What follows belongs to an exercise in optimizing a design on an open flow for small area and a short achievable clock period; a production flow would make more cautious choices.
In this exercise RTL edits were held to simulation tests only and were not proved equivalent to the original.
Some runs may be left out. An edit can pass the tests and still lose a function that they never use.

Fig. 1: run 1, placement by cell class
Bar = 100 um. Fill, decap, tap and diode cells in grey.
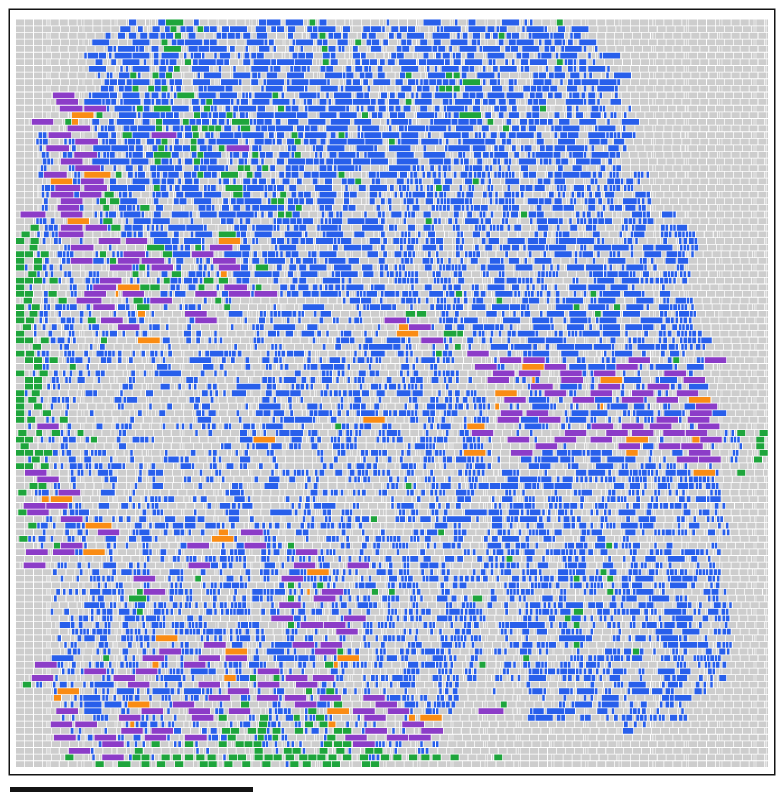
Fig. 2: run 1, where the registers sit
Other sequential cells in the stronger grey, the rest of the logic in the fainter grey.
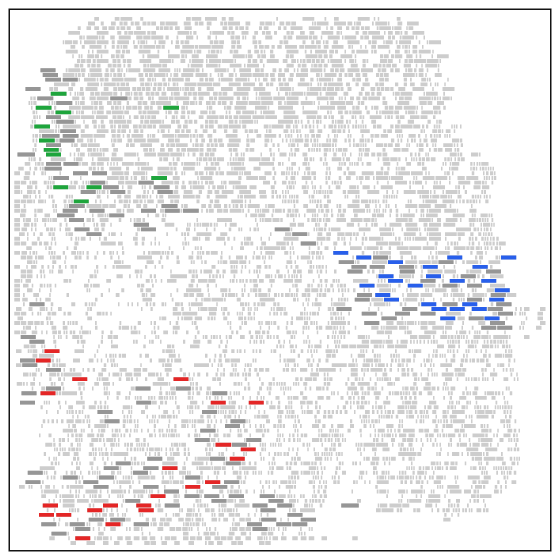
Fig. 3: run 1, local utilization
Bar = 100 um. The die is cut into 31 by 31 equal tiles; dark blue is low, red is high, 0 to 100% covered.
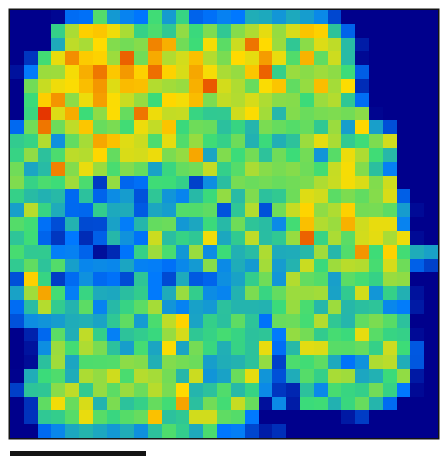
==> flow/design.v, too long to show whole: its modules and the start of the top module <==
// module ntt_butterfly: 1925 lines
module ntt_butterfly
#(
    parameter REG_SIZE = 23
)
(
    input  wire                 clk,
    input  wire                 reset_n,
    input  wire                 zeroize,
    input  wire [2:0]           mode,
    input  wire                 accumulate,
    input  wire                 mlkem,
    input  wire  [REG_SIZE-1:0] opu_i,
    input  wire  [REG_SIZE-1:0] opv_i,
    input  wire  [REG_SIZE-1:0] opw_i,
    output logic [REG_SIZE-1:0] u_o,
    output logic [REG_SIZE-1:0] v_o,
    output logic [REG_SIZE-1:0] pwm_res_o,
    output logic [REG_SIZE-1:0] pairwm_mul_red_o
);
  // ...
==> flow/run.sh <==
#!/bin/bash
# synth_recipe.tcl (not shown) runs the flow's synth.tcl, then flattens the netlist and writes it again
# the make line also repeats each setting of config.mk as NAME=value (left out here)
make -C /OpenROAD-flow-scripts/flow DESIGN_CONFIG=/design/flow/config.mk WORK_HOME=/design/flow/orfs CLKGATE_MAP_FILE= SYNTH_SCRIPT=/design/flow/synth_recipe.tcl finish
==> flow/config.mk <==
export PLATFORM = sky130hd
export DESIGN_NAME = ntt_butterfly
export DESIGN_NICKNAME = ntt_butterfly
export VERILOG_FILES = /design/flow/design.v
export SDC_FILE = /design/flow/constraint.sdc
export NUM_CORES = 4
export LEC_CHECK = 0
export ABC_AREA = 1
export CAP_MARGIN = 20
export CORE_MARGIN = 2
export CORE_UTILIZATION = 40
export SETUP_SLACK_MARGIN = 5
export SLEW_MARGIN = 20
==> flow/constraint.sdc <==
create_clock -name core_clock -period 13.0 [get_ports {clk}]
set_input_delay 2.6000 -clock core_clock [delete_from_list [all_inputs] [get_ports {clk}]]
set_output_delay 2.6000 -clock core_clock [all_outputs]
set_load 0.01 [all_outputs]
==> impl_metrics.yaml, run 1 <==
worst_setup_path:
  cp_max_fo: 7
  crit_slowest_cell: "xnor2_1"
  crit_path_end_kind: "flip-flop"
  start_kind: "flip-flop"
  cp.required_ps: 13450
  cpPeakStageDelay_ps: 780
  ff2ff_path_depth: 29
  rrSetupSlack_ps: 5190
  crit_path_frequent_cell: "fa_1"
  crit_arrival_ps: 8270
  critPathKind: "flip-flop to flip-flop"
floorplanning:
  placementRows: 113
  die_h_um: 314
  die_area_sq_um: 98500
  ios: 169
  die_x_um: 314
cts:
  clock_sinks: 204
  insertion_delay_ps: 610
  cts_hold_buffers: 0
  cts_root_buf: "clkbuf_16"
  cts_tree: "done"
  cts_max_level: 1
  path_clk_slew_ps: 60
  numCtsBuffers: 27
  clk_path_buf_depth: 3
synthesis:
  syn_area_per_cell_sq_um: 7.00
  ys_warn_count: 2
  synth_edf_count: 0
  syn-num-nets: 6198
  async_flop_share_pct: 100
  ys_seq_elements: 204
  synth_ff_type: "dfrtp_1"
  netlist_instances: 5487
  yosysSeqAreaShare_pct: 13.3
  netlist_area_sq_um: 38400
  ys_types: 61
placed_design:
  dp_hpwl_mm: 133
  gp_congestion: 1.03
  dp_cells: 6756
  portBuffers: 168
worst_hold_path:
  min_path_cells: 2
  hp-class: "flip-flop to flip-flop"
route:
  met2_length_mm: 72.2
  drt-met1-wl_mm: 71.3
  wl_mm: 171
  met3WireLength_mm: 19.3
  via_per_inst: 5.71
  drt_iter0_drc: 4487
  wl_per_cell_um: 24.6
  dr.pass1.iters: 7
  vias: 39600
  ant_nets: 0
  topRoutingLayerUsed: "met5"
  route.detailed.drc: 0
cells_and_area:
  layoutNonFillerInstCount: 6938
  nets: 6362
  drive_above_1_share_pct: 10.1
  area_delta_synth_final_pct: 15.6
timing:
  fin_crit_ps: 7810
  max_freq_mhz: 128
  setup_violations: 0
  min_period_over_period_pct: 60.1
  finClkSkew_ps: 44.0
  final.setup.tns_ps: 0
  max-slew-margin-rel_pct: 30.8
  tightest_slew_ps: 1040
  slew_violations: 0
  hold_violations: 0
  rsz0062_at_grt: "yes"
grt:
  grt_usage_pct: 33.5
  antenna_found_initial: 6
  grt_max_degree: 82
  grt_pass1_vias: 37300
  overflow: 0
  grt_pass1_wl_mm: 246
job:
  maxCapViolCount: 0
status:
  status: "no timing/DRC/antenna violations"
## Picture notes: Fig. 1
legend:
  orange:
    class: clock drivers and dummy loads
    cells: 50
  green:
    class: remaining buffers and delay cells
    cells: 346
  purple:
    class: registers
    cells: 204
  blue:
    class: remaining logic cells
    cells: 5,072
sequential cell area share: 11.6%
Final Cell Area: 44,400 sq um

## Picture notes: Fig. 2
legend:
  red:
    netlist_name: c_d
    flops: 23
  blue:
    netlist_name: t_c
    flops: 25
    where: east
  green:
    netlist_name: btwo_r
    flops: 12
    where: north-west
not coloured: 144

## Picture notes: Fig. 3
tiles over 75% full: 6.9%
densest ninth of the die: north
fullest tile: 94%
emptiest ninth of the die: north-east
Core Footprint: 95,000 sq um
Initial Util: 40.4%
Core Util, Final: 46.7%

[run 1: cell families after synthesis]
kind of cell	after synthesis	share of synthesized area [%]
buffers and inverters	1368	13.6
AO/OA/AOI/OAI	1033	15.9
adder cells (fa/ha/maj)	637	27.3
multiplexers	2	0.0586
flip-flops	204	13.3
XOR/XNOR	408	9.52
AND/OR/NAND/NOR	1835	20.3
[run 1: final cells by class]
| class | count | area [sq um] |
|---|---|---|
| Tap cell | 1265 | 1580 |
| Timing Repair inverter | 15 | 108 |
| Sequential cell | 204 | 5150 |
| Fill cell | 9814 | 50600 |
| Inverter | 1139 | 4430 |
| Multi-Input combinational cell | 3918 | 28900 |
| Clock inverter | 17 | 191 |
| Timing Repair Buffer | 346 | 3280 |
| Clock buffer | 33 | 718 |
| Antenna cell | 1 | 2.50 |
[run 1: metrics by stage]
stage          hold slack (ps)  utilization, %  worst slack [ps]  cell area (sq um)
2_1_floorplan              445               -              5040              38400
3_3_place_gp               459            43.4              3400              41200
3_5_place_dp               460            43.4              3230              41200
4_1_cts                    473            45.5              4980              43200
5_1_grt                    512            46.7              4890              44400
6_report                   467            46.7              5190              44400
[run 1: repair_timing]
action | 4_1_cts | 5_1_grt
buffers inserted | 68 | 44
gates resized for setup | 153 | 160
endpoints found under the setup margin | 183 | 110
cloned | 15 | 4
pin swaps | 7 | 20
endpoints found under the hold margin | 0 | 0
[run 1: critical path, delay by kind of cell, from the launching register on]
kind	cells	cell delay, ps
XOR/XNOR	2	1030
buffers and inverters	9	860
flip-flops	1	410
adder cells (fa/ha/maj)	9	4270
AND/OR/NAND/NOR	6	630
AO/OA/AOI/OAI	3	450
[run 1: Yosys cell counts, types with 11 or more instances]
master / count / share of area [%]
o21bai_1: 20 / 0.39
nand3_1: 232 / 3.0
clkbuf_1: 143 / 1.4
ha_1: 296 / 9.6
inv_1: 1112 / 11
nand4_1: 44 / 0.72
nand2_2: 36 / 0.59
nor2_1: 428 / 4.2
o21ai_0: 238 / 3.1
and2_1: 11 / 0.18
nand3_2: 11 / 0.29
nor2_2: 14 / 0.23
nor3_1: 47 / 0.61
nand3b_1: 14 / 0.27
nand2_1: 947 / 9.3
o21a_1: 15 / 0.29
buf_1: 55 / 0.54
a31oi_1: 25 / 0.41
dfrtp_1: 204 / 13
a21oi_1: 295 / 3.8
o21ai_1: 22 / 0.29
xor2_1: 352 / 8.0
inv_2: 26 / 0.25
a21o_1: 16 / 0.31
buf_2: 20 / 0.26
fa_1: 338 / 18
o221ai_1: 40 / 0.91
o211ai_1: 24 / 0.47
xnor2_1: 48 / 1.1
or2_2: 25 / 0.41
o22ai_1: 287 / 4.7
[run 1: metal layers]
metal	vias to the layer above	track usage, %
met2	2317	49.6
met4	12	12.9
met5	-	0
li1	17800	-
met3	429	8.73
met1	19100	46.5
[run 1: layout by cell type, fill, tap and decap left out, types with 19 or more instances in the layout]
cell type	n
xor2_1	341
nor2_2	21
nor3_1	47
o22ai_1	284
clkinvlp_4	38
nor2_1	417
dfrtp_2	19
clkdlybuf4s50_1	166
o21bai_1	19
clkbuf_16	28
a21oi_2	25
xnor2_1	47
buf_4	144
o221ai_1	39
nand2_2	49
o21ai_1	34
nand3_1	229
a31oi_1	22
nand2_1	931
inv_1	1083
dfrtp_1	178
o211ai_1	24
ha_4	21
inv_2	25
o21ai_0	214
ha_1	265
buf_6	19
or2_2	25
a21oi_1	275
fa_1	334
nand4_1	44
Fig. 4: run 1, routed metal, one colour a layer
Only two layers are drawn.
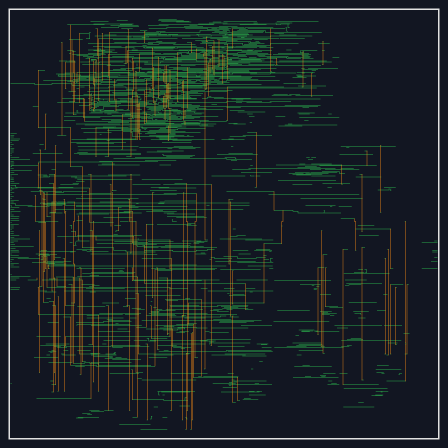

==> run 1 -> run 2 <==
==> flow/flow/run.sh (new file) <==
#!/bin/bash
# Standard layout; the port buffers use the smallest buffer cell (the resizer
# still upsizes any that timing or slew needs).
set -euo pipefail
bash standard.sh SETUP_SLACK_MARGIN=6 "BUFFER_PORTS_ARGS=-buffer_cell sky130_fd_sc_hd__buf_1" finish > standard.log 2>&1
==> flow/standard.sh (new file) <==
#!/bin/bash
# synth_recipe.tcl (not shown) runs the flow's synth.tcl, then flattens the netlist and writes it again
# the make line also repeats each setting of config.mk as NAME=value (left out here)
make -C /OpenROAD-flow-scripts/flow DESIGN_CONFIG=/design/flow/config.mk WORK_HOME=/design/flow/orfs CLKGATE_MAP_FILE= SYNTH_SCRIPT=/design/flow/synth_recipe.tcl "${@:-finish}"
removed: flow/run.sh
Fig. 5: run 2, routed metal, one colour a layer
Only two layers are drawn.
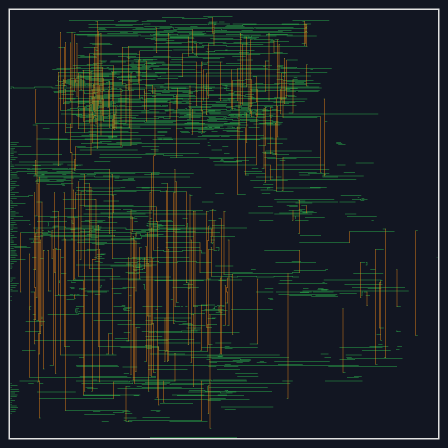
legend:
  green:
    layer: M3
    wire_length: 18,700 um
  orange:
    layer: M4
    wire_length: 10,300 um
routed len/inst: 24.5 um
gr usage total: 33.9%
via count: 40.4k

Fig. 6: run 2, where the registers sit
Other sequential cells in the stronger grey, the rest of the logic in the fainter grey.
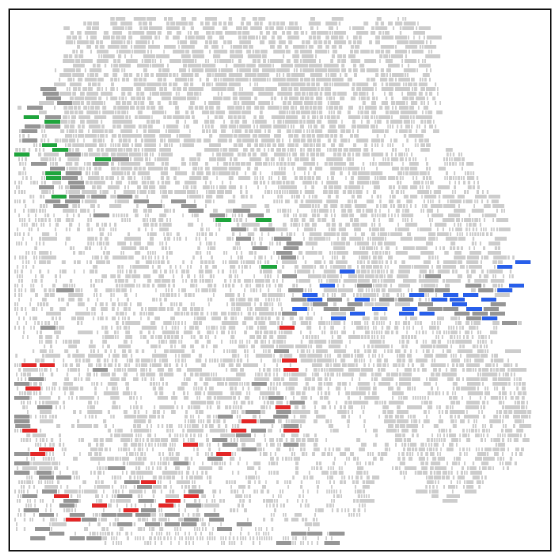
legend:
  red:
    netlist_name: c_d
    flops: 23
  blue:
    netlist_name: t_c
    flops: 25
    where: east
  green:
    netlist_name: btwo_r
    flops: 12
not coloured: 144
Seq. cell area: 5160 sq um

==> impl_metrics.yaml, run 2 <==
cts:
  cts_tree: "done"
  numCtsBuffers: 25
  insertion_delay_ps: 640
  clock_sinks: 204
  clk_path_buf_depth: 3
  path_clk_slew_ps: 70
  cts_root_buf: "clkbuf_16"
  cts_max_level: 1
route:
  route.detailed.drc: 0
  via_per_inst: 5.67
  dr.pass1.iters: 6
  drt_iter0_drc: 4527
  wl_mm: 174
  ant_nets: 0
worst_setup_path:
  crit_path_frequent_cell: "fa_1"
  crit_family: "adder cells"
  cp_max_fo: 5
  rrSetupSlack_ps: 5300
  start_kind: "flip-flop"
  crit_path_end_kind: "flip-flop"
  ff2ff_path_depth: 30
  critPathKind: "flip-flop to flip-flop"
  cp.required_ps: 13440
  crit_arrival_ps: 8140
  crit_slowest_cell: "fa_1"
  cp.depth: 30
  cpPeakStageDelay_ps: 690
  cp.buffers_inverters: 8
grt:
  overflow: 0
  grt_max_degree: 67
  grtUsageMet2_pct: 50.4
  met1_usage_pct: 46.6
  use_met3_pct: 8.15
  antenna_found_initial: 4
  grt-busiest-layer: "met2"
  grt_pass1_vias: 38200
  grt_pass1_wl_mm: 249
timing:
  final.setup.tns_ps: 0
  hold_violations: 0
  max_freq_mhz: 130
  tightest_slew_ps: 1180
  fin_crit_ps: 7700
  finClkSkew_ps: 78.2
  setup_violations: 0
  rsz0062_at_grt: "yes"
  max-slew-margin-rel_pct: 20.7
  slew_violations: 0
  min_period_over_period_pct: 59.2
synthesis:
  synth_edf_count: 0
  yosysSeqAreaShare_pct: 13.3
  ys_warn_count: 2
  syn-num-nets: 6198
  yosys-top-cells-area: "fa_1 (18%), dfrtp_1 (13%), inv_1 (11%)"
  synth_ff_type: "dfrtp_1"
  netlist_area_sq_um: 38400
  yosys-top-cells-count: "inv_1 (1,112), nand2_1 (947), nor2_1 (428)"
  yosysTopAreaCell: "fa_1"
  netlist_instances: 5487
  yosysMostFrequentCell: "inv_1"
  yosys.area.top_type_share_pct: 17.6
  ys_seq_elements: 204
  async_flop_share_pct: 100
  syn_area_per_cell_sq_um: 7.00
  ys_types: 61
job:
  maxCapViolCount: 0
floorplanning:
  die_h_um: 314
  ios: 169
  initial_utilization_pct: 40.4
  die_x_um: 314
  placementRows: 113
  die_area_sq_um: 98500
  coreArea_sq_um: 95000
placed_design:
  dp_cells: 6746
  portBuffers: 168
  place_area_sq_um: 40500
  dp_hpwl_mm: 129
  gp_congestion: 1.02
cells_and_area:
  nets: 6541
  multiInputGateArea_sq_um: 31900
  drive_above_1_share_pct: 22.4
  layoutNonFillerInstCount: 7117
  final_cell_mix: "inv_1 (1,013), nand2_1 (846), nor2_1 (384)"
  layout.cells.most_common: "inv_1"
  utilization_pct: 50.7
  area_delta_synth_final_pct: 25.5
  fill_cells: 9430
  final_cell_area_sq_um: 48200
worst_hold_path:
  hp-class: "flip-flop to flip-flop"
  min_path_cells: 2
status:
  status: "no timing/DRC/antenna violations"
Fig. 7: run 2, local utilization
Bar = 100 um. The die is cut into 31 by 31 equal tiles; dark blue is low, red is high, 0 to 100% covered.
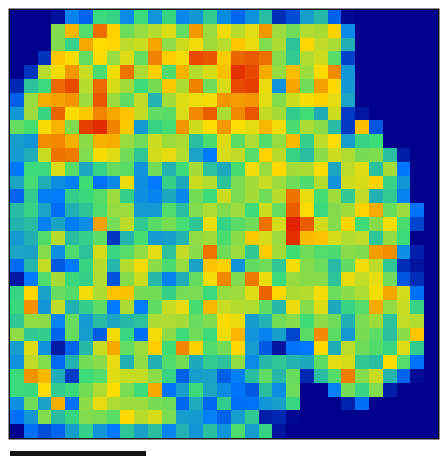
mean over tiles: 47%
tiles over 75% full: 13%
densest ninth of the die: north

## run 2: cell counts after synthesis
Identical to the previous run, type by type.
## run 2: area by class of cell
| class | count | area share [%] |
|---|---|---|
| Antenna cell | 3 | 0.0156 |
| Sequential cell | 204 | 10.7 |
| Clock inverter | 14 | 0.379 |
| Inverter | 1139 | 9.41 |
| Multi-Input combinational cell | 3918 | 66.2 |
| Timing Repair Buffer | 521 | 8.35 |
| Timing Repair inverter | 21 | 0.306 |
| Tap cell | 1265 | 3.28 |
| Clock buffer | 32 | 1.39 |
## run 2: logic make-up (layout without fill, tap and decap cells)
| family | count (synthesis) | in the layout | synth area share [%] |
|---|---|---|---|
| other | 0 | 3 | 0 |
| AOI/OAI and AO/OA | 1033 | 1033 | 15.9 |
| DFF | 204 | 204 | 13.3 |
| xor gates and xnor gates | 408 | 408 | 9.52 |
| muxes | 2 | 2 | 0.0586 |
| and+or+nand+nor | 1835 | 1838 | 20.3 |
| adders and majority gates | 637 | 637 | 27.3 |
| buffers and inverters | 1368 | 1727 | 13.6 |
## run 2: per-layer routing
layer  vias up  routed length, um
met2      2293              73800
met3       510              18700
li1      18100                  -
met1     19400              71700
met5         -                 30
met4         4              10300
## run 2: repair_timing
action	CTS	global route
setup endpoints to repair	188	154
pin swaps	143	221
hold buffers	0	0
setup buffers	163	129
gates resized for setup	503	533
gates cloned	28	2
## run 2: worst register-to-register path, delay by kind of cell, from the launching register on
kind                       cells  cell delay [ps]
AOI/OAI and AO/OA              4              670
xor gates and xnor gates       2              530
adders and majority gates     10             4610
buffers and inverters          8              950
DFF                            1              400
and+or+nand+nor                6              330
## run 2: metrics by stage
step / setup slack [ps] / hold WS, ps
2_1_floorplan: 5990 / 445
3_3_place_gp: 3580 / 455
3_5_place_dp: 3630 / 463
4_1_cts: 5570 / 479
5_1_grt: 5150 / 513
6_report: 5300 / 478
Fig. 8: run 2, placement by cell class
Bar = 100 um. Fill, decap, tap and diode cells in grey.
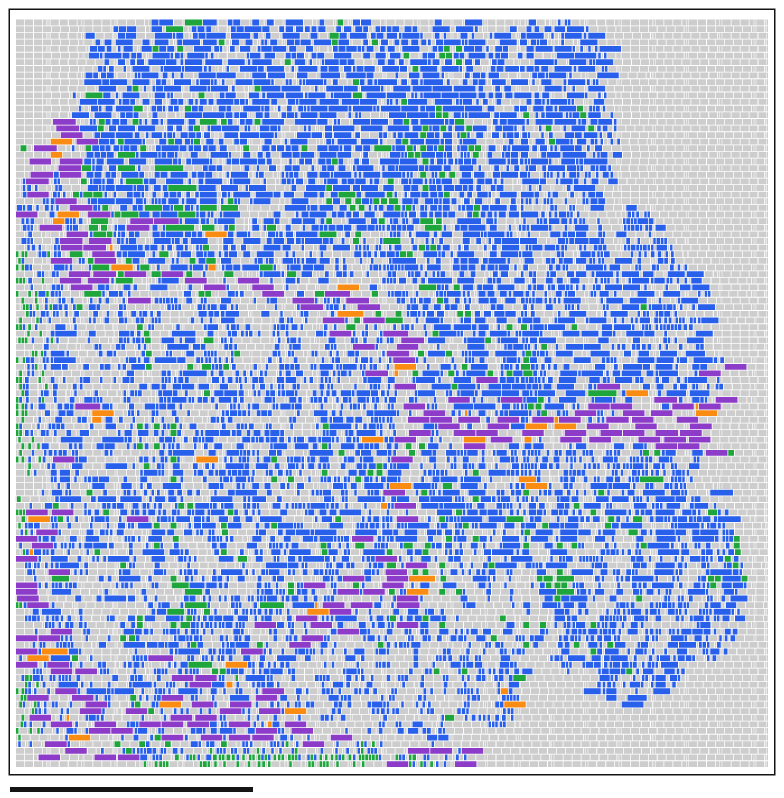

==> run 2 -> run 3 <==
==> flow/flow/run.sh (replaced) <==
#!/bin/bash
# Standard layout; the port buffers use the smallest buffer cell (the resizer
# still upsizes any that timing or slew needs).
set -euo pipefail
bash standard.sh "BUFFER_PORTS_ARGS=-buffer_cell sky130_fd_sc_hd__buf_1" finish > standard.log 2>&1
Fig. 9: run 3, placement by cell class
Bar = 100 um. Fill, decap, tap and diode cells in grey.
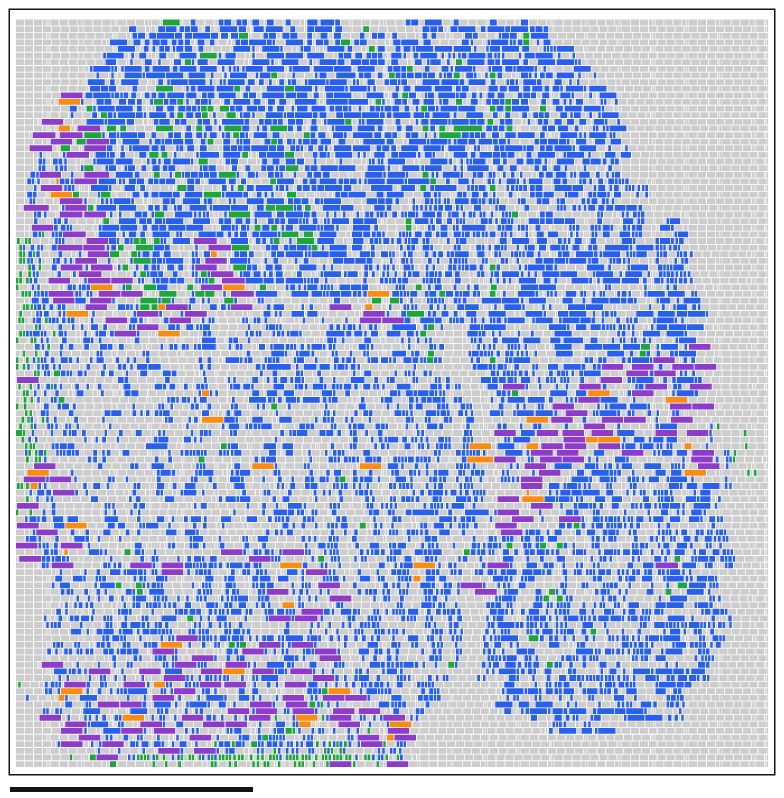
legend:
  orange:
    class: clock drivers and dummy loads
    cells: 47
  purple:
    class: registers
    cells: 204
  blue:
    class: remaining logic cells
    cells: 5,070
  green:
    class: remaining buffers and delay cells
    cells: 340

Fig. 10: run 3, routed metal, one colour a layer
Only two layers are drawn.
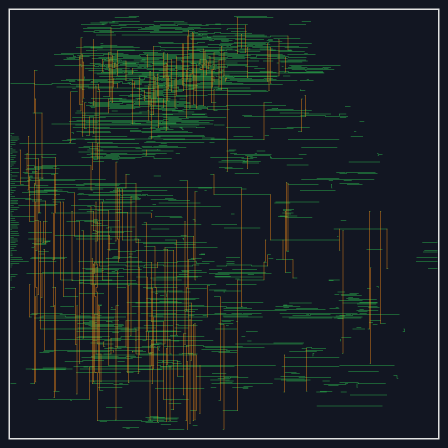
legend:
  green:
    layer: M3
    wire_length: 18,500 um
  orange:
    layer: M4
    wire_length: 8,510 um

Fig. 11: run 3, where the registers sit
Other sequential cells in the stronger grey, the rest of the logic in the fainter grey.
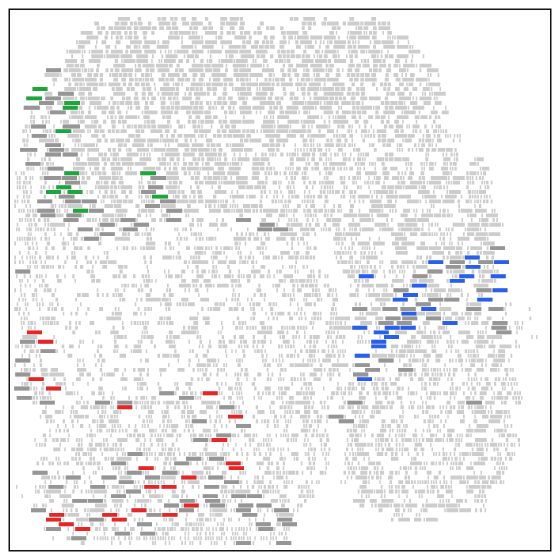
legend:
  red:
    netlist_name: c_d
    flops: 23
  blue:
    netlist_name: t_c
    flops: 25
    where: east
  green:
    netlist_name: btwo_r
    flops: 12
Seq. cell area: 5140 sq um
sequential cell area share: 11.8%
Core Util, Final: 45.7%

==> impl_metrics.yaml, run 3 <==
timing:
  rsz0062_at_grt: "no"
  min_period_over_period_pct: 60.4
  setup_violations: 0
  fin_ws_ps: 5150
  fin_crit_ps: 7850
  tightest_slew_ps: 1260
  slew_violations: 0
  finClkSkew_ps: 78.0
  max_freq_mhz: 127
  final.setup.tns_ps: 0
  max-slew-margin-rel_pct: 15.8
  hold_violations: 0
cells_and_area:
  drive_above_1_share_pct: 10.4
  layout.cells.most_common: "inv_1"
  fill_cells: 9908
  area_delta_synth_final_pct: 13.1
  nets: 6355
  final_cell_mix: "inv_1 (1,077), nand2_1 (933), nor2_1 (411)"
route:
  met2_length_mm: 72.1
  drt-met1-wl_mm: 71.2
  dr.pass1.iters: 8
  wl_per_cell_um: 24.6
  ant_nets: 0
  vias: 39500
  drt_iter0_drc: 4222
  route.detailed.drc: 0
  topRoutingLayerUsed: "met5"
  met3WireLength_mm: 18.5
  wl_mm: 170
  via_per_inst: 5.70
synthesis:
  ys_seq_elements: 204
  ys_types: 61
  async_flop_share_pct: 100
  yosys.area.top_type_share_pct: 17.6
  syn_area_per_cell_sq_um: 7.00
  synth_ff_type: "dfrtp_1"
  yosys-top-cells-area: "fa_1 (18%), dfrtp_1 (13%), inv_1 (11%)"
  yosysTopAreaCell: "fa_1"
  syn-num-nets: 6198
  synth_edf_count: 0
  yosysSeqAreaShare_pct: 13.3
  yosysMostFrequentCell: "inv_1"
  netlist_area_sq_um: 38400
  yosys-top-cells-count: "inv_1 (1,112), nand2_1 (947), nor2_1 (428)"
  ys_warn_count: 2
  netlist_instances: 5487
worst_setup_path:
  crit_slowest_cell: "fa_1"
  crit_path_frequent_cell: "fa_1"
  cpPeakStageDelay_ps: 610
  ff2ff_path_depth: 34
  rrSetupSlack_ps: 5150
  crit_arrival_ps: 8300
  critPathKind: "flip-flop to flip-flop"
  start_kind: "flip-flop"
  cp_max_fo: 7
  cp.required_ps: 13450
  crit_path_end_kind: "flip-flop"
cts:
  insertion_delay_ps: 640
  cts_hold_buffers: 0
  clock_sinks: 204
  cts_root_buf: "clkbuf_16"
  numCtsBuffers: 28
  cts_max_level: 1
  cts_tree: "done"
  path_clk_slew_ps: 60
  clk_path_buf_depth: 3
grt:
  grt_pass1_wl_mm: 244
  grt_pass1_vias: 37600
  grt_max_degree: 70
  overflow: 0
  antenna_found_initial: 10
  grt_usage_pct: 33.2
status:
  status: "no timing/DRC/antenna violations"
floorplanning:
  initial_utilization_pct: 40.4
  die_h_um: 314
  coreArea_sq_um: 95000
  die_area_sq_um: 98500
  die_x_um: 314
  placementRows: 113
  ios: 169
placed_design:
  dp_slack_ps: 3660
  gp_congestion: 1.04
  portBuffers: 168
  dp_hpwl_mm: 132
worst_hold_path:
  min_path_cells: 2
  hp-class: "flip-flop to flip-flop"
job:
  maxCapViolCount: 0
[run 3: cell types whose count changed in the layout (fill, tap and decap cells not counted), moves of 59 or more]
cell and change:
ha_1 +60, buf_4 -157, inv_1 +64, nand2_1 +87
a21oi_1 +68, ha_4 -59
[run 3: critical path: cells and delay by family, from the launching register on]
family          cells  cell delay (ps)
xor+xnor            2              420
simple gates        9              590
compound gates      8             1100
fa+ha+maj          10             4480
flops               1              430
buf+inv             5              640
[run 3: area by class of cell]
type | instances | area, sq um | share of cell area [%]
flip-flops and latches | 204 | 5140 | 11.8
clock inverters | 11 | 111 | 0.256
clock buffers | 36 | 791 | 1.82
repair inverters | 11 | 80.1 | 0.184
inverters | 1139 | 4410 | 10.2
multi-input cells | 3920 | 28900 | 66.7
well taps | 1265 | 1580 | 3.65
diodes | 2 | 5.00 | 0.0115
repair buffers | 340 | 2350 | 5.41
[run 3: timing repair]
action,in CTS,in global routing
pin swaps,7,47
setup buffers,49,52
endpoints found under the setup margin,112,110
resized for setup,132,214
cloned,13,6
[run 3: stage by stage]
| stage | hold slack (ps) | instances | cell area [sq um] |
|---|---|---|---|
| 3_3_place_gp | 459 | 6759 | 40200 |
| 5_1_grt | 500 | 6926 | 43400 |
| 6_report | 476 | 6928 | 43400 |
| 2_1_floorplan | 445 | 5487 | 38400 |
| 3_5_place_dp | 465 | 6759 | 40200 |
| 4_1_cts | 477 | 6868 | 42100 |
[run 3: cells by family (layout without fill, tap and decap cells)]
family	count (synthesis)	after routing	share of synthesized area, %
AO/OA/AOI/OAI	1033	1033	15.9
XOR/XNOR	408	408	9.52
adder cells (fa/ha/maj)	637	637	27.3
buffers and inverters	1368	1537	13.6
flip-flops	204	204	13.3
multiplexers	2	2	0.0586
other	0	2	0
AND/OR/NAND/NOR	1835	1840	20.3
[run 3: routing by layer]
| layer | vias to the layer above | GRT usage, % |
|---|---|---|
| li1 | 17700 | - |
| met1 | 19100 | 45.7 |
| met2 | 2153 | 49.4 |
| met3 | 466 | 8.16 |
| met4 | 8 | 14.1 |
| met5 | - | 0 |
Fig. 12: run 3, local utilization
Bar = 100 um. The die is cut into 31 by 31 equal tiles; dark blue is low, red is high, 0 to 100% covered.
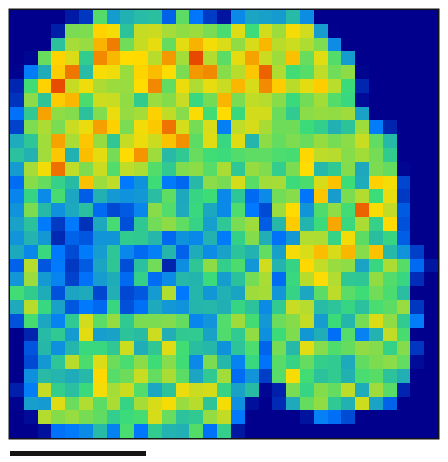

==> run 3 -> run 4 <==
==> flow/flow/run.sh (replaced) <==
#!/bin/bash
# Standard layout; the port buffers use the smallest buffer cell (the resizer
# still upsizes any that timing or slew needs).
set -euo pipefail
bash standard.sh SETUP_SLACK_MARGIN=5.5 "BUFFER_PORTS_ARGS=-buffer_cell sky130_fd_sc_hd__buf_1" finish > standard.log 2>&1
Fig. 13: run 4, local utilization
Bar = 100 um. The die is cut into 31 by 31 equal tiles; dark blue is low, red is high, 0 to 100% covered.
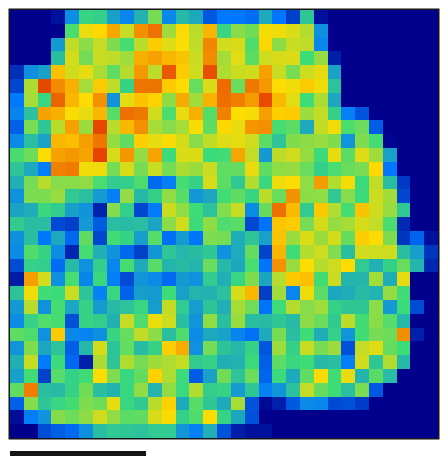
densest ninth of the die: north
nearly empty tiles: 15%
mean over tiles: 44%
tiles over 75% full: 10%
fullest tile: 92%

Fig. 14: run 4, where the registers sit
Other sequential cells in the stronger grey, the rest of the logic in the fainter grey.
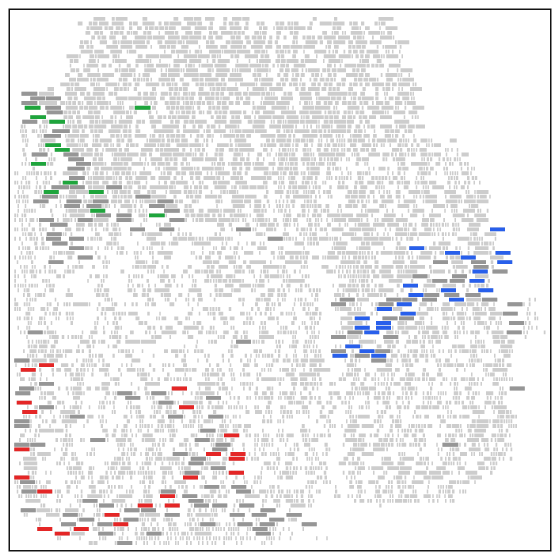
legend:
  blue:
    netlist_name: t_c
    flops: 25
    where: east
  green:
    netlist_name: btwo_r
    flops: 12
    where: north-west
  red:
    netlist_name: c_d
    flops: 23
    where: south-west
not coloured: 144

Fig. 15: run 4, placement by cell class
Bar = 100 um. Fill, decap, tap and diode cells in grey.
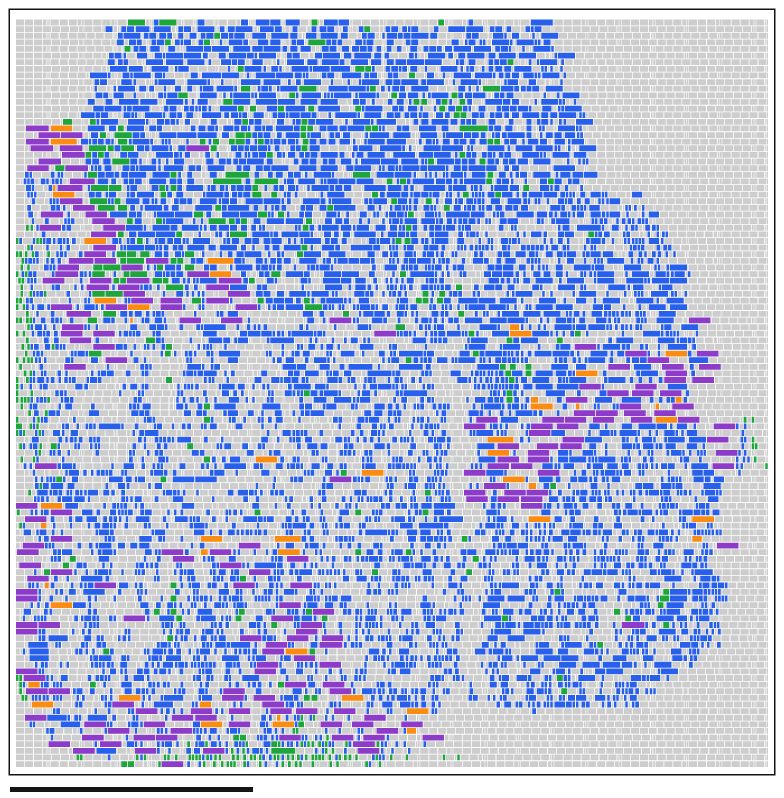
legend:
  purple:
    class: registers
    cells: 204
  blue:
    class: remaining logic cells
    cells: 5,075
  green:
    class: remaining buffers and delay cells
    cells: 412
  orange:
    class: clock drivers and dummy loads
    cells: 48

==> impl_metrics.yaml, run 4 <==
worst_setup_path:
  rrSetupSlack_ps: 5510
  cp.required_ps: 13400
  crit_path_end_kind: "flip-flop"
  cp_max_fo: 9
  crit_path_frequent_cell: "fa_1"
  start_kind: "flip-flop"
  crit_arrival_ps: 7900
  crit_slowest_cell: "fa_2"
  critPathKind: "flip-flop to flip-flop"
  cpPeakStageDelay_ps: 600
  ff2ff_path_depth: 31
route:
  wl_mm: 171
  via_per_inst: 5.72
  dr.pass1.iters: 6
  route.detailed.drc: 0
  drt_iter0_drc: 4580
  wl_per_cell_um: 24.5
  vias: 40100
  ant_nets: 0
floorplanning:
  die_h_um: 314
  initial_utilization_pct: 40.4
  coreArea_sq_um: 95000
  die_x_um: 314
  ios: 169
  die_area_sq_um: 98500
  placementRows: 113
timing:
  fin_ws_ps: 5510
  max_freq_mhz: 133
  fin_crit_ps: 7500
  max-slew-margin-rel_pct: 30.3
  finClkSkew_ps: 78.6
  setup_violations: 0
  final.setup.tns_ps: 0
  tightest_slew_ps: 1040
  hold_violations: 0
  rsz0062_at_grt: "yes"
  slew_violations: 0
  min_period_over_period_pct: 57.7
synthesis:
  syn_area_per_cell_sq_um: 7.00
  synth_ff_type: "dfrtp_1"
  netlist_area_sq_um: 38400
  yosys.area.top_type_share_pct: 17.6
  yosys-top-cells-count: "inv_1 (1,112), nand2_1 (947), nor2_1 (428)"
  netlist_instances: 5487
  synth_edf_count: 0
  yosys-top-cells-area: "fa_1 (18%), dfrtp_1 (13%), inv_1 (11%)"
  yosysSeqAreaShare_pct: 13.3
  async_flop_share_pct: 100
  ys_types: 61
  ys_warn_count: 2
  yosysTopAreaCell: "fa_1"
  ys_seq_elements: 204
  syn-num-nets: 6198
  yosysMostFrequentCell: "inv_1"
cts:
  cts_root_buf: "clkbuf_16"
  insertion_delay_ps: 630
  path_clk_slew_ps: 60
  cts_hold_buffers: 0
  cts_max_level: 1
  numCtsBuffers: 28
  cts_tree: "done"
  clk_path_buf_depth: 3
  clock_sinks: 204
cells_and_area:
  area_delta_synth_final_pct: 18.0
  layoutNonFillerInstCount: 7009
  drive_above_1_share_pct: 14.8
  final_cell_area_sq_um: 45300
  final_cell_mix: "inv_1 (1,065), nand2_1 (905), nor2_1 (405)"
  nets: 6432
  layout.cells.most_common: "inv_1"
grt:
  grt_usage_pct: 33.5
  grt_pass1_vias: 37500
  grt_pass1_wl_mm: 246
  overflow: 0
  grt_max_degree: 71
  antenna_found_initial: 7
job:
  maxCapViolCount: 0
placed_design:
  place_area_sq_um: 40200
  dp_hpwl_mm: 129
  portBuffers: 168
  gp_congestion: 1.06
  dp_slack_ps: 3660
  dp_cells: 6753
status:
  status: "no timing/DRC/antenna violations"
worst_hold_path:
  min_path_cells: 2
  hp-class: "flip-flop to flip-flop"
run 4: metrics by stage:
step	hold WS (ps)	util, %
2_1_floorplan	445	-
3_3_place_gp	453	42.3
3_5_place_dp	461	42.3
4_1_cts	473	45.9
5_1_grt	494	47.7
6_report	468	47.7
run 4: metal layers:
metal | GRT usage [%] | share of wire, % | vias to the layer above
met5 | 0.387 | 0.047 | -
li1 | - | - | 17900
met4 | 12.1 | 4.7 | 10
met3 | 7.83 | 11 | 468
met1 | 46.6 | 42 | 19400
met2 | 50.4 | 43 | 2350
run 4: kinds of logic after synthesis:
logic type | count (synthesis) | share of synthesized area, %
compound gates | 1033 | 15.9
simple gates | 1835 | 20.3
mux | 2 | 0.0586
flops | 204 | 13.3
xor+xnor | 408 | 9.52
fa+ha+maj | 637 | 27.3
buf+inv | 1368 | 13.6
run 4: area by class of cell:
| cell class | count | area (sq um) |
|---|---|---|
| clock inverter | 16 | 215 |
| clock buffer | 32 | 736 |
| timing repair buffer | 412 | 2980 |
| multi-input combinational | 3921 | 30100 |
| fill | 9661 | 49700 |
| timing repair inverter | 15 | 111 |
| inverter | 1139 | 4460 |
| sequential | 204 | 5150 |
| antenna | 5 | 12.5 |
| tap | 1265 | 1580 |
run 4: timing repair:
action,CTS,global route
resized for setup,324,289
pin swaps,65,96
setup buffers,123,54
cloned,21,4
endpoints found under the setup margin,160,126
run 4: worst max-delay path, delay by kind of cell, from the launching register on:
kind | cells | cell delay [ps]
flip-flops | 1 | 410
buffers and inverters | 7 | 810
XOR/XNOR | 2 | 380
AO/OA/AOI/OAI | 9 | 1290
AND/OR/NAND/NOR | 4 | 290
adder cells (fa/ha/maj) | 9 | 4060
Fig. 16: run 4, routed metal, one colour a layer
Only two layers are drawn.
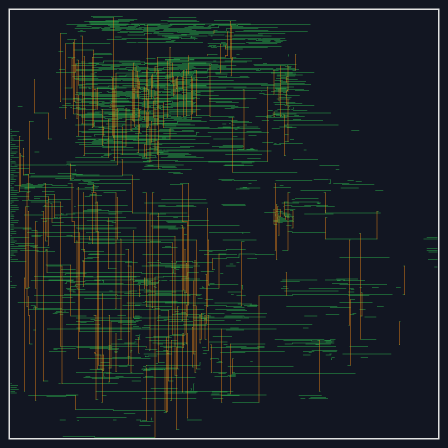

==> run 4 -> run 5 <==
--- a/flow/config.mk
+++ b/flow/config.mk
@@ -9,5 +9,6 @@
 export CAP_MARGIN = 20
 export CORE_MARGIN = 2
 export CORE_UTILIZATION = 40
+export CTS_BUF_LIST = sky130_fd_sc_hd__clkbuf_4 sky130_fd_sc_hd__clkbuf_8
 export SETUP_SLACK_MARGIN = 5
 export SLEW_MARGIN = 20
Fig. 17: run 5, routed metal, one colour a layer
Only two layers are drawn.
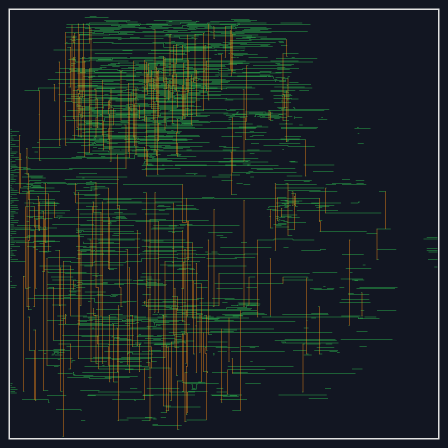
legend:
  green:
    layer: M3
    wire_length: 20.1 mm
  orange:
    layer: M4
    wire_length: 9,010 um
routed len/inst: 24.7 um
gr usage total: 33.8%

Fig. 18: run 5, where the registers sit
Other sequential cells in the stronger grey, the rest of the logic in the fainter grey.
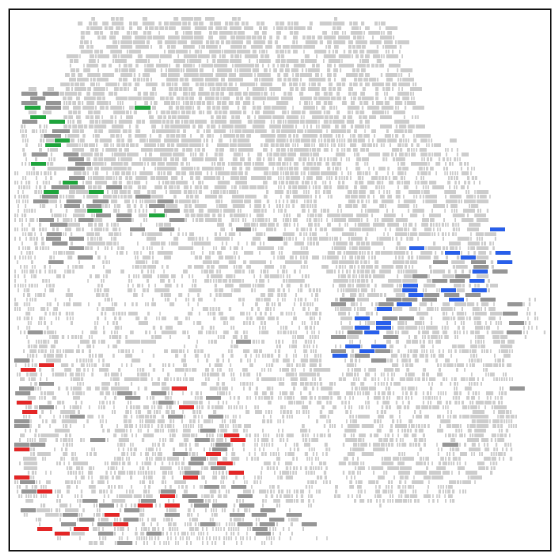
legend:
  red:
    netlist_name: c_d
    flops: 23
    where: south-west
  green:
    netlist_name: btwo_r
    flops: 12
    where: north-west
  blue:
    netlist_name: t_c
    flops: 25
    where: east
Seq. cell area: 5150 sq um
Core Util, Final: 48.2%
sequential cell area share: 11.2%

==> impl_metrics.yaml, run 5 <==
status:
  status: "no timing/DRC/antenna violations"
cts:
  insertion_delay_ps: 690
  clk_path_buf_depth: 3
  path_clk_slew_ps: 60
  cts_max_level: 2
  cts_tree: "done"
  cts_root_buf: "clkbuf_8"
  numCtsBuffers: 42
  clock_sinks: 204
synthesis:
  yosys-top-cells-count: "inv_1 (1,112), nand2_1 (947), nor2_1 (428)"
  yosysSeqAreaShare_pct: 13.3
  ys_warn_count: 2
  async_flop_share_pct: 100
  syn_area_per_cell_sq_um: 7.00
  synth_edf_count: 0
  netlist_instances: 5487
  netlist_area_sq_um: 38400
  ys_seq_elements: 204
  yosysTopAreaCell: "fa_1"
  yosysMostFrequentCell: "inv_1"
  synth_ff_type: "dfrtp_1"
  ys_types: 61
  syn-num-nets: 6198
  yosys-top-cells-area: "fa_1 (18%), dfrtp_1 (13%), inv_1 (11%)"
  yosys.area.top_type_share_pct: 17.6
worst_setup_path:
  rrSetupSlack_ps: 5440
  crit_arrival_ps: 8070
  crit_slowest_cell: "fa_2"
  start_kind: "flip-flop"
  cp_max_fo: 6
  critPathKind: "flip-flop to flip-flop"
  crit_path_end_kind: "flip-flop"
  ff2ff_path_depth: 35
  cpPeakStageDelay_ps: 590
  cp.required_ps: 13510
grt:
  overflow: 0
  grt_pass1_wl_mm: 248
  grt_pass1_vias: 37900
  antenna_found_initial: 7
  grt_max_degree: 71
route:
  drt_iter0_drc: 4359
  ant_nets: 0
  via_per_inst: 5.73
  route.detailed.drc: 0
  wl_mm: 174
  vias: 40400
  dr.pass1.iters: 7
timing:
  tightest_slew_ps: 1280
  max-slew-margin-rel_pct: 14.5
  setup_violations: 0
  fin_crit_ps: 7560
  min_period_over_period_pct: 58.2
  rsz0062_at_grt: "yes"
  max_freq_mhz: 132
  hold_violations: 0
  slew_violations: 0
  finClkSkew_ps: 63.3
  final.setup.tns_ps: 0
cells_and_area:
  nets: 6459
  fill_cells: 9624
  layoutNonFillerInstCount: 7048
  layout.cells.most_common: "inv_1"
  area_delta_synth_final_pct: 19.4
  drive_above_1_share_pct: 15.9
  final_cell_mix: "inv_1 (1,056), nand2_1 (902), nor2_1 (403)"
floorplanning:
  initial_utilization_pct: 40.4
  die_h_um: 314
  ios: 169
  die_area_sq_um: 98500
  coreArea_sq_um: 95000
  die_x_um: 314
placed_design:
  dp_cells: 6753
  portBuffers: 168
  dp_hpwl_mm: 129
  gp_congestion: 1.06
job:
  maxCapViolCount: 0
worst_hold_path:
  hp-class: "flip-flop to flip-flop"
  min_path_cells: 2
Fig. 19: run 5, placement by cell class
Bar = 100 um. Fill, decap, tap and diode cells in grey.
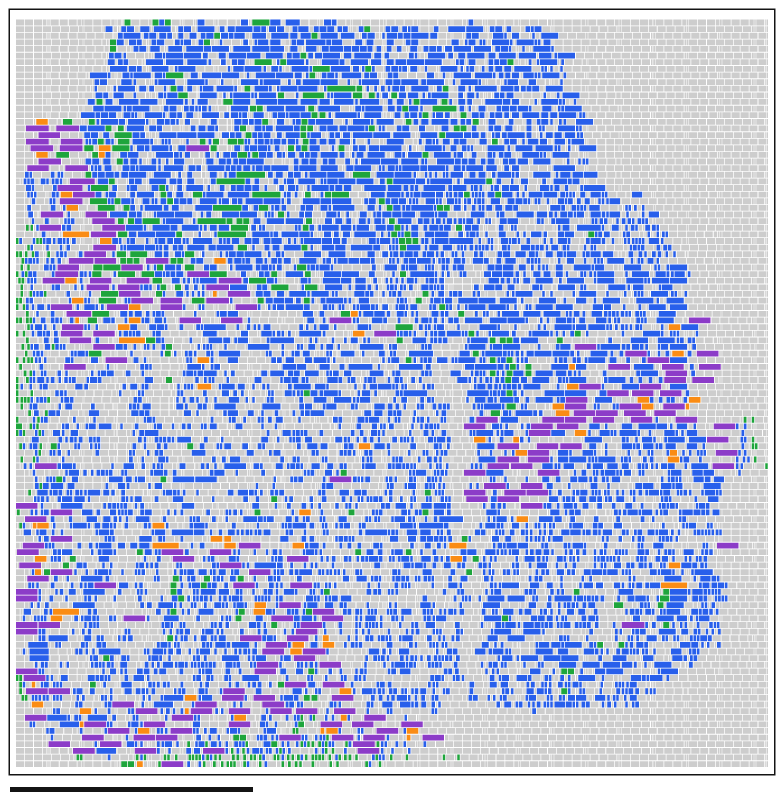
legend:
  green:
    class: remaining buffers and delay cells
    cells: 424
  purple:
    class: registers
    cells: 204
  orange:
    class: clock drivers and dummy loads
    cells: 77
  blue:
    class: remaining logic cells
    cells: 5,076
row count: 113
Final Cell Area: 45,800 sq um

-- run 5: layer usage --
metal	GRT usage, %	up-vias	share of wire [%]
met4	14.2	4	5.2
met2	50.1	2455	42
met1	46.8	19400	41
met3	8.44	506	12
li1	-	18000	-
met5	0.387	-	0.019
-- run 5: worst max-delay path: cells and delay by family (launching register included) --
kind | cells | cell delay [ps]
buf+inv | 10 | 860
fa+ha+maj | 10 | 4480
xor+xnor | 2 | 380
flops | 1 | 430
simple gates | 9 | 620
compound gates | 4 | 660
-- run 5: metrics by stage --
stage	worst slack (ps)	hold WS (ps)	cell area, sq um
final	5440	469	45800
after CTS	5480	472	43700
after global routing	5180	495	45800
after floorplan	5510	445	38500
after detailed placement	3660	461	40200
after global placement	3680	453	40200
-- run 5: kinds of logic after synthesis --
kind of cell | after synthesis | share of synthesized area [%]
buffers and inverters | 1368 | 13.6
AO/OA/AOI/OAI | 1033 | 15.9
AND/OR/NAND/NOR | 1835 | 20.3
multiplexers | 2 | 0.0586
flip-flops | 204 | 13.3
adder cells (fa/ha/maj) | 637 | 27.3
XOR/XNOR | 408 | 9.52
-- run 5: timing repair --
action,in CTS,in global routing
pin swaps,60,118
gates resized for setup,297,370
setup buffers,117,68
hold buffers,0,0
cloned,28,3
setup endpoints to repair,171,132
-- run 5: area by class of cell --
type | count | area [sq um] | share of cell area (%)
diodes | 2 | 5.00 | 0.0109
clock buffers | 55 | 726 | 1.58
clock inverters | 22 | 289 | 0.631
inverters | 1139 | 4450 | 9.72
multi-input cells | 3922 | 30300 | 66.1
flip-flops and latches | 204 | 5150 | 11.2
well taps | 1265 | 1580 | 3.45
repair buffers | 424 | 3200 | 6.98
repair inverters | 15 | 111 | 0.243
Fig. 20: run 5, local utilization
Bar = 100 um. The die is cut into 31 by 31 equal tiles; dark blue is low, red is high, 0 to 100% covered.
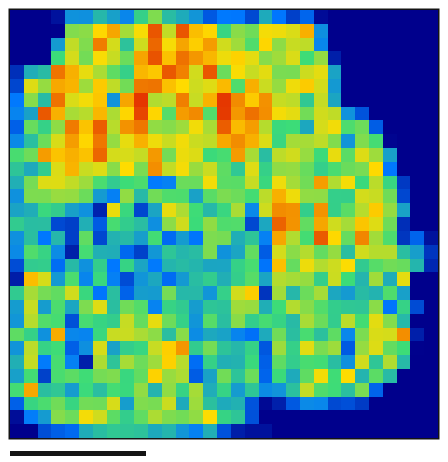

==> run 5 -> run 6 <==
--- a/flow/design.v
+++ b/flow/design.v
@@ -47,8 +47,8 @@
     wire [24:0] d_p = {2'b0, ax} + {2'b11, ~ay} + 25'd1 + q1;   
     wire [22:0] addm = s_m[24] ? s_a[22:0] : s_m[22:0];        
     wire [22:0] subm = d_a[24] ? d_p[22:0] : d_a[22:0];        
-    wire [22:0] a_n = m_ct ? opv_i : m_gs ? subm : opu_i;
-    wire [22:0] b_n = (m_ct | m_gs) ? opw_i : opv_i;
+    wire [22:0] a_n = m_gs ? subm : opv_i;
+    wire [22:0] b_n = (m_ct | m_gs) ? opw_i : opu_i;
     logic [22:0] c_n;
     always_comb begin
         case (mode_r)
@@ -57,7 +57,7 @@
             PWM:     c_n = opw_i;
             PWA:     c_n = addm;
             PWS:     c_n = subm;
-            default: c_n = '0;
+            default: c_n = addm;           
         endcase
     end
     wire [24:0] bx = {1'b0, b_n, 1'b0};
--- a/flow/config.mk
+++ b/flow/config.mk
@@ -9,6 +9,5 @@
 export CAP_MARGIN = 20
 export CORE_MARGIN = 2
 export CORE_UTILIZATION = 40
-export CTS_BUF_LIST = sky130_fd_sc_hd__clkbuf_4 sky130_fd_sc_hd__clkbuf_8
 export SETUP_SLACK_MARGIN = 5
 export SLEW_MARGIN = 20
Fig. 21: run 6, local utilization
Bar = 100 um. The die is cut into 31 by 31 equal tiles; dark blue is low, red is high, 0 to 100% covered.
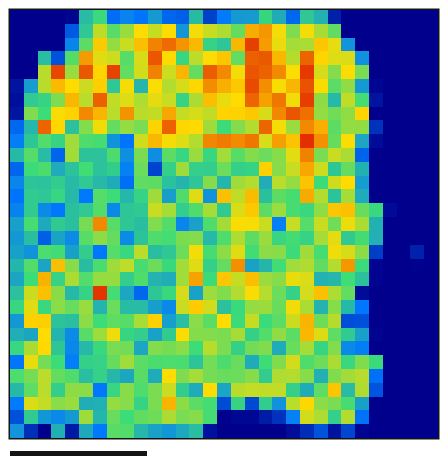
nearly empty tiles: 18%
mean over tiles: 45%
densest ninth of the die: north
emptiest ninth of the die: south-east

Fig. 22: run 6, routed metal, one colour a layer
Only two layers are drawn.
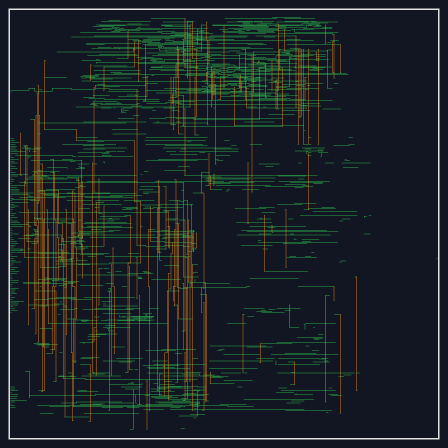
legend:
  orange:
    layer: M4
    wire_length: 9,150 um
  green:
    layer: M3
    wire_length: 15,900 um

==> impl_metrics.yaml, run 6 <==
status:
  status: "no timing/DRC/antenna violations"
synthesis:
  ys_seq_elements: 204
  yosys-top-cells-count: "inv_1 (1,070), nand2_1 (920), nor2_1 (421)"
  syn-num-nets: 6096
  synth_edf_count: 0
  yosysTopAreaCell: "fa_1"
  async_flop_share_pct: 100
  yosysSeqAreaShare_pct: 13.5
  netlist_instances: 5385
  ys_types: 64
  synth_ff_type: "dfrtp_1"
  ys_warn_count: 2
  yosys-top-cells-area: "fa_1 (18%), dfrtp_1 (13%), inv_1 (11%)"
  yosysMostFrequentCell: "inv_1"
  netlist_area_sq_um: 37900
  syn_area_per_cell_sq_um: 7.03
  yosys.area.top_type_share_pct: 17.9
floorplanning:
  initial_utilization_pct: 40.5
  coreArea_sq_um: 93600
  die_h_um: 312
  ios: 169
  die_x_um: 312
  die_area_sq_um: 97200
  placementRows: 112
grt:
  grt_usage_pct: 30.8
  grt_max_degree: 72
  overflow: 0
  antenna_found_initial: 3
  grt_pass1_vias: 36700
  grt_pass1_wl_mm: 228
cts:
  clk_path_buf_depth: 3
  cts_max_level: 1
  cts_root_buf: "clkbuf_16"
  path_clk_slew_ps: 60
  cts_tree: "done"
  cts_hold_buffers: 0
  clock_sinks: 204
  insertion_delay_ps: 590
  numCtsBuffers: 27
worst_setup_path:
  critPathKind: "flip-flop to flip-flop"
  crit_path_end_kind: "flip-flop"
  cpPeakStageDelay_ps: 590
  crit_slowest_cell: "fa_2"
  crit_path_frequent_cell: "fa_1"
  cp.required_ps: 13440
  start_kind: "flip-flop"
  rrSetupSlack_ps: 5570
  ff2ff_path_depth: 34
  crit_arrival_ps: 7870
  cp_max_fo: 6
timing:
  max_freq_mhz: 135
  final.setup.tns_ps: 0
  fin_crit_ps: 7430
  min_period_over_period_pct: 57.2
  slew_violations: 0
  setup_violations: 0
  rsz0062_at_grt: "yes"
  max-slew-margin-rel_pct: 35.7
  tightest_slew_ps: 965
  hold_violations: 0
  finClkSkew_ps: 19.5
placed_design:
  dp_hpwl_mm: 120
  portBuffers: 168
  place_area_sq_um: 39700
  gp_congestion: 1.04
worst_hold_path:
  hp-class: "flip-flop to flip-flop"
  min_path_cells: 2
route:
  ant_nets: 0
  via_per_inst: 5.60
  wl_mm: 157
  dr.pass1.iters: 7
  drt_iter0_drc: 4204
  route.detailed.drc: 0
  vias: 38600
  wl_per_cell_um: 22.8
cells_and_area:
  drive_above_1_share_pct: 15.8
  nets: 6341
  area_delta_synth_final_pct: 19.6
  layout.cells.most_common: "inv_1"
  final_cell_area_sq_um: 45300
  final_cell_mix: "inv_1 (1,008), nand2_1 (878), nor2_1 (394)"
job:
  maxCapViolCount: 0
Fig. 23: run 6, where the registers sit
Other sequential cells in the stronger grey, the rest of the logic in the fainter grey.
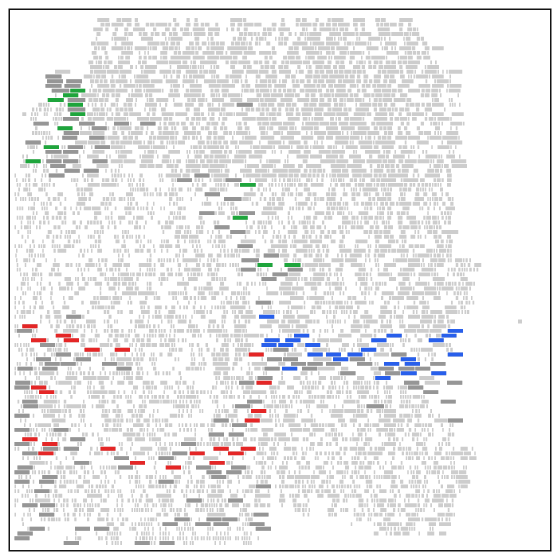
legend:
  red:
    netlist_name: c_d
    flops: 23
  blue:
    netlist_name: t_c
    flops: 25
  green:
    netlist_name: btwo_r
    flops: 12
not coloured: 144
Seq. cell area: 5150 sq um
sequential cell area share: 11.4%
Core Util, Final: 48.4%

-- run 6: cell types whose count changed after synthesis, sizes merged, moves of 8 or more --
cell / previous run / this run
a221oi: 5 / 26
nand3: 243 / 257
nor2: 445 / 437
a21oi: 304 / 291
o22ai: 288 / 267
o221ai: 40 / 20
nand2: 985 / 952
inv: 1138 / 1097
nor3: 52 / 43
o21ai: 264 / 287
-- run 6: area by class of cell --
class / count / area [sq um]
inverter: 1099 / 4280
timing repair buffer: 426 / 3490
tap: 1254 / 1570
multi-input combinational: 3860 / 29800
sequential: 204 / 5150
clock buffer: 31 / 701
timing repair inverter: 12 / 85.1
antenna: 1 / 2.50
clock inverter: 18 / 219
fill: 9436 / 48300
-- run 6: logic make-up after synthesis --
logic type / share of synthesized area (%)
AOI/OAI and AO/OA: 15.6
and+or+nand+nor: 20.1
DFF: 13.5
adders and majority gates: 27.7
buffers and inverters: 13.4
muxes: 0.0595
xor gates and xnor gates: 9.61
-- run 6: through the flow --
stage / setup WS, ps / hold slack (ps) / std cells
global route: 5350 / 502 / 6904
detailed placement: 3910 / 461 / 6643
floorplan: 5490 / 445 / 5385
CTS: 5470 / 472 / 6801
finish: 5570 / 472 / 6905
global placement: 4030 / 453 / 6643
-- run 6: routing by layer --
metal / part of all wire, % / global-route usage [%] / wire, um / up-vias
met5: 0.043 / 0.593 / 67 / -
met4: 5.8 / 14.1 / 9150 / 6
met3: 10 / 6.24 / 15900 / 432
met2: 44 / 48.1 / 69300 / 2067
met1: 40 / 40.9 / 63000 / 18600
li1: - / - / - / 17600
-- run 6: worst max-delay path, delay by kind of cell, from the launching register on --
family                     cells  cell delay, ps
AOI/OAI and AO/OA              8            1080
buffers and inverters          9             920
DFF                            1             390
and+or+nand+nor                6             440
adders and majority gates      9            4080
xor gates and xnor gates       2             390
-- run 6: timing repair --
action / CTS / global route
pin swaps: 79 / 131
cloned: 22 / 8
endpoints found under the setup margin: 167 / 119
gates resized for setup: 345 / 340
setup buffers: 87 / 94
Fig. 24: run 6, placement by cell class
Bar = 100 um. Fill, decap, tap and diode cells in grey.
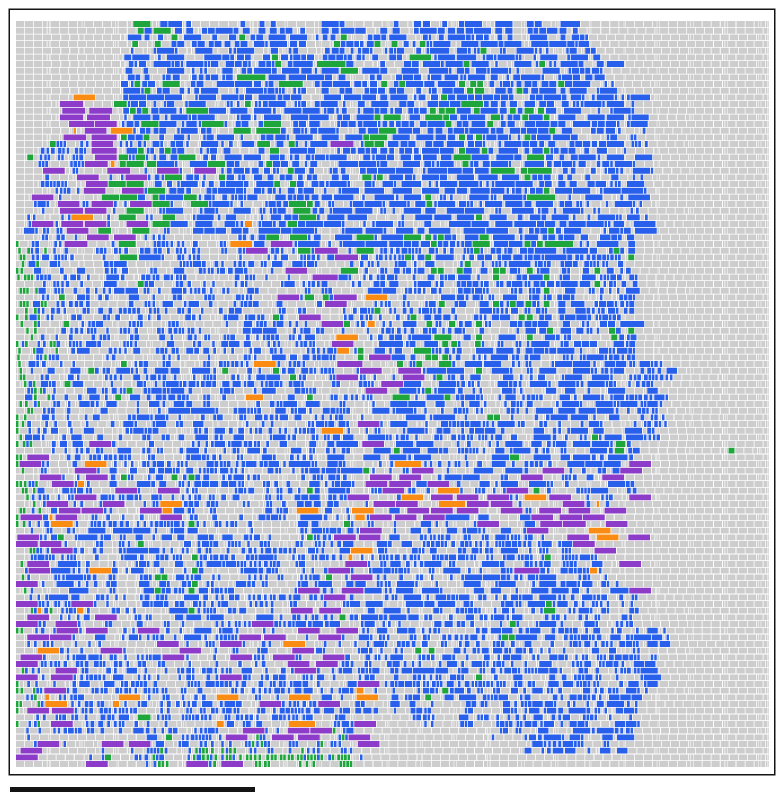

==> run 6 -> run 7 <==
==> flow/flow/run.sh (replaced) <==
#!/bin/bash
# Standard layout; the port buffers use the smallest buffer cell (the resizer
# still upsizes any that timing or slew needs).
set -euo pipefail
bash standard.sh "BUFFER_PORTS_ARGS=-buffer_cell sky130_fd_sc_hd__buf_1" finish > standard.log 2>&1
Fig. 25: run 7, placement by cell class
Bar = 100 um. Fill, decap, tap and diode cells in grey.
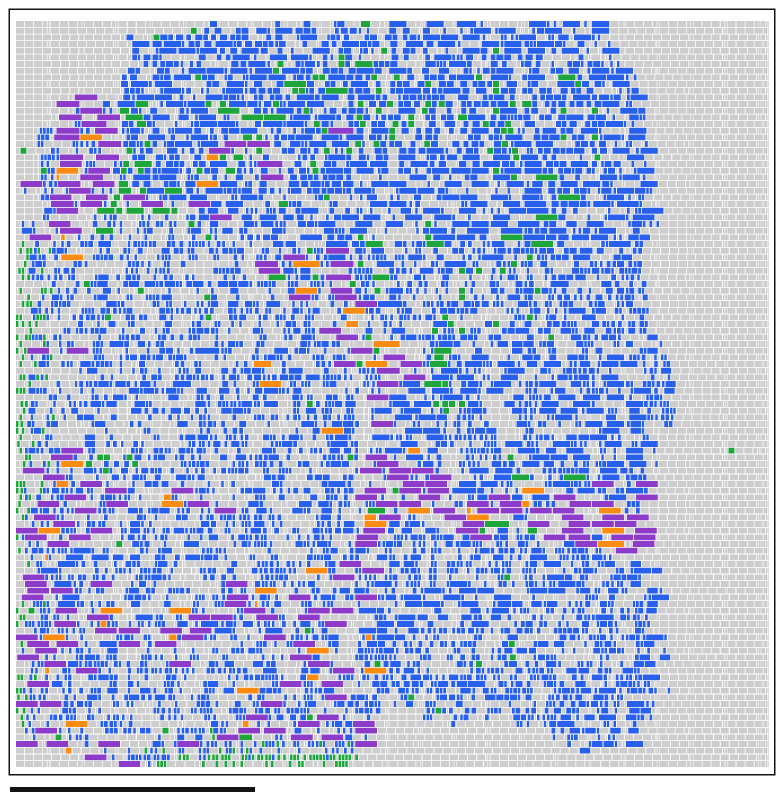
legend:
  orange:
    class: clock drivers and dummy loads
    cells: 50
  green:
    class: remaining buffers and delay cells
    cells: 356
  blue:
    class: remaining logic cells
    cells: 4,969
  purple:
    class: registers
    cells: 204

Fig. 26: run 7, local utilization
Bar = 100 um. The die is cut into 31 by 31 equal tiles; dark blue is low, red is high, 0 to 100% covered.
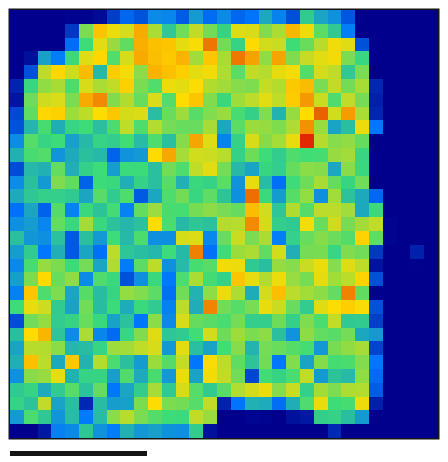
densest ninth of the die: north
fullest tile: 96%
emptiest ninth of the die: south-east
nearly empty tiles: 18%
tiles over 75% full: 5.9%
Core Footprint: 93,600 sq um
Core Util, Final: 46.0%
Initial Util: 40.5%

==> impl_metrics.yaml, run 7 <==
status:
  status: "no timing/DRC/antenna violations"
timing:
  setup_violations: 0
  finClkSkew_ps: 22.5
  max-slew-margin-rel_pct: 21.8
  final.setup.tns_ps: 0
  min_period_over_period_pct: 60.3
  hold_violations: 0
  max_freq_mhz: 128
  slew_violations: 0
  tightest_slew_ps: 1170
  fin_ws_ps: 5160
worst_hold_path:
  hp-class: "flip-flop to flip-flop"
worst_setup_path:
  cpPeakStageDelay_ps: 600
  start_kind: "flip-flop"
  rrSetupSlack_ps: 5160
  cp.buffers_inverters: 8
  crit_slowest_cell: "fa_1"
  critPathKind: "flip-flop to flip-flop"
  cp.required_ps: 13460
  crit_path_end_kind: "flip-flop"
  crit_arrival_ps: 8300
  crit_family: "adder cells"
cells_and_area:
  final_cell_area_sq_um: 43000
  register_area_sq_um: 5150
  area_delta_synth_final_pct: 13.6
  fill_cells: 9823
  drive_above_1_share_pct: 10.5
  final_cell_mix: "inv_1 (1,030), nand2_1 (908), nor2_1 (404)"
  layoutNonFillerInstCount: 6834
  nets: 6269
  multiInputGateArea_sq_um: 28500
  layout.cells.most_common: "inv_1"
cts:
  clk_path_buf_depth: 3
  cts_max_level: 1
  insertion_delay_ps: 600
  numCtsBuffers: 27
  clock_sinks: 204
  cts_tree: "done"
  path_clk_slew_ps: 60
floorplanning:
  die_x_um: 312
  ios: 169
  die_area_sq_um: 97200
  placementRows: 112
synthesis:
  ys_warn_count: 2
  yosys-top-cells-count: "inv_1 (1,070), nand2_1 (920), nor2_1 (421)"
  yosysMostFrequentCell: "inv_1"
  async_flop_share_pct: 100
  netlist_instances: 5385
  synth_edf_count: 0
  yosysTopAreaCell: "fa_1"
  ys_seq_elements: 204
  synth_ff_type: "dfrtp_1"
  syn-num-nets: 6096
  yosys-top-cells-area: "fa_1 (18%), dfrtp_1 (13%), inv_1 (11%)"
grt:
  grt_usage_pct: 30.9
  overflow: 0
  grt_pass1_vias: 36300
  grt_pass1_wl_mm: 229
placed_design:
  place_area_sq_um: 39600
  dp_cells: 6639
  portBuffers: 168
  dp_hpwl_mm: 122
  gp_congestion: 0.998
  dp_slack_ps: 3620
route:
  drt_iter0_drc: 4169
  route.detailed.drc: 0
  vias: 38300
  ant_nets: 0
job:
  maxCapViolCount: 0
Fig. 27: run 7, routed metal, one colour a layer
Only two layers are drawn.
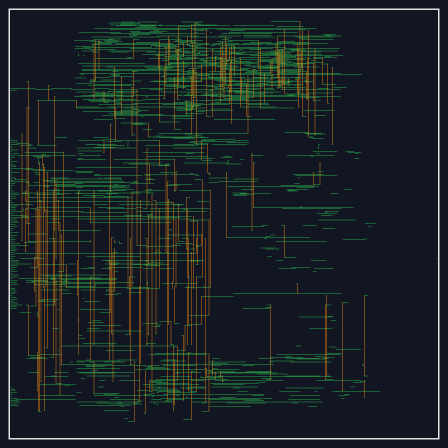
legend:
  green:
    layer: M3
    wire_length: 16,600 um
  orange:
    layer: M4
    wire_length: 8,500 um

run 7: cell types whose count changed in the layout (fill, tap and decap cells not counted), moves of 22 or more:
cell and delta:
o22ai_1 +42, buf_4 -34, o22ai_2 -34, fa_1 +33
fa_2 -33, nand2_1 +30, inv_2 -28, ha_1 +25
xor2_1 +25, xor2_2 -25, buf_12 -24, inv_1 +22
run 7: area by class of cell:
type,instances,area share (%)
clock buffers,36,1.79
repair buffers,356,5.94
flip-flops and latches,204,12.0
clock inverters,14,0.422
repair inverters,13,0.204
well taps,1254,3.65
multi-input cells,3857,66.1
diodes,1,0.00581
inverters,1099,9.90
run 7: per-stage QoR:
stage | hold WS, ps | utilization [%]
2_1_floorplan | 445 | -
3_3_place_gp | 457 | 42.3
3_5_place_dp | 462 | 42.3
4_1_cts | 468 | 44.4
5_1_grt | 501 | 46.0
6_report | 474 | 46.0
run 7: worst register-to-register path: cells and delay by family, from the launching register on:
family / cells / cell delay (ps)
buffers and inverters: 8 / 950
AND/OR/NAND/NOR: 11 / 740
flip-flops: 1 / 430
adder cells (fa/ha/maj): 10 / 4570
AO/OA/AOI/OAI: 4 / 690
XOR/XNOR: 2 / 310
run 7: cell families (layout without fill, tap and decap cells):
kind of cell / Yosys count / count (layout) / synth area share [%]
simple gates: 1797 / 1799 / 20.1
buf+inv: 1327 / 1518 / 13.4
compound gates: 1010 / 1011 / 15.6
fa+ha+maj: 637 / 637 / 27.7
xor+xnor: 408 / 408 / 9.61
flops: 204 / 204 / 13.5
mux: 2 / 2 / 0.0595
other cells: 0 / 1 / 0
run 7: what timing repair did:
action / CTS / global route
setup buffers: 56 / 60
pin swaps: 6 / 44
gates cloned: 13 / 14
setup endpoints to repair: 119 / 117
resized for setup: 126 / 191
hold buffers: 0 / 0
run 7: layer usage:
metal	GRT usage (%)	vias to the layer above	routed length [um]
met3	6.00	426	16600
li1	-	17500	-
met4	13.6	8	8500
met5	0	-	60
met2	48.3	2054	69700
met1	41.5	18400	63900
Fig. 28: run 7, where the registers sit
Other sequential cells in the stronger grey, the rest of the logic in the fainter grey.
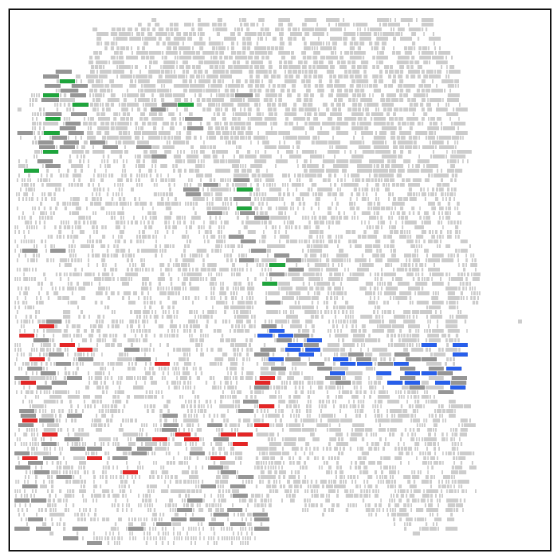

==> run 7 -> run 8 <==
==> flow/flow/run.sh (replaced) <==
#!/bin/bash
# Standard synthesis, then a netlist pass that re-balances the inverters around
# the full-adder cells (flow/fixfa.py, logic unchanged), then the standard
# layout with port buffers of the smallest buffer cell and a larger setup
# slack margin for repair_timing. Each tool's output goes to its own log here.
set -euo pipefail
R=orfs/results/sky130hd/ntt_butterfly/base
ARGS=(SETUP_SLACK_MARGIN=5.5 "BUFFER_PORTS_ARGS=-buffer_cell sky130_fd_sc_hd__buf_1")
bash standard.sh "${ARGS[@]}" synth > synth.log 2>&1
cp "$R/1_2_yosys.v" "$R/1_2_yosys.std.v"
python3 flow/fixfa.py "$R/1_2_yosys.std.v" "$R/1_2_yosys.v" > fixfa.log 2>&1
rm -f "$R/1_synth.odb" "$R/1_synth.sdc"
bash standard.sh "${ARGS[@]}" finish > standard.log 2>&1
==> flow/flow/fixfa.py (new file) <==
#!/usr/bin/env python3
"""Re-balance inverters around full-adder cells in a Yosys structural netlist.

A full adder is self-dual: FA(~a, ~b, ~c) = (~sum, ~cout). Yosys' adder
extraction picks the polarity of each extracted full adder arbitrarily, which
leaves inverters between chained full adders. This script chooses, per full
adder, whether it works on complemented signals so that as few inverters as
possible are needed, then rewires the netlist (sharing one inverter per net
that is needed in complemented form). The logic function is unchanged.

usage: fixfa.py IN.v OUT.v
"""
import re, sys, collections

OUTPINS = {"X", "Y", "Q", "Q_N", "SUM", "COUT", "HI", "LO"}
INV = "sky130_fd_sc_hd__inv_1"

src = open(sys.argv[1]).read()
inst_re = re.compile(r"^(\s*)(sky130_fd_sc_hd__\w+)\s+(\S+)\s*\((.*?)\);\n", re.S | re.M)
pin_re = re.compile(r"\.(\w+)\(\s*([^()]*?)\s*\)")

cells = []  # dict(type, name, pins: list of [pin, net])
pieces = []  # text pieces: str or cell index
pos = 0
for m in inst_re.finditer(src):
    pieces.append(src[pos:m.start()])
    pins = [[p, n] for p, n in pin_re.findall(m.group(4))]
    cells.append({"type": m.group(2), "name": m.group(3), "pins": pins, "indent": m.group(1)})
    pieces.append(len(cells) - 1)
    pos = m.end()
pieces.append(src[pos:])

# ports
ports = set()
for m in re.finditer(r"^\s*(input|output)\s+(\[\d+:\d+\]\s+)?(\S+)\s*;", src, re.M):
    ports.add(m.group(3))
def is_port(net):
    base = re.sub(r"\[\d+\]$", "", net)
    return base in ports or net in ports

driver = {}
loads = collections.defaultdict(list)
for ci, c in enumerate(cells):
    for k, (p, n) in enumerate(c["pins"]):
        if p in OUTPINS:
            driver[n] = (ci, k)
        else:
            loads[n].append((ci, k))

def is_inv(ci): return cells[ci]["type"] == INV
def is_fa(ci): return cells[ci]["type"].startswith("sky130_fd_sc_hd__fa_")

# inverters that can be absorbed: input net not driven by an inverter, output not a port
absorb = {}
for ci, c in enumerate(cells):
    if not is_inv(ci): continue
    a = [n for p, n in c["pins"] if p == "A"][0]
    y = [n for p, n in c["pins"] if p == "Y"][0]
    if is_port(y): continue
    if a in driver and is_inv(driver[a][0]): continue
    if y in driver and False: pass
    absorb[ci] = (a, y)

# connections: (root, parity, load pin) for every load pin of absorbed-inverter outputs and of roots
inv_out = {y: (ci, a) for ci, (a, y) in absorb.items()}
conns = collections.defaultdict(list)  # root -> list of (parity, ci, k)
for n, ls in loads.items():
    if n in inv_out:
        ci_inv, r = inv_out[n]
        for (ci, k) in ls: conns[r].append((1, ci, k))
    else:
        for (ci, k) in ls:
            if ci in absorb: continue  # the absorbed inverter itself
            conns[n].append((0, ci, k))

fas = [ci for ci in range(len(cells)) if is_fa(ci)]
flip = {ci: 0 for ci in fas}

def drv_flip(r):
    d = driver.get(r)
    return flip.get(d[0], 0) if d else 0

def need_inv(r):
    fr = drv_flip(r)
    for p, ci, k in conns[r]:
        if p ^ fr ^ (flip.get(ci, 0) if is_fa(ci) else 0):
            return 1
    return 0

# roots touched by each FA
fa_roots = collections.defaultdict(set)
for r, lst in conns.items():
    d = driver.get(r)
    if d and is_fa(d[0]): fa_roots[d[0]].add(r)
    for p, ci, k in lst:
        if is_fa(ci): fa_roots[ci].add(r)

before = sum(need_inv(r) for r in conns)
for it in range(20):
    changed = 0
    for ci in fas:
        rs = fa_roots[ci]
        cur = sum(need_inv(r) for r in rs)
        flip[ci] ^= 1
        new = sum(need_inv(r) for r in rs)
        if new < cur: changed += 1
        else: flip[ci] ^= 1
    if not changed: break
after = sum(need_inv(r) for r in conns)
print(f"fixfa: {len(fas)} full adders, {sum(flip.values())} flipped, "
      f"{len(absorb)} absorbable inverters, complemented nets {before} -> {after}", file=sys.stderr)

# rebuild: keep one inverter per root that needs it (reuse an absorbed one when available)
inv_for_root = {}
for ci, (a, y) in absorb.items():
    inv_for_root.setdefault(a, ci)
used_inv = set()
new_cells = []
newnet = 0
for r, lst in conns.items():
    fr = drv_flip(r)
    neg = None
    for p, ci, k in lst:
        want_neg = p ^ fr ^ (flip.get(ci, 0) if is_fa(ci) else 0)
        if want_neg:
            if neg is None:
                if r in inv_for_root:
                    ii = inv_for_root[r]; used_inv.add(ii)
                    neg = absorb[ii][1]
                else:
                    neg = f"_fixfa_n{newnet}_"; newnet += 1
                    new_cells.append((r, neg))
            cells[ci]["pins"][k][1] = neg
        else:
            cells[ci]["pins"][k][1] = r
drop = set(absorb) - used_inv

def esc(n):
    return n + " " if n.startswith("\\") else n

out = []
for pc in pieces:
    if isinstance(pc, str):
        out.append(pc); continue
    if pc in drop: continue
    c = cells[pc]
    ind = c["indent"]
    pl = (",\n").join(f"{ind}  .{p}({esc(n)})" for p, n in c["pins"])
    out.append(f"{ind}{c['type']} {c['name']} (\n{pl}\n{ind});\n")
text = "".join(out)
# declare new nets and cells before endmodule
decl = "".join(f"  wire {n};\n" for r, n in new_cells)
insts = "".join(f"  {INV} _fixfa_i{i}_ (\n    .A({esc(r)}),\n    .Y({n})\n  );\n" for i, (r, n) in enumerate(new_cells))
k = text.rindex("endmodule")
text = text[:k] + decl + insts + text[k:]
open(sys.argv[2], "w").write(text)
print(f"fixfa: inverters removed {len(drop)}, added {len(new_cells)}", file=sys.stderr)
Fig. 29: run 8, where the registers sit
Other sequential cells in the stronger grey, the rest of the logic in the fainter grey.
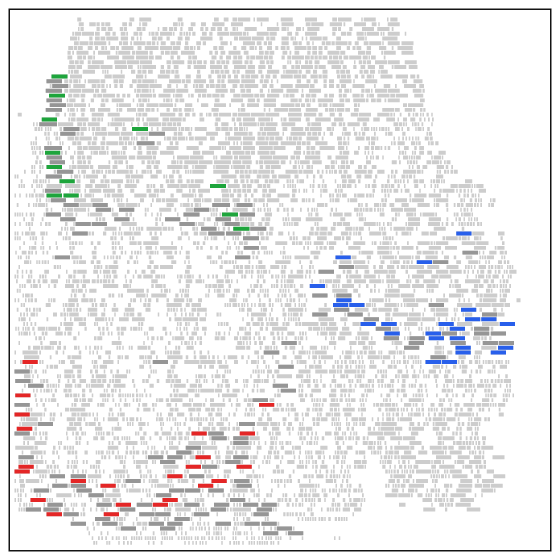
legend:
  green:
    netlist_name: btwo_r
    flops: 12
  red:
    netlist_name: c_d
    flops: 23
  blue:
    netlist_name: t_c
    flops: 25
    where: east
not coloured: 144
Core Util, Final: 48.5%
sequential cell area share: 11.6%
Seq. cell area: 5150 sq um

Fig. 30: run 8, local utilization
Bar = 100 um. The die is cut into 31 by 31 equal tiles; dark blue is low, red is high, 0 to 100% covered.
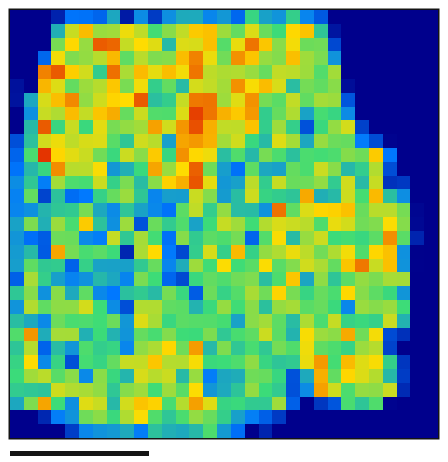
tiles over 75% full: 10%
mean over tiles: 45%
nearly empty tiles: 16%
fullest tile: 94%
emptiest ninth of the die: north-east
Core Footprint: 91,800 sq um
Initial Util: 40.5%

Fig. 31: run 8, routed metal, one colour a layer
Only two layers are drawn.
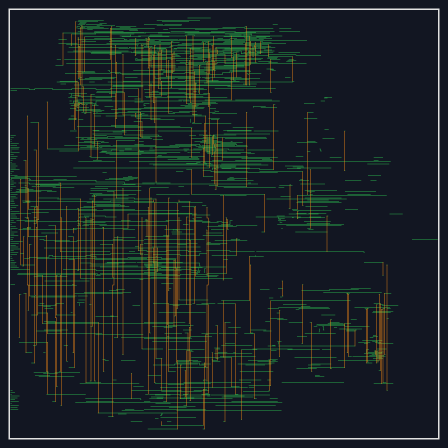
legend:
  green:
    layer: M3
    wire_length: 17,800 um
  orange:
    layer: M4
    wire_length: 9,230 um
gr usage total: 33.5%
Final Routed Wirelength: 165 mm
routed len/inst: 24.7 um

==> impl_metrics.yaml, run 8 <==
status:
  status: "no timing/DRC/antenna violations"
worst_setup_path:
  crit_path_end_kind: "flip-flop"
  crit_arrival_ps: 8070
  crit_family: "adder cells"
  cp.depth: 30
  ff2ff_path_depth: 30
  cp.required_ps: 13400
  cp_max_fo: 24
  start_kind: "flip-flop"
  cp.buffers_inverters: 10
  critPathKind: "flip-flop to flip-flop"
  rrSetupSlack_ps: 5330
  cpPeakStageDelay_ps: 590
  crit_slowest_cell: "fa_1"
worst_hold_path:
  min_path_cells: 2
  hp-class: "flip-flop to flip-flop"
cells_and_area:
  fill_cells: 9256
  nets: 6143
  area_delta_synth_final_pct: 19.9
  final_cell_mix: "nand2_1 (871), inv_1 (827), nor2_1 (393)"
  layoutNonFillerInstCount: 6697
  layout.cells.most_common: "nand2_1"
  drive_above_1_share_pct: 16.7
floorplanning:
  die_h_um: 309
  placementRows: 111
  die_x_um: 309
  die_area_sq_um: 95300
  ios: 169
cts:
  cts_root_buf: "clkbuf_16"
  clock_sinks: 204
  cts_tree: "done"
  path_clk_slew_ps: 60
  insertion_delay_ps: 590
  cts_max_level: 1
  numCtsBuffers: 25
  clk_path_buf_depth: 3
timing:
  max_freq_mhz: 130
  hold_violations: 0
  min_period_over_period_pct: 59.0
  rsz0062_at_grt: "yes"
  setup_violations: 0
  fin_crit_ps: 7670
  finClkSkew_ps: 36.4
  slew_violations: 0
  final.setup.tns_ps: 0
  max-slew-margin-rel_pct: 27.3
  tightest_slew_ps: 1090
grt:
  grt_max_degree: 73
  antenna_found_initial: 6
  overflow: 0
  grt_pass1_vias: 36300
  grt_pass1_wl_mm: 237
synthesis:
  netlist_instances: 5187
  ys_warn_count: 2
  syn-num-nets: 5898
  syn_area_per_cell_sq_um: 7.16
  netlist_area_sq_um: 37100
job:
  maxCapViolCount: 0
route:
  drt_iter0_drc: 4379
  vias: 38400
  ant_nets: 0
  route.detailed.drc: 0
  via_per_inst: 5.74
  dr.pass1.iters: 8
placed_design:
  dp_hpwl_mm: 125
  gp_congestion: 1.04
  dp_cells: 6430
  portBuffers: 168
run 8: stage by stage:
step	hold slack (ps)	util [%]	setup WS (ps)	cell area, sq um
after floorplan	445	-	5470	37200
after global placement	455	42.3	3380	38900
after detailed placement	462	42.3	3360	38900
after CTS	476	45.7	5290	41900
after global routing	500	48.5	5070	44500
final	468	48.5	5330	44500
run 8: worst min-delay path, stage by stage, from the launching register on:
cell     delay (ps)
dfrtp_1         320
inv_1            50
nor2_1           70
run 8: repair_timing:
action,in CTS,in global routing
setup endpoints to repair,188,151
buffers inserted,79,112
hold buffers,0,0
gates resized for setup,333,336
cloned,24,3
pin swaps,82,124
run 8: layout make-up:
class / count / area [sq um] / area share, %
multi-input cells: 3859 / 30100 / 67.6
flip-flops and latches: 204 / 5150 / 11.6
inverters: 901 / 3550 / 7.98
repair buffers: 424 / 3170 / 7.12
well taps: 1243 / 1560 / 3.49
clock buffers: 32 / 702 / 1.58
clock inverters: 14 / 190 / 0.427
repair inverters: 17 / 120 / 0.270
diodes: 3 / 7.51 / 0.0169
run 8: routing by layer:
| metal | up-vias | share of wire (%) | global-route usage [%] |
|---|---|---|---|
| met1 | 18600 | 41 | 45.6 |
| li1 | 17200 | - | - |
| met4 | 8 | 5.6 | 14.4 |
| met3 | 491 | 11 | 7.79 |
| met5 | - | 0.034 | 0 |
| met2 | 2165 | 43 | 50.7 |
Fig. 32: run 8, placement by cell class
Bar = 100 um. Fill, decap, tap and diode cells in grey.
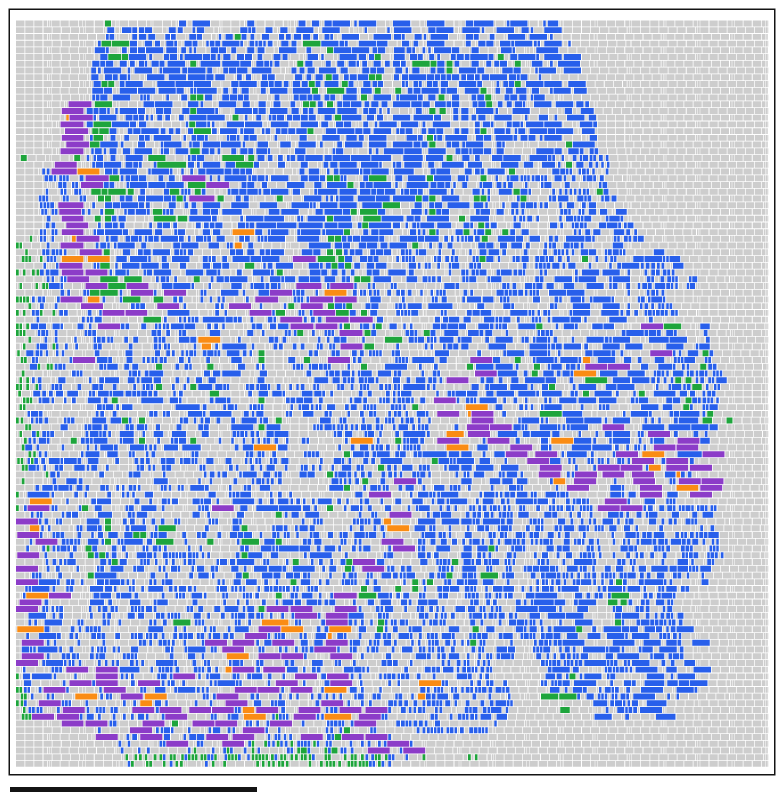

==> run 8 -> run 9 <==
--- a/flow/flow/run.sh
+++ b/flow/flow/run.sh
@@ -5,7 +5,7 @@
 # slack margin for repair_timing. Each tool's output goes to its own log here.
 set -euo pipefail
 R=orfs/results/sky130hd/ntt_butterfly/base
-ARGS=(SETUP_SLACK_MARGIN=5.5 "BUFFER_PORTS_ARGS=-buffer_cell sky130_fd_sc_hd__buf_1")
+ARGS=("BUFFER_PORTS_ARGS=-buffer_cell sky130_fd_sc_hd__buf_1")
 bash standard.sh "${ARGS[@]}" synth > synth.log 2>&1
 cp "$R/1_2_yosys.v" "$R/1_2_yosys.std.v"
 python3 flow/fixfa.py "$R/1_2_yosys.std.v" "$R/1_2_yosys.v" > fixfa.log 2>&1
Fig. 33: run 9, placement by cell class
Bar = 100 um. Fill, decap, tap and diode cells in grey.
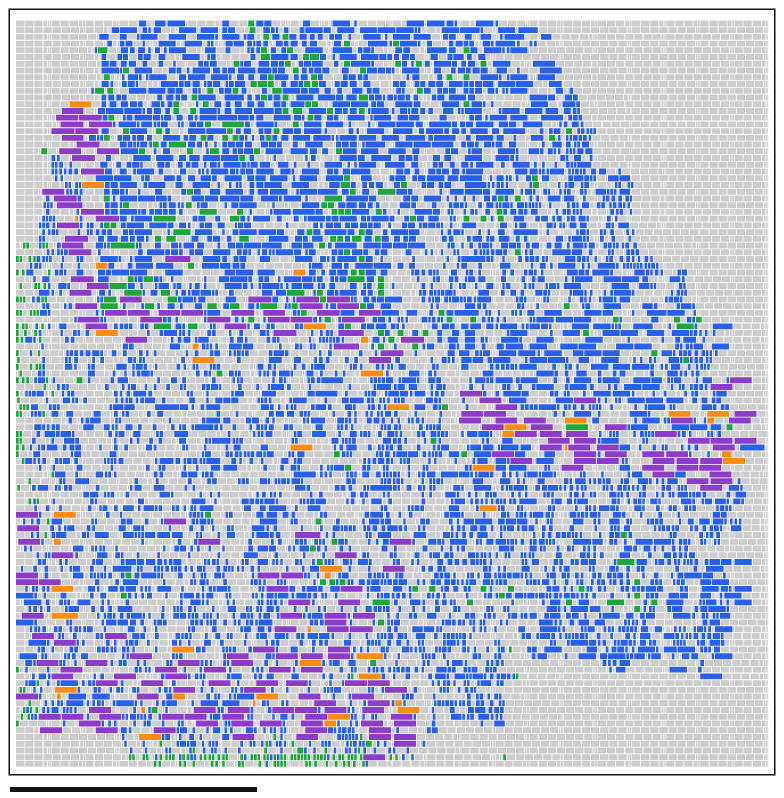
legend:
  orange:
    class: clock drivers and dummy loads
    cells: 46
  purple:
    class: registers
    cells: 204
  green:
    class: remaining buffers and delay cells
    cells: 377
  blue:
    class: remaining logic cells
    cells: 4,779
Final Cell Area: 42,900 sq um
row count: 111

Fig. 34: run 9, local utilization
Bar = 100 um. The die is cut into 31 by 31 equal tiles; dark blue is low, red is high, 0 to 100% covered.
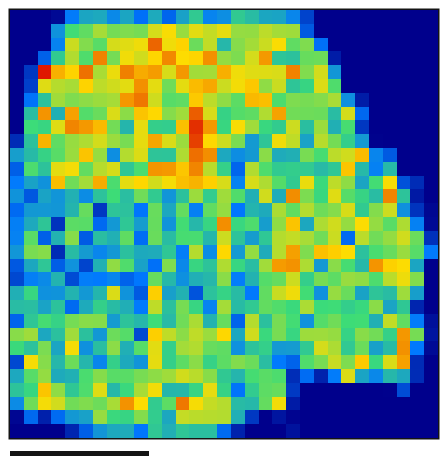
emptiest ninth of the die: north-east
densest ninth of the die: north
tiles over 75% full: 8.4%
Core Util, Final: 46.7%

==> impl_metrics.yaml, run 9 <==
status:
  status: "no timing/DRC/antenna violations"
synthesis:
  syn_area_per_cell_sq_um: 7.16
  netlist_area_sq_um: 37100
  netlist_instances: 5187
  syn-num-nets: 5898
  ys_warn_count: 2
grt:
  grt_max_degree: 82
  grt_usage_pct: 33.3
  grt_pass1_vias: 36300
  overflow: 0
  grt_pass1_wl_mm: 236
  antenna_found_initial: 2
timing:
  rsz0062_at_grt: "yes"
  finClkSkew_ps: 56.3
  max-slew-margin-rel_pct: 28.7
  tightest_slew_ps: 1070
  max_freq_mhz: 128
  fin_crit_ps: 7840
  min_period_over_period_pct: 60.3
  setup_violations: 0
  hold_violations: 0
  final.setup.tns_ps: 0
  slew_violations: 0
route:
  ant_nets: 0
  via_per_inst: 5.76
  route.detailed.drc: 0
  dr.pass1.iters: 7
  drt_iter0_drc: 4408
  wl_mm: 165
  vias: 38300
  wl_per_cell_um: 24.7
worst_setup_path:
  cpPeakStageDelay_ps: 610
  crit_slowest_cell: "fa_1"
  crit_path_frequent_cell: "fa_1"
  crit_arrival_ps: 8250
  cp.required_ps: 13410
  cp_max_fo: 10
  crit_path_end_kind: "flip-flop"
  start_kind: "flip-flop"
  rrSetupSlack_ps: 5160
  critPathKind: "flip-flop to flip-flop"
  ff2ff_path_depth: 28
cts:
  cts_tree: "done"
  cts_max_level: 1
  insertion_delay_ps: 610
  numCtsBuffers: 25
  path_clk_slew_ps: 60
  clk_path_buf_depth: 3
  cts_root_buf: "clkbuf_16"
  clock_sinks: 204
placed_design:
  place_area_sq_um: 38800
  portBuffers: 168
  gp_congestion: 1.04
  dp_hpwl_mm: 125
worst_hold_path:
  min_path_cells: 2
  hp-class: "flip-flop to flip-flop"
cells_and_area:
  nets: 6098
  area_delta_synth_final_pct: 15.4
  layout.cells.most_common: "nand2_1"
  drive_above_1_share_pct: 13.3
  final_cell_mix: "nand2_1 (894), inv_1 (830), nor2_1 (400)"
floorplanning:
  coreArea_sq_um: 91800
  die_h_um: 309
  initial_utilization_pct: 40.5
  ios: 169
  die_x_um: 309
  die_area_sq_um: 95300
job:
  maxCapViolCount: 0
Fig. 35: run 9, routed metal, one colour a layer
Only two layers are drawn.
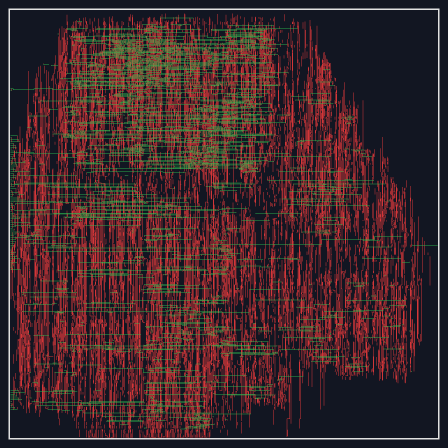
legend:
  green:
    layer: M3
    wire_length: 17,200 um
  red:
    layer: M2
    wire_length: 71.0 mm

-- run 9: final cells by class --
cell class | instances | area (sq um)
repair buffers | 377 | 2570
clock buffers | 33 | 706
well taps | 1243 | 1560
repair inverters | 21 | 150
flip-flops and latches | 204 | 5160
diodes | 1 | 2.50
inverters | 901 | 3540
clock inverters | 13 | 156
multi-input cells | 3857 | 29000
fillers | 9376 | 48900
-- run 9: metrics by stage --
step	utilization, %	worst slack (ps)	hold WS (ps)	instances
finish	46.7	5160	467	6650
detailed placement	42.3	3020	461	6420
global route	46.7	4930	484	6649
CTS	44.9	5000	471	6584
floorplan	-	5120	445	5187
global placement	42.2	3080	457	6419
-- run 9: what timing repair did --
action | in CTS | in global routing
setup endpoints to repair | 180 | 137
resized for setup | 194 | 249
buffers inserted | 95 | 61
cloned | 23 | 4
hold buffers | 0 | 0
pin swaps | 13 | 88
-- run 9: metal layers --
layer	global-route usage (%)	wire length [um]	vias up
met3	6.89	17200	537
met4	14.0	9000	0
met2	51.1	71000	2259
li1	-	-	17100
met1	45.4	67300	18400
met5	0	0	-
-- run 9: worst max-delay path: cells and delay by family, from the launching register on --
kind	cells	cell delay, ps
adders and majority gates	9	4390
xor gates and xnor gates	2	410
DFF	1	420
buffers and inverters	6	810
and+or+nand+nor	5	430
AOI/OAI and AO/OA	6	1170
Fig. 36: run 9, where the registers sit
Other sequential cells in the stronger grey, the rest of the logic in the fainter grey.
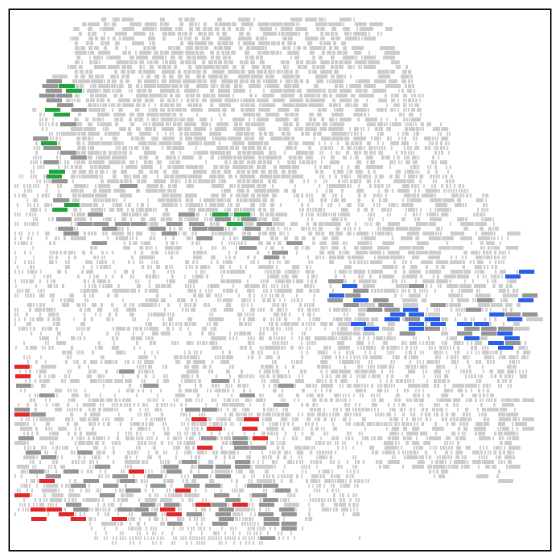

==> run 9 -> run 10 <==
--- a/flow/config.mk
+++ b/flow/config.mk
@@ -11,3 +11,4 @@
 export CORE_UTILIZATION = 40
 export SETUP_SLACK_MARGIN = 5
 export SLEW_MARGIN = 20
+export TNS_END_PERCENT = 10
Fig. 37: run 10, where the registers sit
Other sequential cells in the stronger grey, the rest of the logic in the fainter grey.
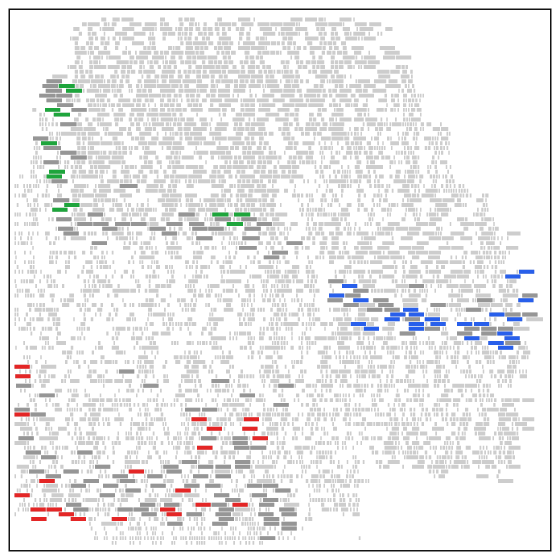
legend:
  blue:
    netlist_name: t_c
    flops: 25
    where: east
  green:
    netlist_name: btwo_r
    flops: 12
  red:
    netlist_name: c_d
    flops: 23
not coloured: 144

Fig. 38: run 10, placement by cell class
Bar = 100 um. Fill, decap, tap and diode cells in grey.
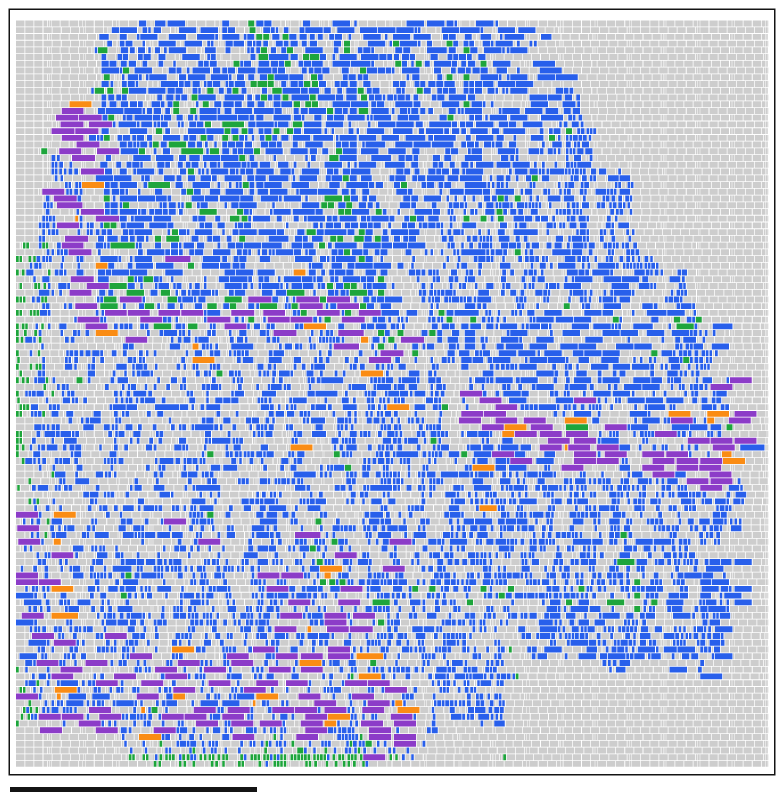
legend:
  orange:
    class: clock drivers and dummy loads
    cells: 46
  blue:
    class: remaining logic cells
    cells: 4,779
  purple:
    class: registers
    cells: 204
  green:
    class: remaining buffers and delay cells
    cells: 382

==> impl_metrics.yaml, run 10 <==
timing:
  final.setup.tns_ps: 0
  slew_violations: 0
  finClkSkew_ps: 56.9
  tightest_slew_ps: 1070
  max-slew-margin-rel_pct: 28.7
  rsz0062_at_grt: "yes"
  min_period_over_period_pct: 60.4
  fin_crit_ps: 7850
  hold_violations: 0
  setup_violations: 0
  max_freq_mhz: 127
cells_and_area:
  layout.cells.most_common: "nand2_1"
  drive_above_1_share_pct: 13.5
  layoutNonFillerInstCount: 6656
  nets: 6103
  final_cell_mix: "nand2_1 (893), inv_1 (830), nor2_1 (403)"
  area_delta_synth_final_pct: 15.6
  fill_cells: 9362
route:
  via_per_inst: 5.74
  met3WireLength_mm: 17.2
  route.detailed.drc: 0
  ant_nets: 0
  wl_mm: 165
  topRoutingLayerUsed: "met4"
  dr.pass1.iters: 7
  drt_iter0_drc: 4786
  wl_per_cell_um: 24.8
  met2_length_mm: 70.7
  vias: 38200
  drt-met1-wl_mm: 67.4
synthesis:
  syn-num-nets: 5898
  ys_warn_count: 2
  netlist_instances: 5187
  syn_area_per_cell_sq_um: 7.16
  netlist_area_sq_um: 37100
placed_design:
  dp_hpwl_mm: 125
  gp_congestion: 1.04
  dp_cells: 6420
  portBuffers: 168
worst_setup_path:
  ff2ff_path_depth: 28
  cpPeakStageDelay_ps: 610
  rrSetupSlack_ps: 5150
  crit_path_frequent_cell: "fa_1"
  crit_slowest_cell: "fa_1"
  crit_path_end_kind: "flip-flop"
  cp.required_ps: 13410
  crit_arrival_ps: 8250
  critPathKind: "flip-flop to flip-flop"
  cp_max_fo: 10
  start_kind: "flip-flop"
floorplanning:
  die_h_um: 309
  coreArea_sq_um: 91800
  die_area_sq_um: 95300
  initial_utilization_pct: 40.5
  placementRows: 111
  ios: 169
  die_x_um: 309
grt:
  grt_pass1_vias: 36300
  grt_max_degree: 82
  grt_usage_pct: 33.2
  grt_pass1_wl_mm: 235
  antenna_found_initial: 1
  overflow: 0
cts:
  cts_tree: "done"
  path_clk_slew_ps: 60
  clk_path_buf_depth: 3
  clock_sinks: 204
  cts_hold_buffers: 0
  insertion_delay_ps: 610
  cts_max_level: 1
  cts_root_buf: "clkbuf_16"
  numCtsBuffers: 25
job:
  maxCapViolCount: 0
status:
  status: "no timing/DRC/antenna violations"
worst_hold_path:
  hp-class: "flip-flop to flip-flop"
  min_path_cells: 2
Fig. 39: run 10, local utilization
Bar = 100 um. The die is cut into 31 by 31 equal tiles; dark blue is low, red is high, 0 to 100% covered.
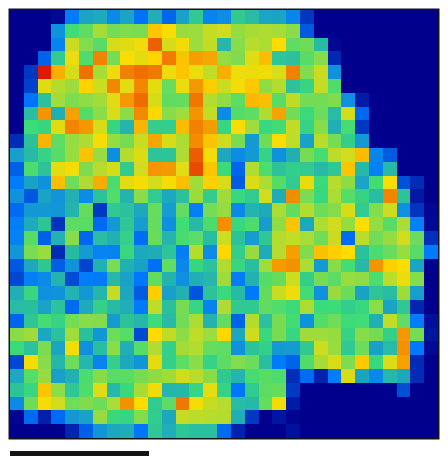
tiles over 75% full: 8.2%
densest ninth of the die: north
emptiest ninth of the die: north-east
mean over tiles: 43%
nearly empty tiles: 16%

[run 10: cell count changes in the layout (fill, tap and decap cells not counted), moves of 3 or more]
cell     change
buf_4        +6
a21oi_1      -5
a21oi_2      +5
ha_4         +3
inv_4        +3
nor2_1       +3
xor2_2       -3
[run 10: repair_timing]
item,CTS,global route
gates resized for setup,177,271
endpoints found under the setup margin,180,138
pin swaps,10,89
setup buffers,89,71
cloned,23,5
[run 10: worst max-delay path: cells and delay by family, from the launching register on]
family          cells  cell delay [ps]
flops               1              420
xor+xnor            2              410
fa+ha+maj           9             4390
buf+inv             6              810
compound gates      6             1180
simple gates        5              410
[run 10: cell type report]
cell class,count,area (sq um),share of cell area [%]
clock inverter,13,156,0.364
timing repair inverter,21,150,0.350
multi-input combinational,3857,29100,67.7
timing repair buffer,382,2610,6.07
antenna,2,5.00,0.0117
tap,1243,1560,3.62
sequential,204,5160,12.0
inverter,901,3540,8.25
clock buffer,33,706,1.64
[run 10: routing by layer]
metal	global-route usage, %	vias up
met4	14.3	0
met2	50.9	2206
met3	6.82	522
li1	-	17100
met1	45.4	18400
met5	0	-
[run 10: through the flow]
| stage | instance area [sq um] | util, % | setup WS (ps) | hold slack (ps) |
|---|---|---|---|---|
| final | 42900 | 46.8 | 5150 | 467 |
| after global routing | 42900 | 46.8 | 4900 | 484 |
| after CTS | 41100 | 44.8 | 4960 | 471 |
| after detailed placement | 38800 | 42.3 | 3020 | 461 |
| after global placement | 38800 | 42.2 | 3080 | 457 |
| after floorplan | 37100 | - | 5120 | 445 |
Fig. 40: run 10, routed metal, one colour a layer
Only two layers are drawn.
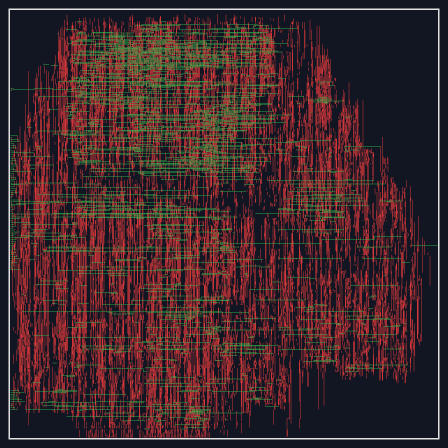

==> run 10 -> run 11 <==
--- a/flow/config.mk
+++ b/flow/config.mk
@@ -11,4 +11,4 @@
 export CORE_UTILIZATION = 40
 export SETUP_SLACK_MARGIN = 5
 export SLEW_MARGIN = 20
-export TNS_END_PERCENT = 10
+export TNS_END_PERCENT = 40
Fig. 41: run 11, routed metal, one colour a layer
Only two layers are drawn.
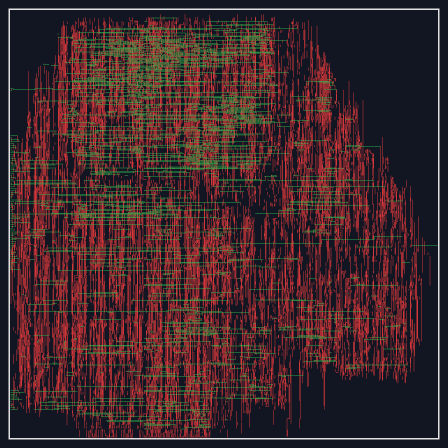
legend:
  green:
    layer: M3
    wire_length: 16,900 um
  red:
    layer: M2
    wire_length: 70.6 mm
gr usage total: 33.3%
Final Routed Wirelength: 164 mm
routed len/inst: 24.7 um
via count: 38.0k

Fig. 42: run 11, placement by cell class
Bar = 100 um. Fill, decap, tap and diode cells in grey.
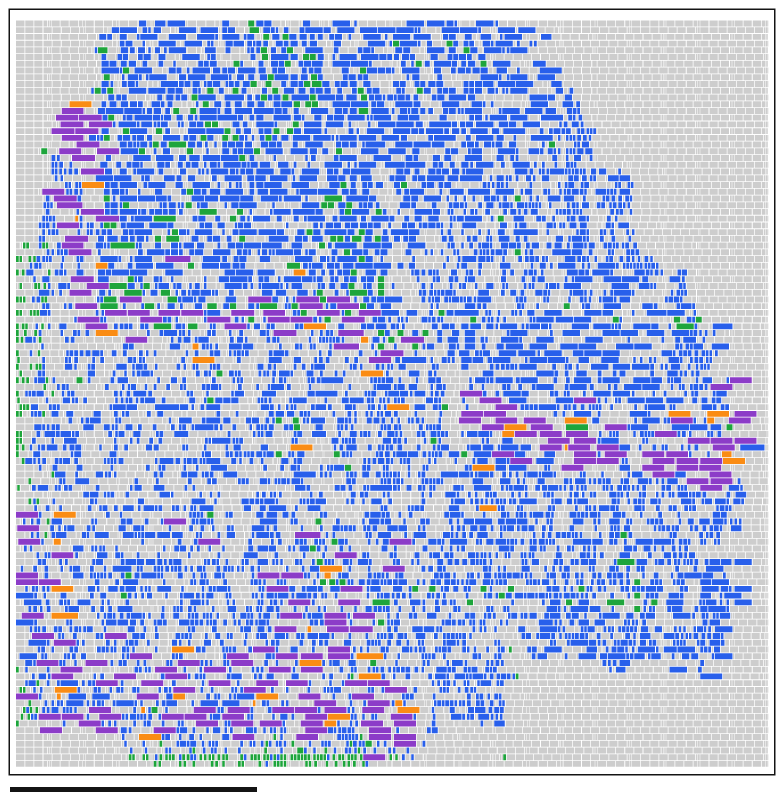
legend:
  orange:
    class: clock drivers and dummy loads
    cells: 46
  purple:
    class: registers
    cells: 204
  green:
    class: remaining buffers and delay cells
    cells: 357
  blue:
    class: remaining logic cells
    cells: 4,779

==> impl_metrics.yaml, run 11 <==
status:
  status: "no timing/DRC/antenna violations"
cts:
  numCtsBuffers: 25
  clk_path_buf_depth: 3
  cts_hold_buffers: 0
  cts_max_level: 1
  clock_sinks: 204
  insertion_delay_ps: 620
  cts_root_buf: "clkbuf_16"
  path_clk_slew_ps: 60
  cts_tree: "done"
synthesis:
  syn_area_per_cell_sq_um: 7.16
  ys_warn_count: 2
  netlist_area_sq_um: 37100
  syn-num-nets: 5898
  netlist_instances: 5187
worst_setup_path:
  start_kind: "flip-flop"
  cpPeakStageDelay_ps: 560
  ff2ff_path_depth: 28
  crit_arrival_ps: 8350
  crit_path_frequent_cell: "fa_1"
  crit_slowest_cell: "fa_2"
  cp_max_fo: 11
  critPathKind: "flip-flop to flip-flop"
  rrSetupSlack_ps: 5060
  cp.required_ps: 13410
  crit_path_end_kind: "flip-flop"
grt:
  antenna_found_initial: 1
  overflow: 0
  grt_max_degree: 82
  grt_pass1_vias: 36300
  grt_pass1_wl_mm: 236
route:
  ant_nets: 0
  dr.pass1.iters: 7
  via_per_inst: 5.74
  route.detailed.drc: 0
  drt_iter0_drc: 4444
cells_and_area:
  drive_above_1_share_pct: 12.1
  nets: 6078
  utilization_pct: 46.2
  area_delta_synth_final_pct: 14.1
  layoutNonFillerInstCount: 6630
  final_cell_mix: "nand2_1 (897), inv_1 (834), nor2_1 (403)"
  layout.cells.most_common: "nand2_1"
  fill_cells: 9435
timing:
  finClkSkew_ps: 60.8
  tightest_slew_ps: 1080
  hold_violations: 0
  hold_slack_ps: 465
  rsz0062_at_grt: "yes"
  max-slew-margin-rel_pct: 27.4
  min_period_over_period_pct: 61.1
  max_freq_mhz: 126
  slew_violations: 0
  fin_crit_ps: 7940
  setup_violations: 0
  final.setup.tns_ps: 0
floorplanning:
  die_h_um: 309
  die_area_sq_um: 95300
  coreArea_sq_um: 91800
  die_x_um: 309
  initial_utilization_pct: 40.5
  placementRows: 111
  ios: 169
placed_design:
  portBuffers: 168
  dp_cells: 6420
  dp_hpwl_mm: 125
  gp_congestion: 1.04
worst_hold_path:
  hp-class: "flip-flop to flip-flop"
  min_path_cells: 2
job:
  maxCapViolCount: 0
Fig. 43: run 11, local utilization
Bar = 100 um. The die is cut into 31 by 31 equal tiles; dark blue is low, red is high, 0 to 100% covered.
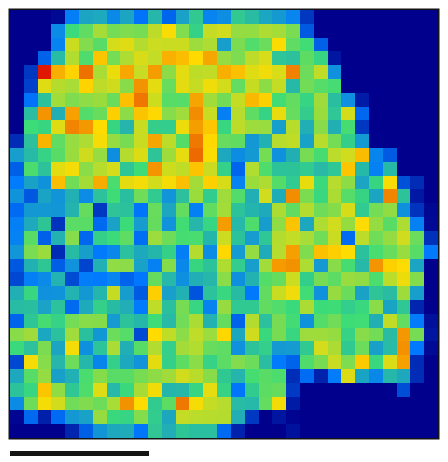
emptiest ninth of the die: north-east
nearly empty tiles: 16%
mean over tiles: 43%
densest ninth of the die: north

==> run 11: worst max-delay path: cells and delay by family, from the launching register on <==
family          cells  cell delay [ps]
simple gates        5              430
flops               1              400
compound gates      6             1280
xor+xnor            2              410
fa+ha+maj           9             4340
buf+inv             6              880
==> run 11: per-layer routing <==
layer	routed length, um	vias up	share of wire [%]	global-route usage (%)
met1	67100	18300	41	45.3
met4	8900	0	5.4	13.9
met5	0	-	0	0
li1	-	17100	-	-
met2	70600	2196	43	51.1
met3	16900	496	10	6.95
==> run 11: what timing repair did <==
| action | CTS | global route |
|---|---|---|
| pin swaps | 12 | 51 |
| setup endpoints to repair | 180 | 137 |
| resized for setup | 192 | 180 |
| cloned | 23 | 3 |
| buffers inserted | 94 | 43 |
==> run 11: stage by stage <==
step	worst slack (ps)	cell area [sq um]
floorplan	5120	37100
global placement	3080	38800
detailed placement	3020	38800
CTS	4980	41200
global route	4850	42400
finish	5060	42400
==> run 11: layout make-up <==
type                    instances  area, sq um  share of cell area, %
diodes                          1         2.50                0.00591
clock buffers                  33          706                   1.67
clock inverters                13          156                  0.369
inverters                     901         3540                   8.35
multi-input cells            3857        28800                   67.9
flip-flops and latches        204         5160                   12.2
well taps                    1243         1560                   3.67
repair buffers                357         2330                   5.51
repair inverters               21          150                  0.354
Fig. 44: run 11, where the registers sit
Other sequential cells in the stronger grey, the rest of the logic in the fainter grey.
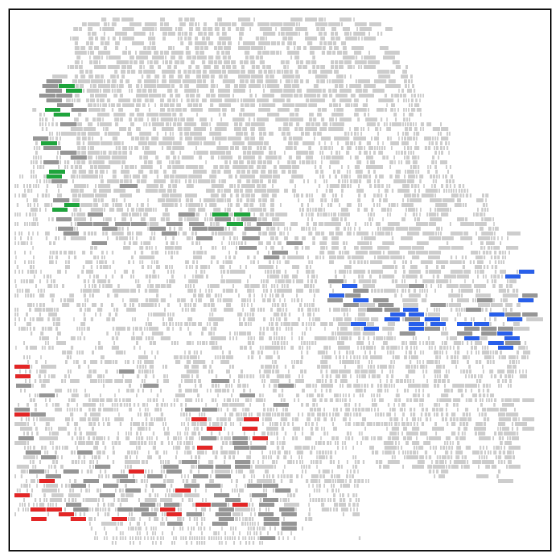

==> run 11 -> run 12 <==
--- a/flow/config.mk
+++ b/flow/config.mk
@@ -5,10 +5,8 @@
 export SDC_FILE = /design/flow/constraint.sdc
 export NUM_CORES = 4
 export LEC_CHECK = 0
-export ABC_AREA = 1
 export CAP_MARGIN = 20
 export CORE_MARGIN = 2
 export CORE_UTILIZATION = 40
 export SETUP_SLACK_MARGIN = 5
 export SLEW_MARGIN = 20
-export TNS_END_PERCENT = 40
Fig. 45: run 12, where the registers sit
Other sequential cells in the stronger grey, the rest of the logic in the fainter grey.
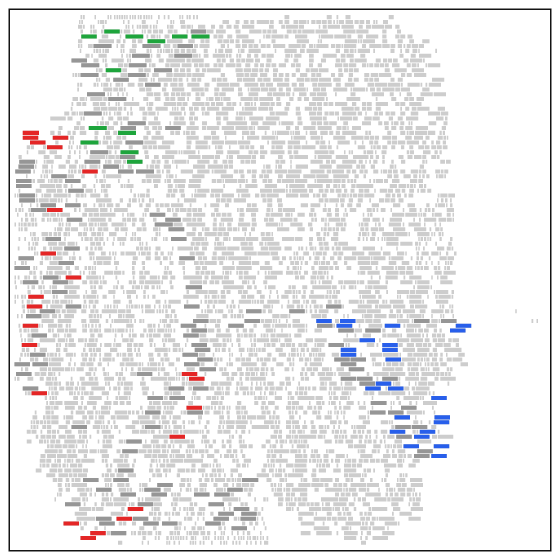
legend:
  blue:
    netlist_name: t_c
    flops: 25
  green:
    netlist_name: btwo_r
    flops: 12
    where: north-west
  red:
    netlist_name: c_d
    flops: 23
not coloured: 144

Fig. 46: run 12, routed metal, one colour a layer
Only two layers are drawn.
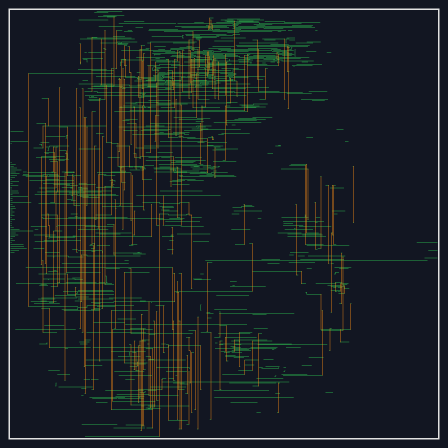
legend:
  orange:
    layer: M4
    wire_length: 9,230 um
  green:
    layer: M3
    wire_length: 12,200 um

==> impl_metrics.yaml, run 12 <==
floorplanning:
  ios: 169
  placementRows: 110
  coreArea_sq_um: 89700
  initial_utilization_pct: 40.3
  die_h_um: 305
  die_area_sq_um: 92800
  die_x_um: 305
route:
  wl_mm: 146
  drt_iter0_drc: 3479
  vias: 34500
  wl_per_cell_um: 25.6
  via_per_inst: 6.06
  ant_nets: 0
  route.detailed.drc: 0
  dr.pass1.iters: 8
worst_setup_path:
  cp_max_fo: 6
  cp.required_ps: 13490
  critPathKind: "flip-flop to flip-flop"
  start_kind: "flip-flop"
  crit_arrival_ps: 8720
  crit_path_frequent_cell: "fa_2"
  crit_slowest_cell: "dfrtp_4"
  cpPeakStageDelay_ps: 560
  rrSetupSlack_ps: 4760
  ff2ff_path_depth: 30
  crit_path_end_kind: "flip-flop"
cts:
  numCtsBuffers: 28
  cts_max_level: 1
  insertion_delay_ps: 620
  clk_path_buf_depth: 3
  cts_root_buf: "clkbuf_16"
  cts_tree: "done"
  clock_sinks: 204
  path_clk_slew_ps: 60
  cts_hold_buffers: 0
worst_hold_path:
  hp-class: "flip-flop to flip-flop"
  min_path_cells: 1
status:
  status: "no timing/DRC/antenna violations"
grt:
  grt_pass1_vias: 33600
  antenna_found_initial: 3
  overflow: 0
  grt_max_degree: 156
  grt_usage_pct: 29.9
  grt_pass1_wl_mm: 214
timing:
  rsz0062_at_grt: "yes"
  max-slew-margin-rel_pct: 24.7
  min_period_over_period_pct: 63.4
  tightest_slew_ps: 1100
  slew_violations: 0
  setup_violations: 0
  finClkSkew_ps: 40.1
  max_freq_mhz: 121
  hold_violations: 0
  final.setup.tns_ps: 0
  fin_crit_ps: 8240
job:
  maxCapViolCount: 0
synthesis:
  netlist_area_sq_um: 36100
  ys_warn_count: 2
  syn_area_per_cell_sq_um: 8.38
  syn-num-nets: 5024
  netlist_instances: 4313
placed_design:
  gp_congestion: 1.02
  dp_hpwl_mm: 105
  place_area_sq_um: 38200
  portBuffers: 168
  dp_cells: 5462
cells_and_area:
  final_cell_mix: "inv_1 (373), xnor2_1 (342), nor2_1 (328)"
  layoutNonFillerInstCount: 5695
  utilization_pct: 48.3
  drive_above_1_share_pct: 18.1
  area_delta_synth_final_pct: 19.9
  fill_cells: 8572
  nets: 5211
  layout.cells.most_common: "inv_1"
  final_cell_area_sq_um: 43300
  diodes: 0
Fig. 47: run 12, local utilization
Bar = 100 um. The die is cut into 30 by 30 equal tiles; dark blue is low, red is high, 0 to 100% covered.
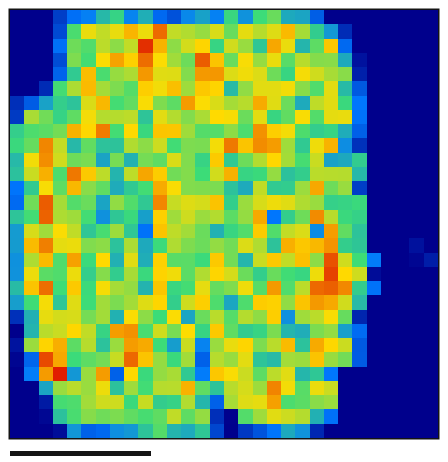
tiles over 75% full: 13%
nearly empty tiles: 21%
mean over tiles: 45%
fullest tile: 97%

[run 12: area by class of cell]
cell class                      instances  area (sq um)  area share [%]
Multi-Input combinational cell       3435         30800            71.1
Sequential cell                       204          5200            12.0
Timing Repair Buffer                  426          3190            7.36
Inverter                              403          1650            3.80
Tap cell                             1176          1470            3.40
Clock buffer                           36           781            1.80
Clock inverter                         13           228           0.526
Timing Repair inverter                  2          17.5          0.0404
[run 12: metal layers]
layer	GRT usage (%)	routed length, um	part of all wire (%)	vias to the layer above
met5	0	30	0.021	-
met4	15.1	9230	6.3	4
met3	5.20	12200	8.4	459
met2	48.6	66900	46	1770
met1	38.4	57400	39	17100
li1	-	-	-	15200
[run 12: metrics by stage]
step | hold WS, ps | setup slack (ps)
global placement | 488 | 2720
global route | 535 | 4490
CTS | 497 | 4840
detailed placement | 479 | 2750
finish | 496 | 4760
floorplan | 464 | 5000
[run 12: critical path, delay by kind of cell (launching register included)]
| family | cells | cell delay [ps] |
|---|---|---|
| multiplexers | 1 | 240 |
| buffers and inverters | 2 | 200 |
| flip-flops | 1 | 560 |
| adder cells (fa/ha/maj) | 10 | 4260 |
| AO/OA/AOI/OAI | 11 | 2040 |
| XOR/XNOR | 1 | 150 |
| AND/OR/NAND/NOR | 5 | 680 |
[run 12: timing repair]
action | in CTS | in global routing
buffers inserted | 111 | 63
gates cloned | 6 | 4
pin swaps | 100 | 141
endpoints found under the setup margin | 178 | 125
resized for setup | 308 | 270

afterwards: timing with drivers on the ports:
How much do the figures lean on ideal ports? The routed layouts below were timed once more, with nothing changed but the port constraints. Step 1 (the two cells are an assumption about what drives the block):
set clk [get_ports {clk}]
set_driving_cell -lib_cell sky130_fd_sc_hd__clkbuf_16 $clk
set_driving_cell -lib_cell sky130_fd_sc_hd__buf_2 [delete_from_list [all_inputs] $clk]
Step 2 moves the port delays by t, midway between the first and last clock arrival at a register: inputs arrive t later, outputs are due t later. That takes back most of the time a late clock gives input paths. a / b / c = no drivers / after step 1 / after step 2; a / b = the first two.
run	t, ns	setup WS [ns]	worst setup path at the end	worst slew at a driven data input, ns
run 1	0.664	5.187 / 5.187 / 4.921	input to register	0.05
run 2	0.674	5.301 / 5.301 / 5.301	register to register	0.07
run 3	0.672	5.145 / 5.145 / 5.145	register to register	0.04
run 4	0.655	5.505 / 5.505 / 5.505	register to register	0.04
run 5	0.722	5.440 / 5.440 / 5.440	register to register	0.04
run 6	0.653	5.569 / 5.569 / 5.569	register to register	0.05
run 7	0.652	5.158 / 5.158 / 5.158	register to register	0.05
run 8	0.641	5.330 / 5.330 / 5.330	register to register	0.05
run 9	0.657	5.161 / 5.161 / 5.161	register to register	0.05
run 10	0.657	5.154 / 5.154 / 5.154	register to register	0.04
run 11	0.658	5.058 / 4.991 / 5.058	register to register	0.04
run 12	0.662	4.763 / 4.763 / 4.763	register to register	0.08
After both steps setup and hold are still met in every run listed. For run 1, which loses most, drivers alone change the setup slack by 0.000 ns; drivers and shift together by -0.266 ns.
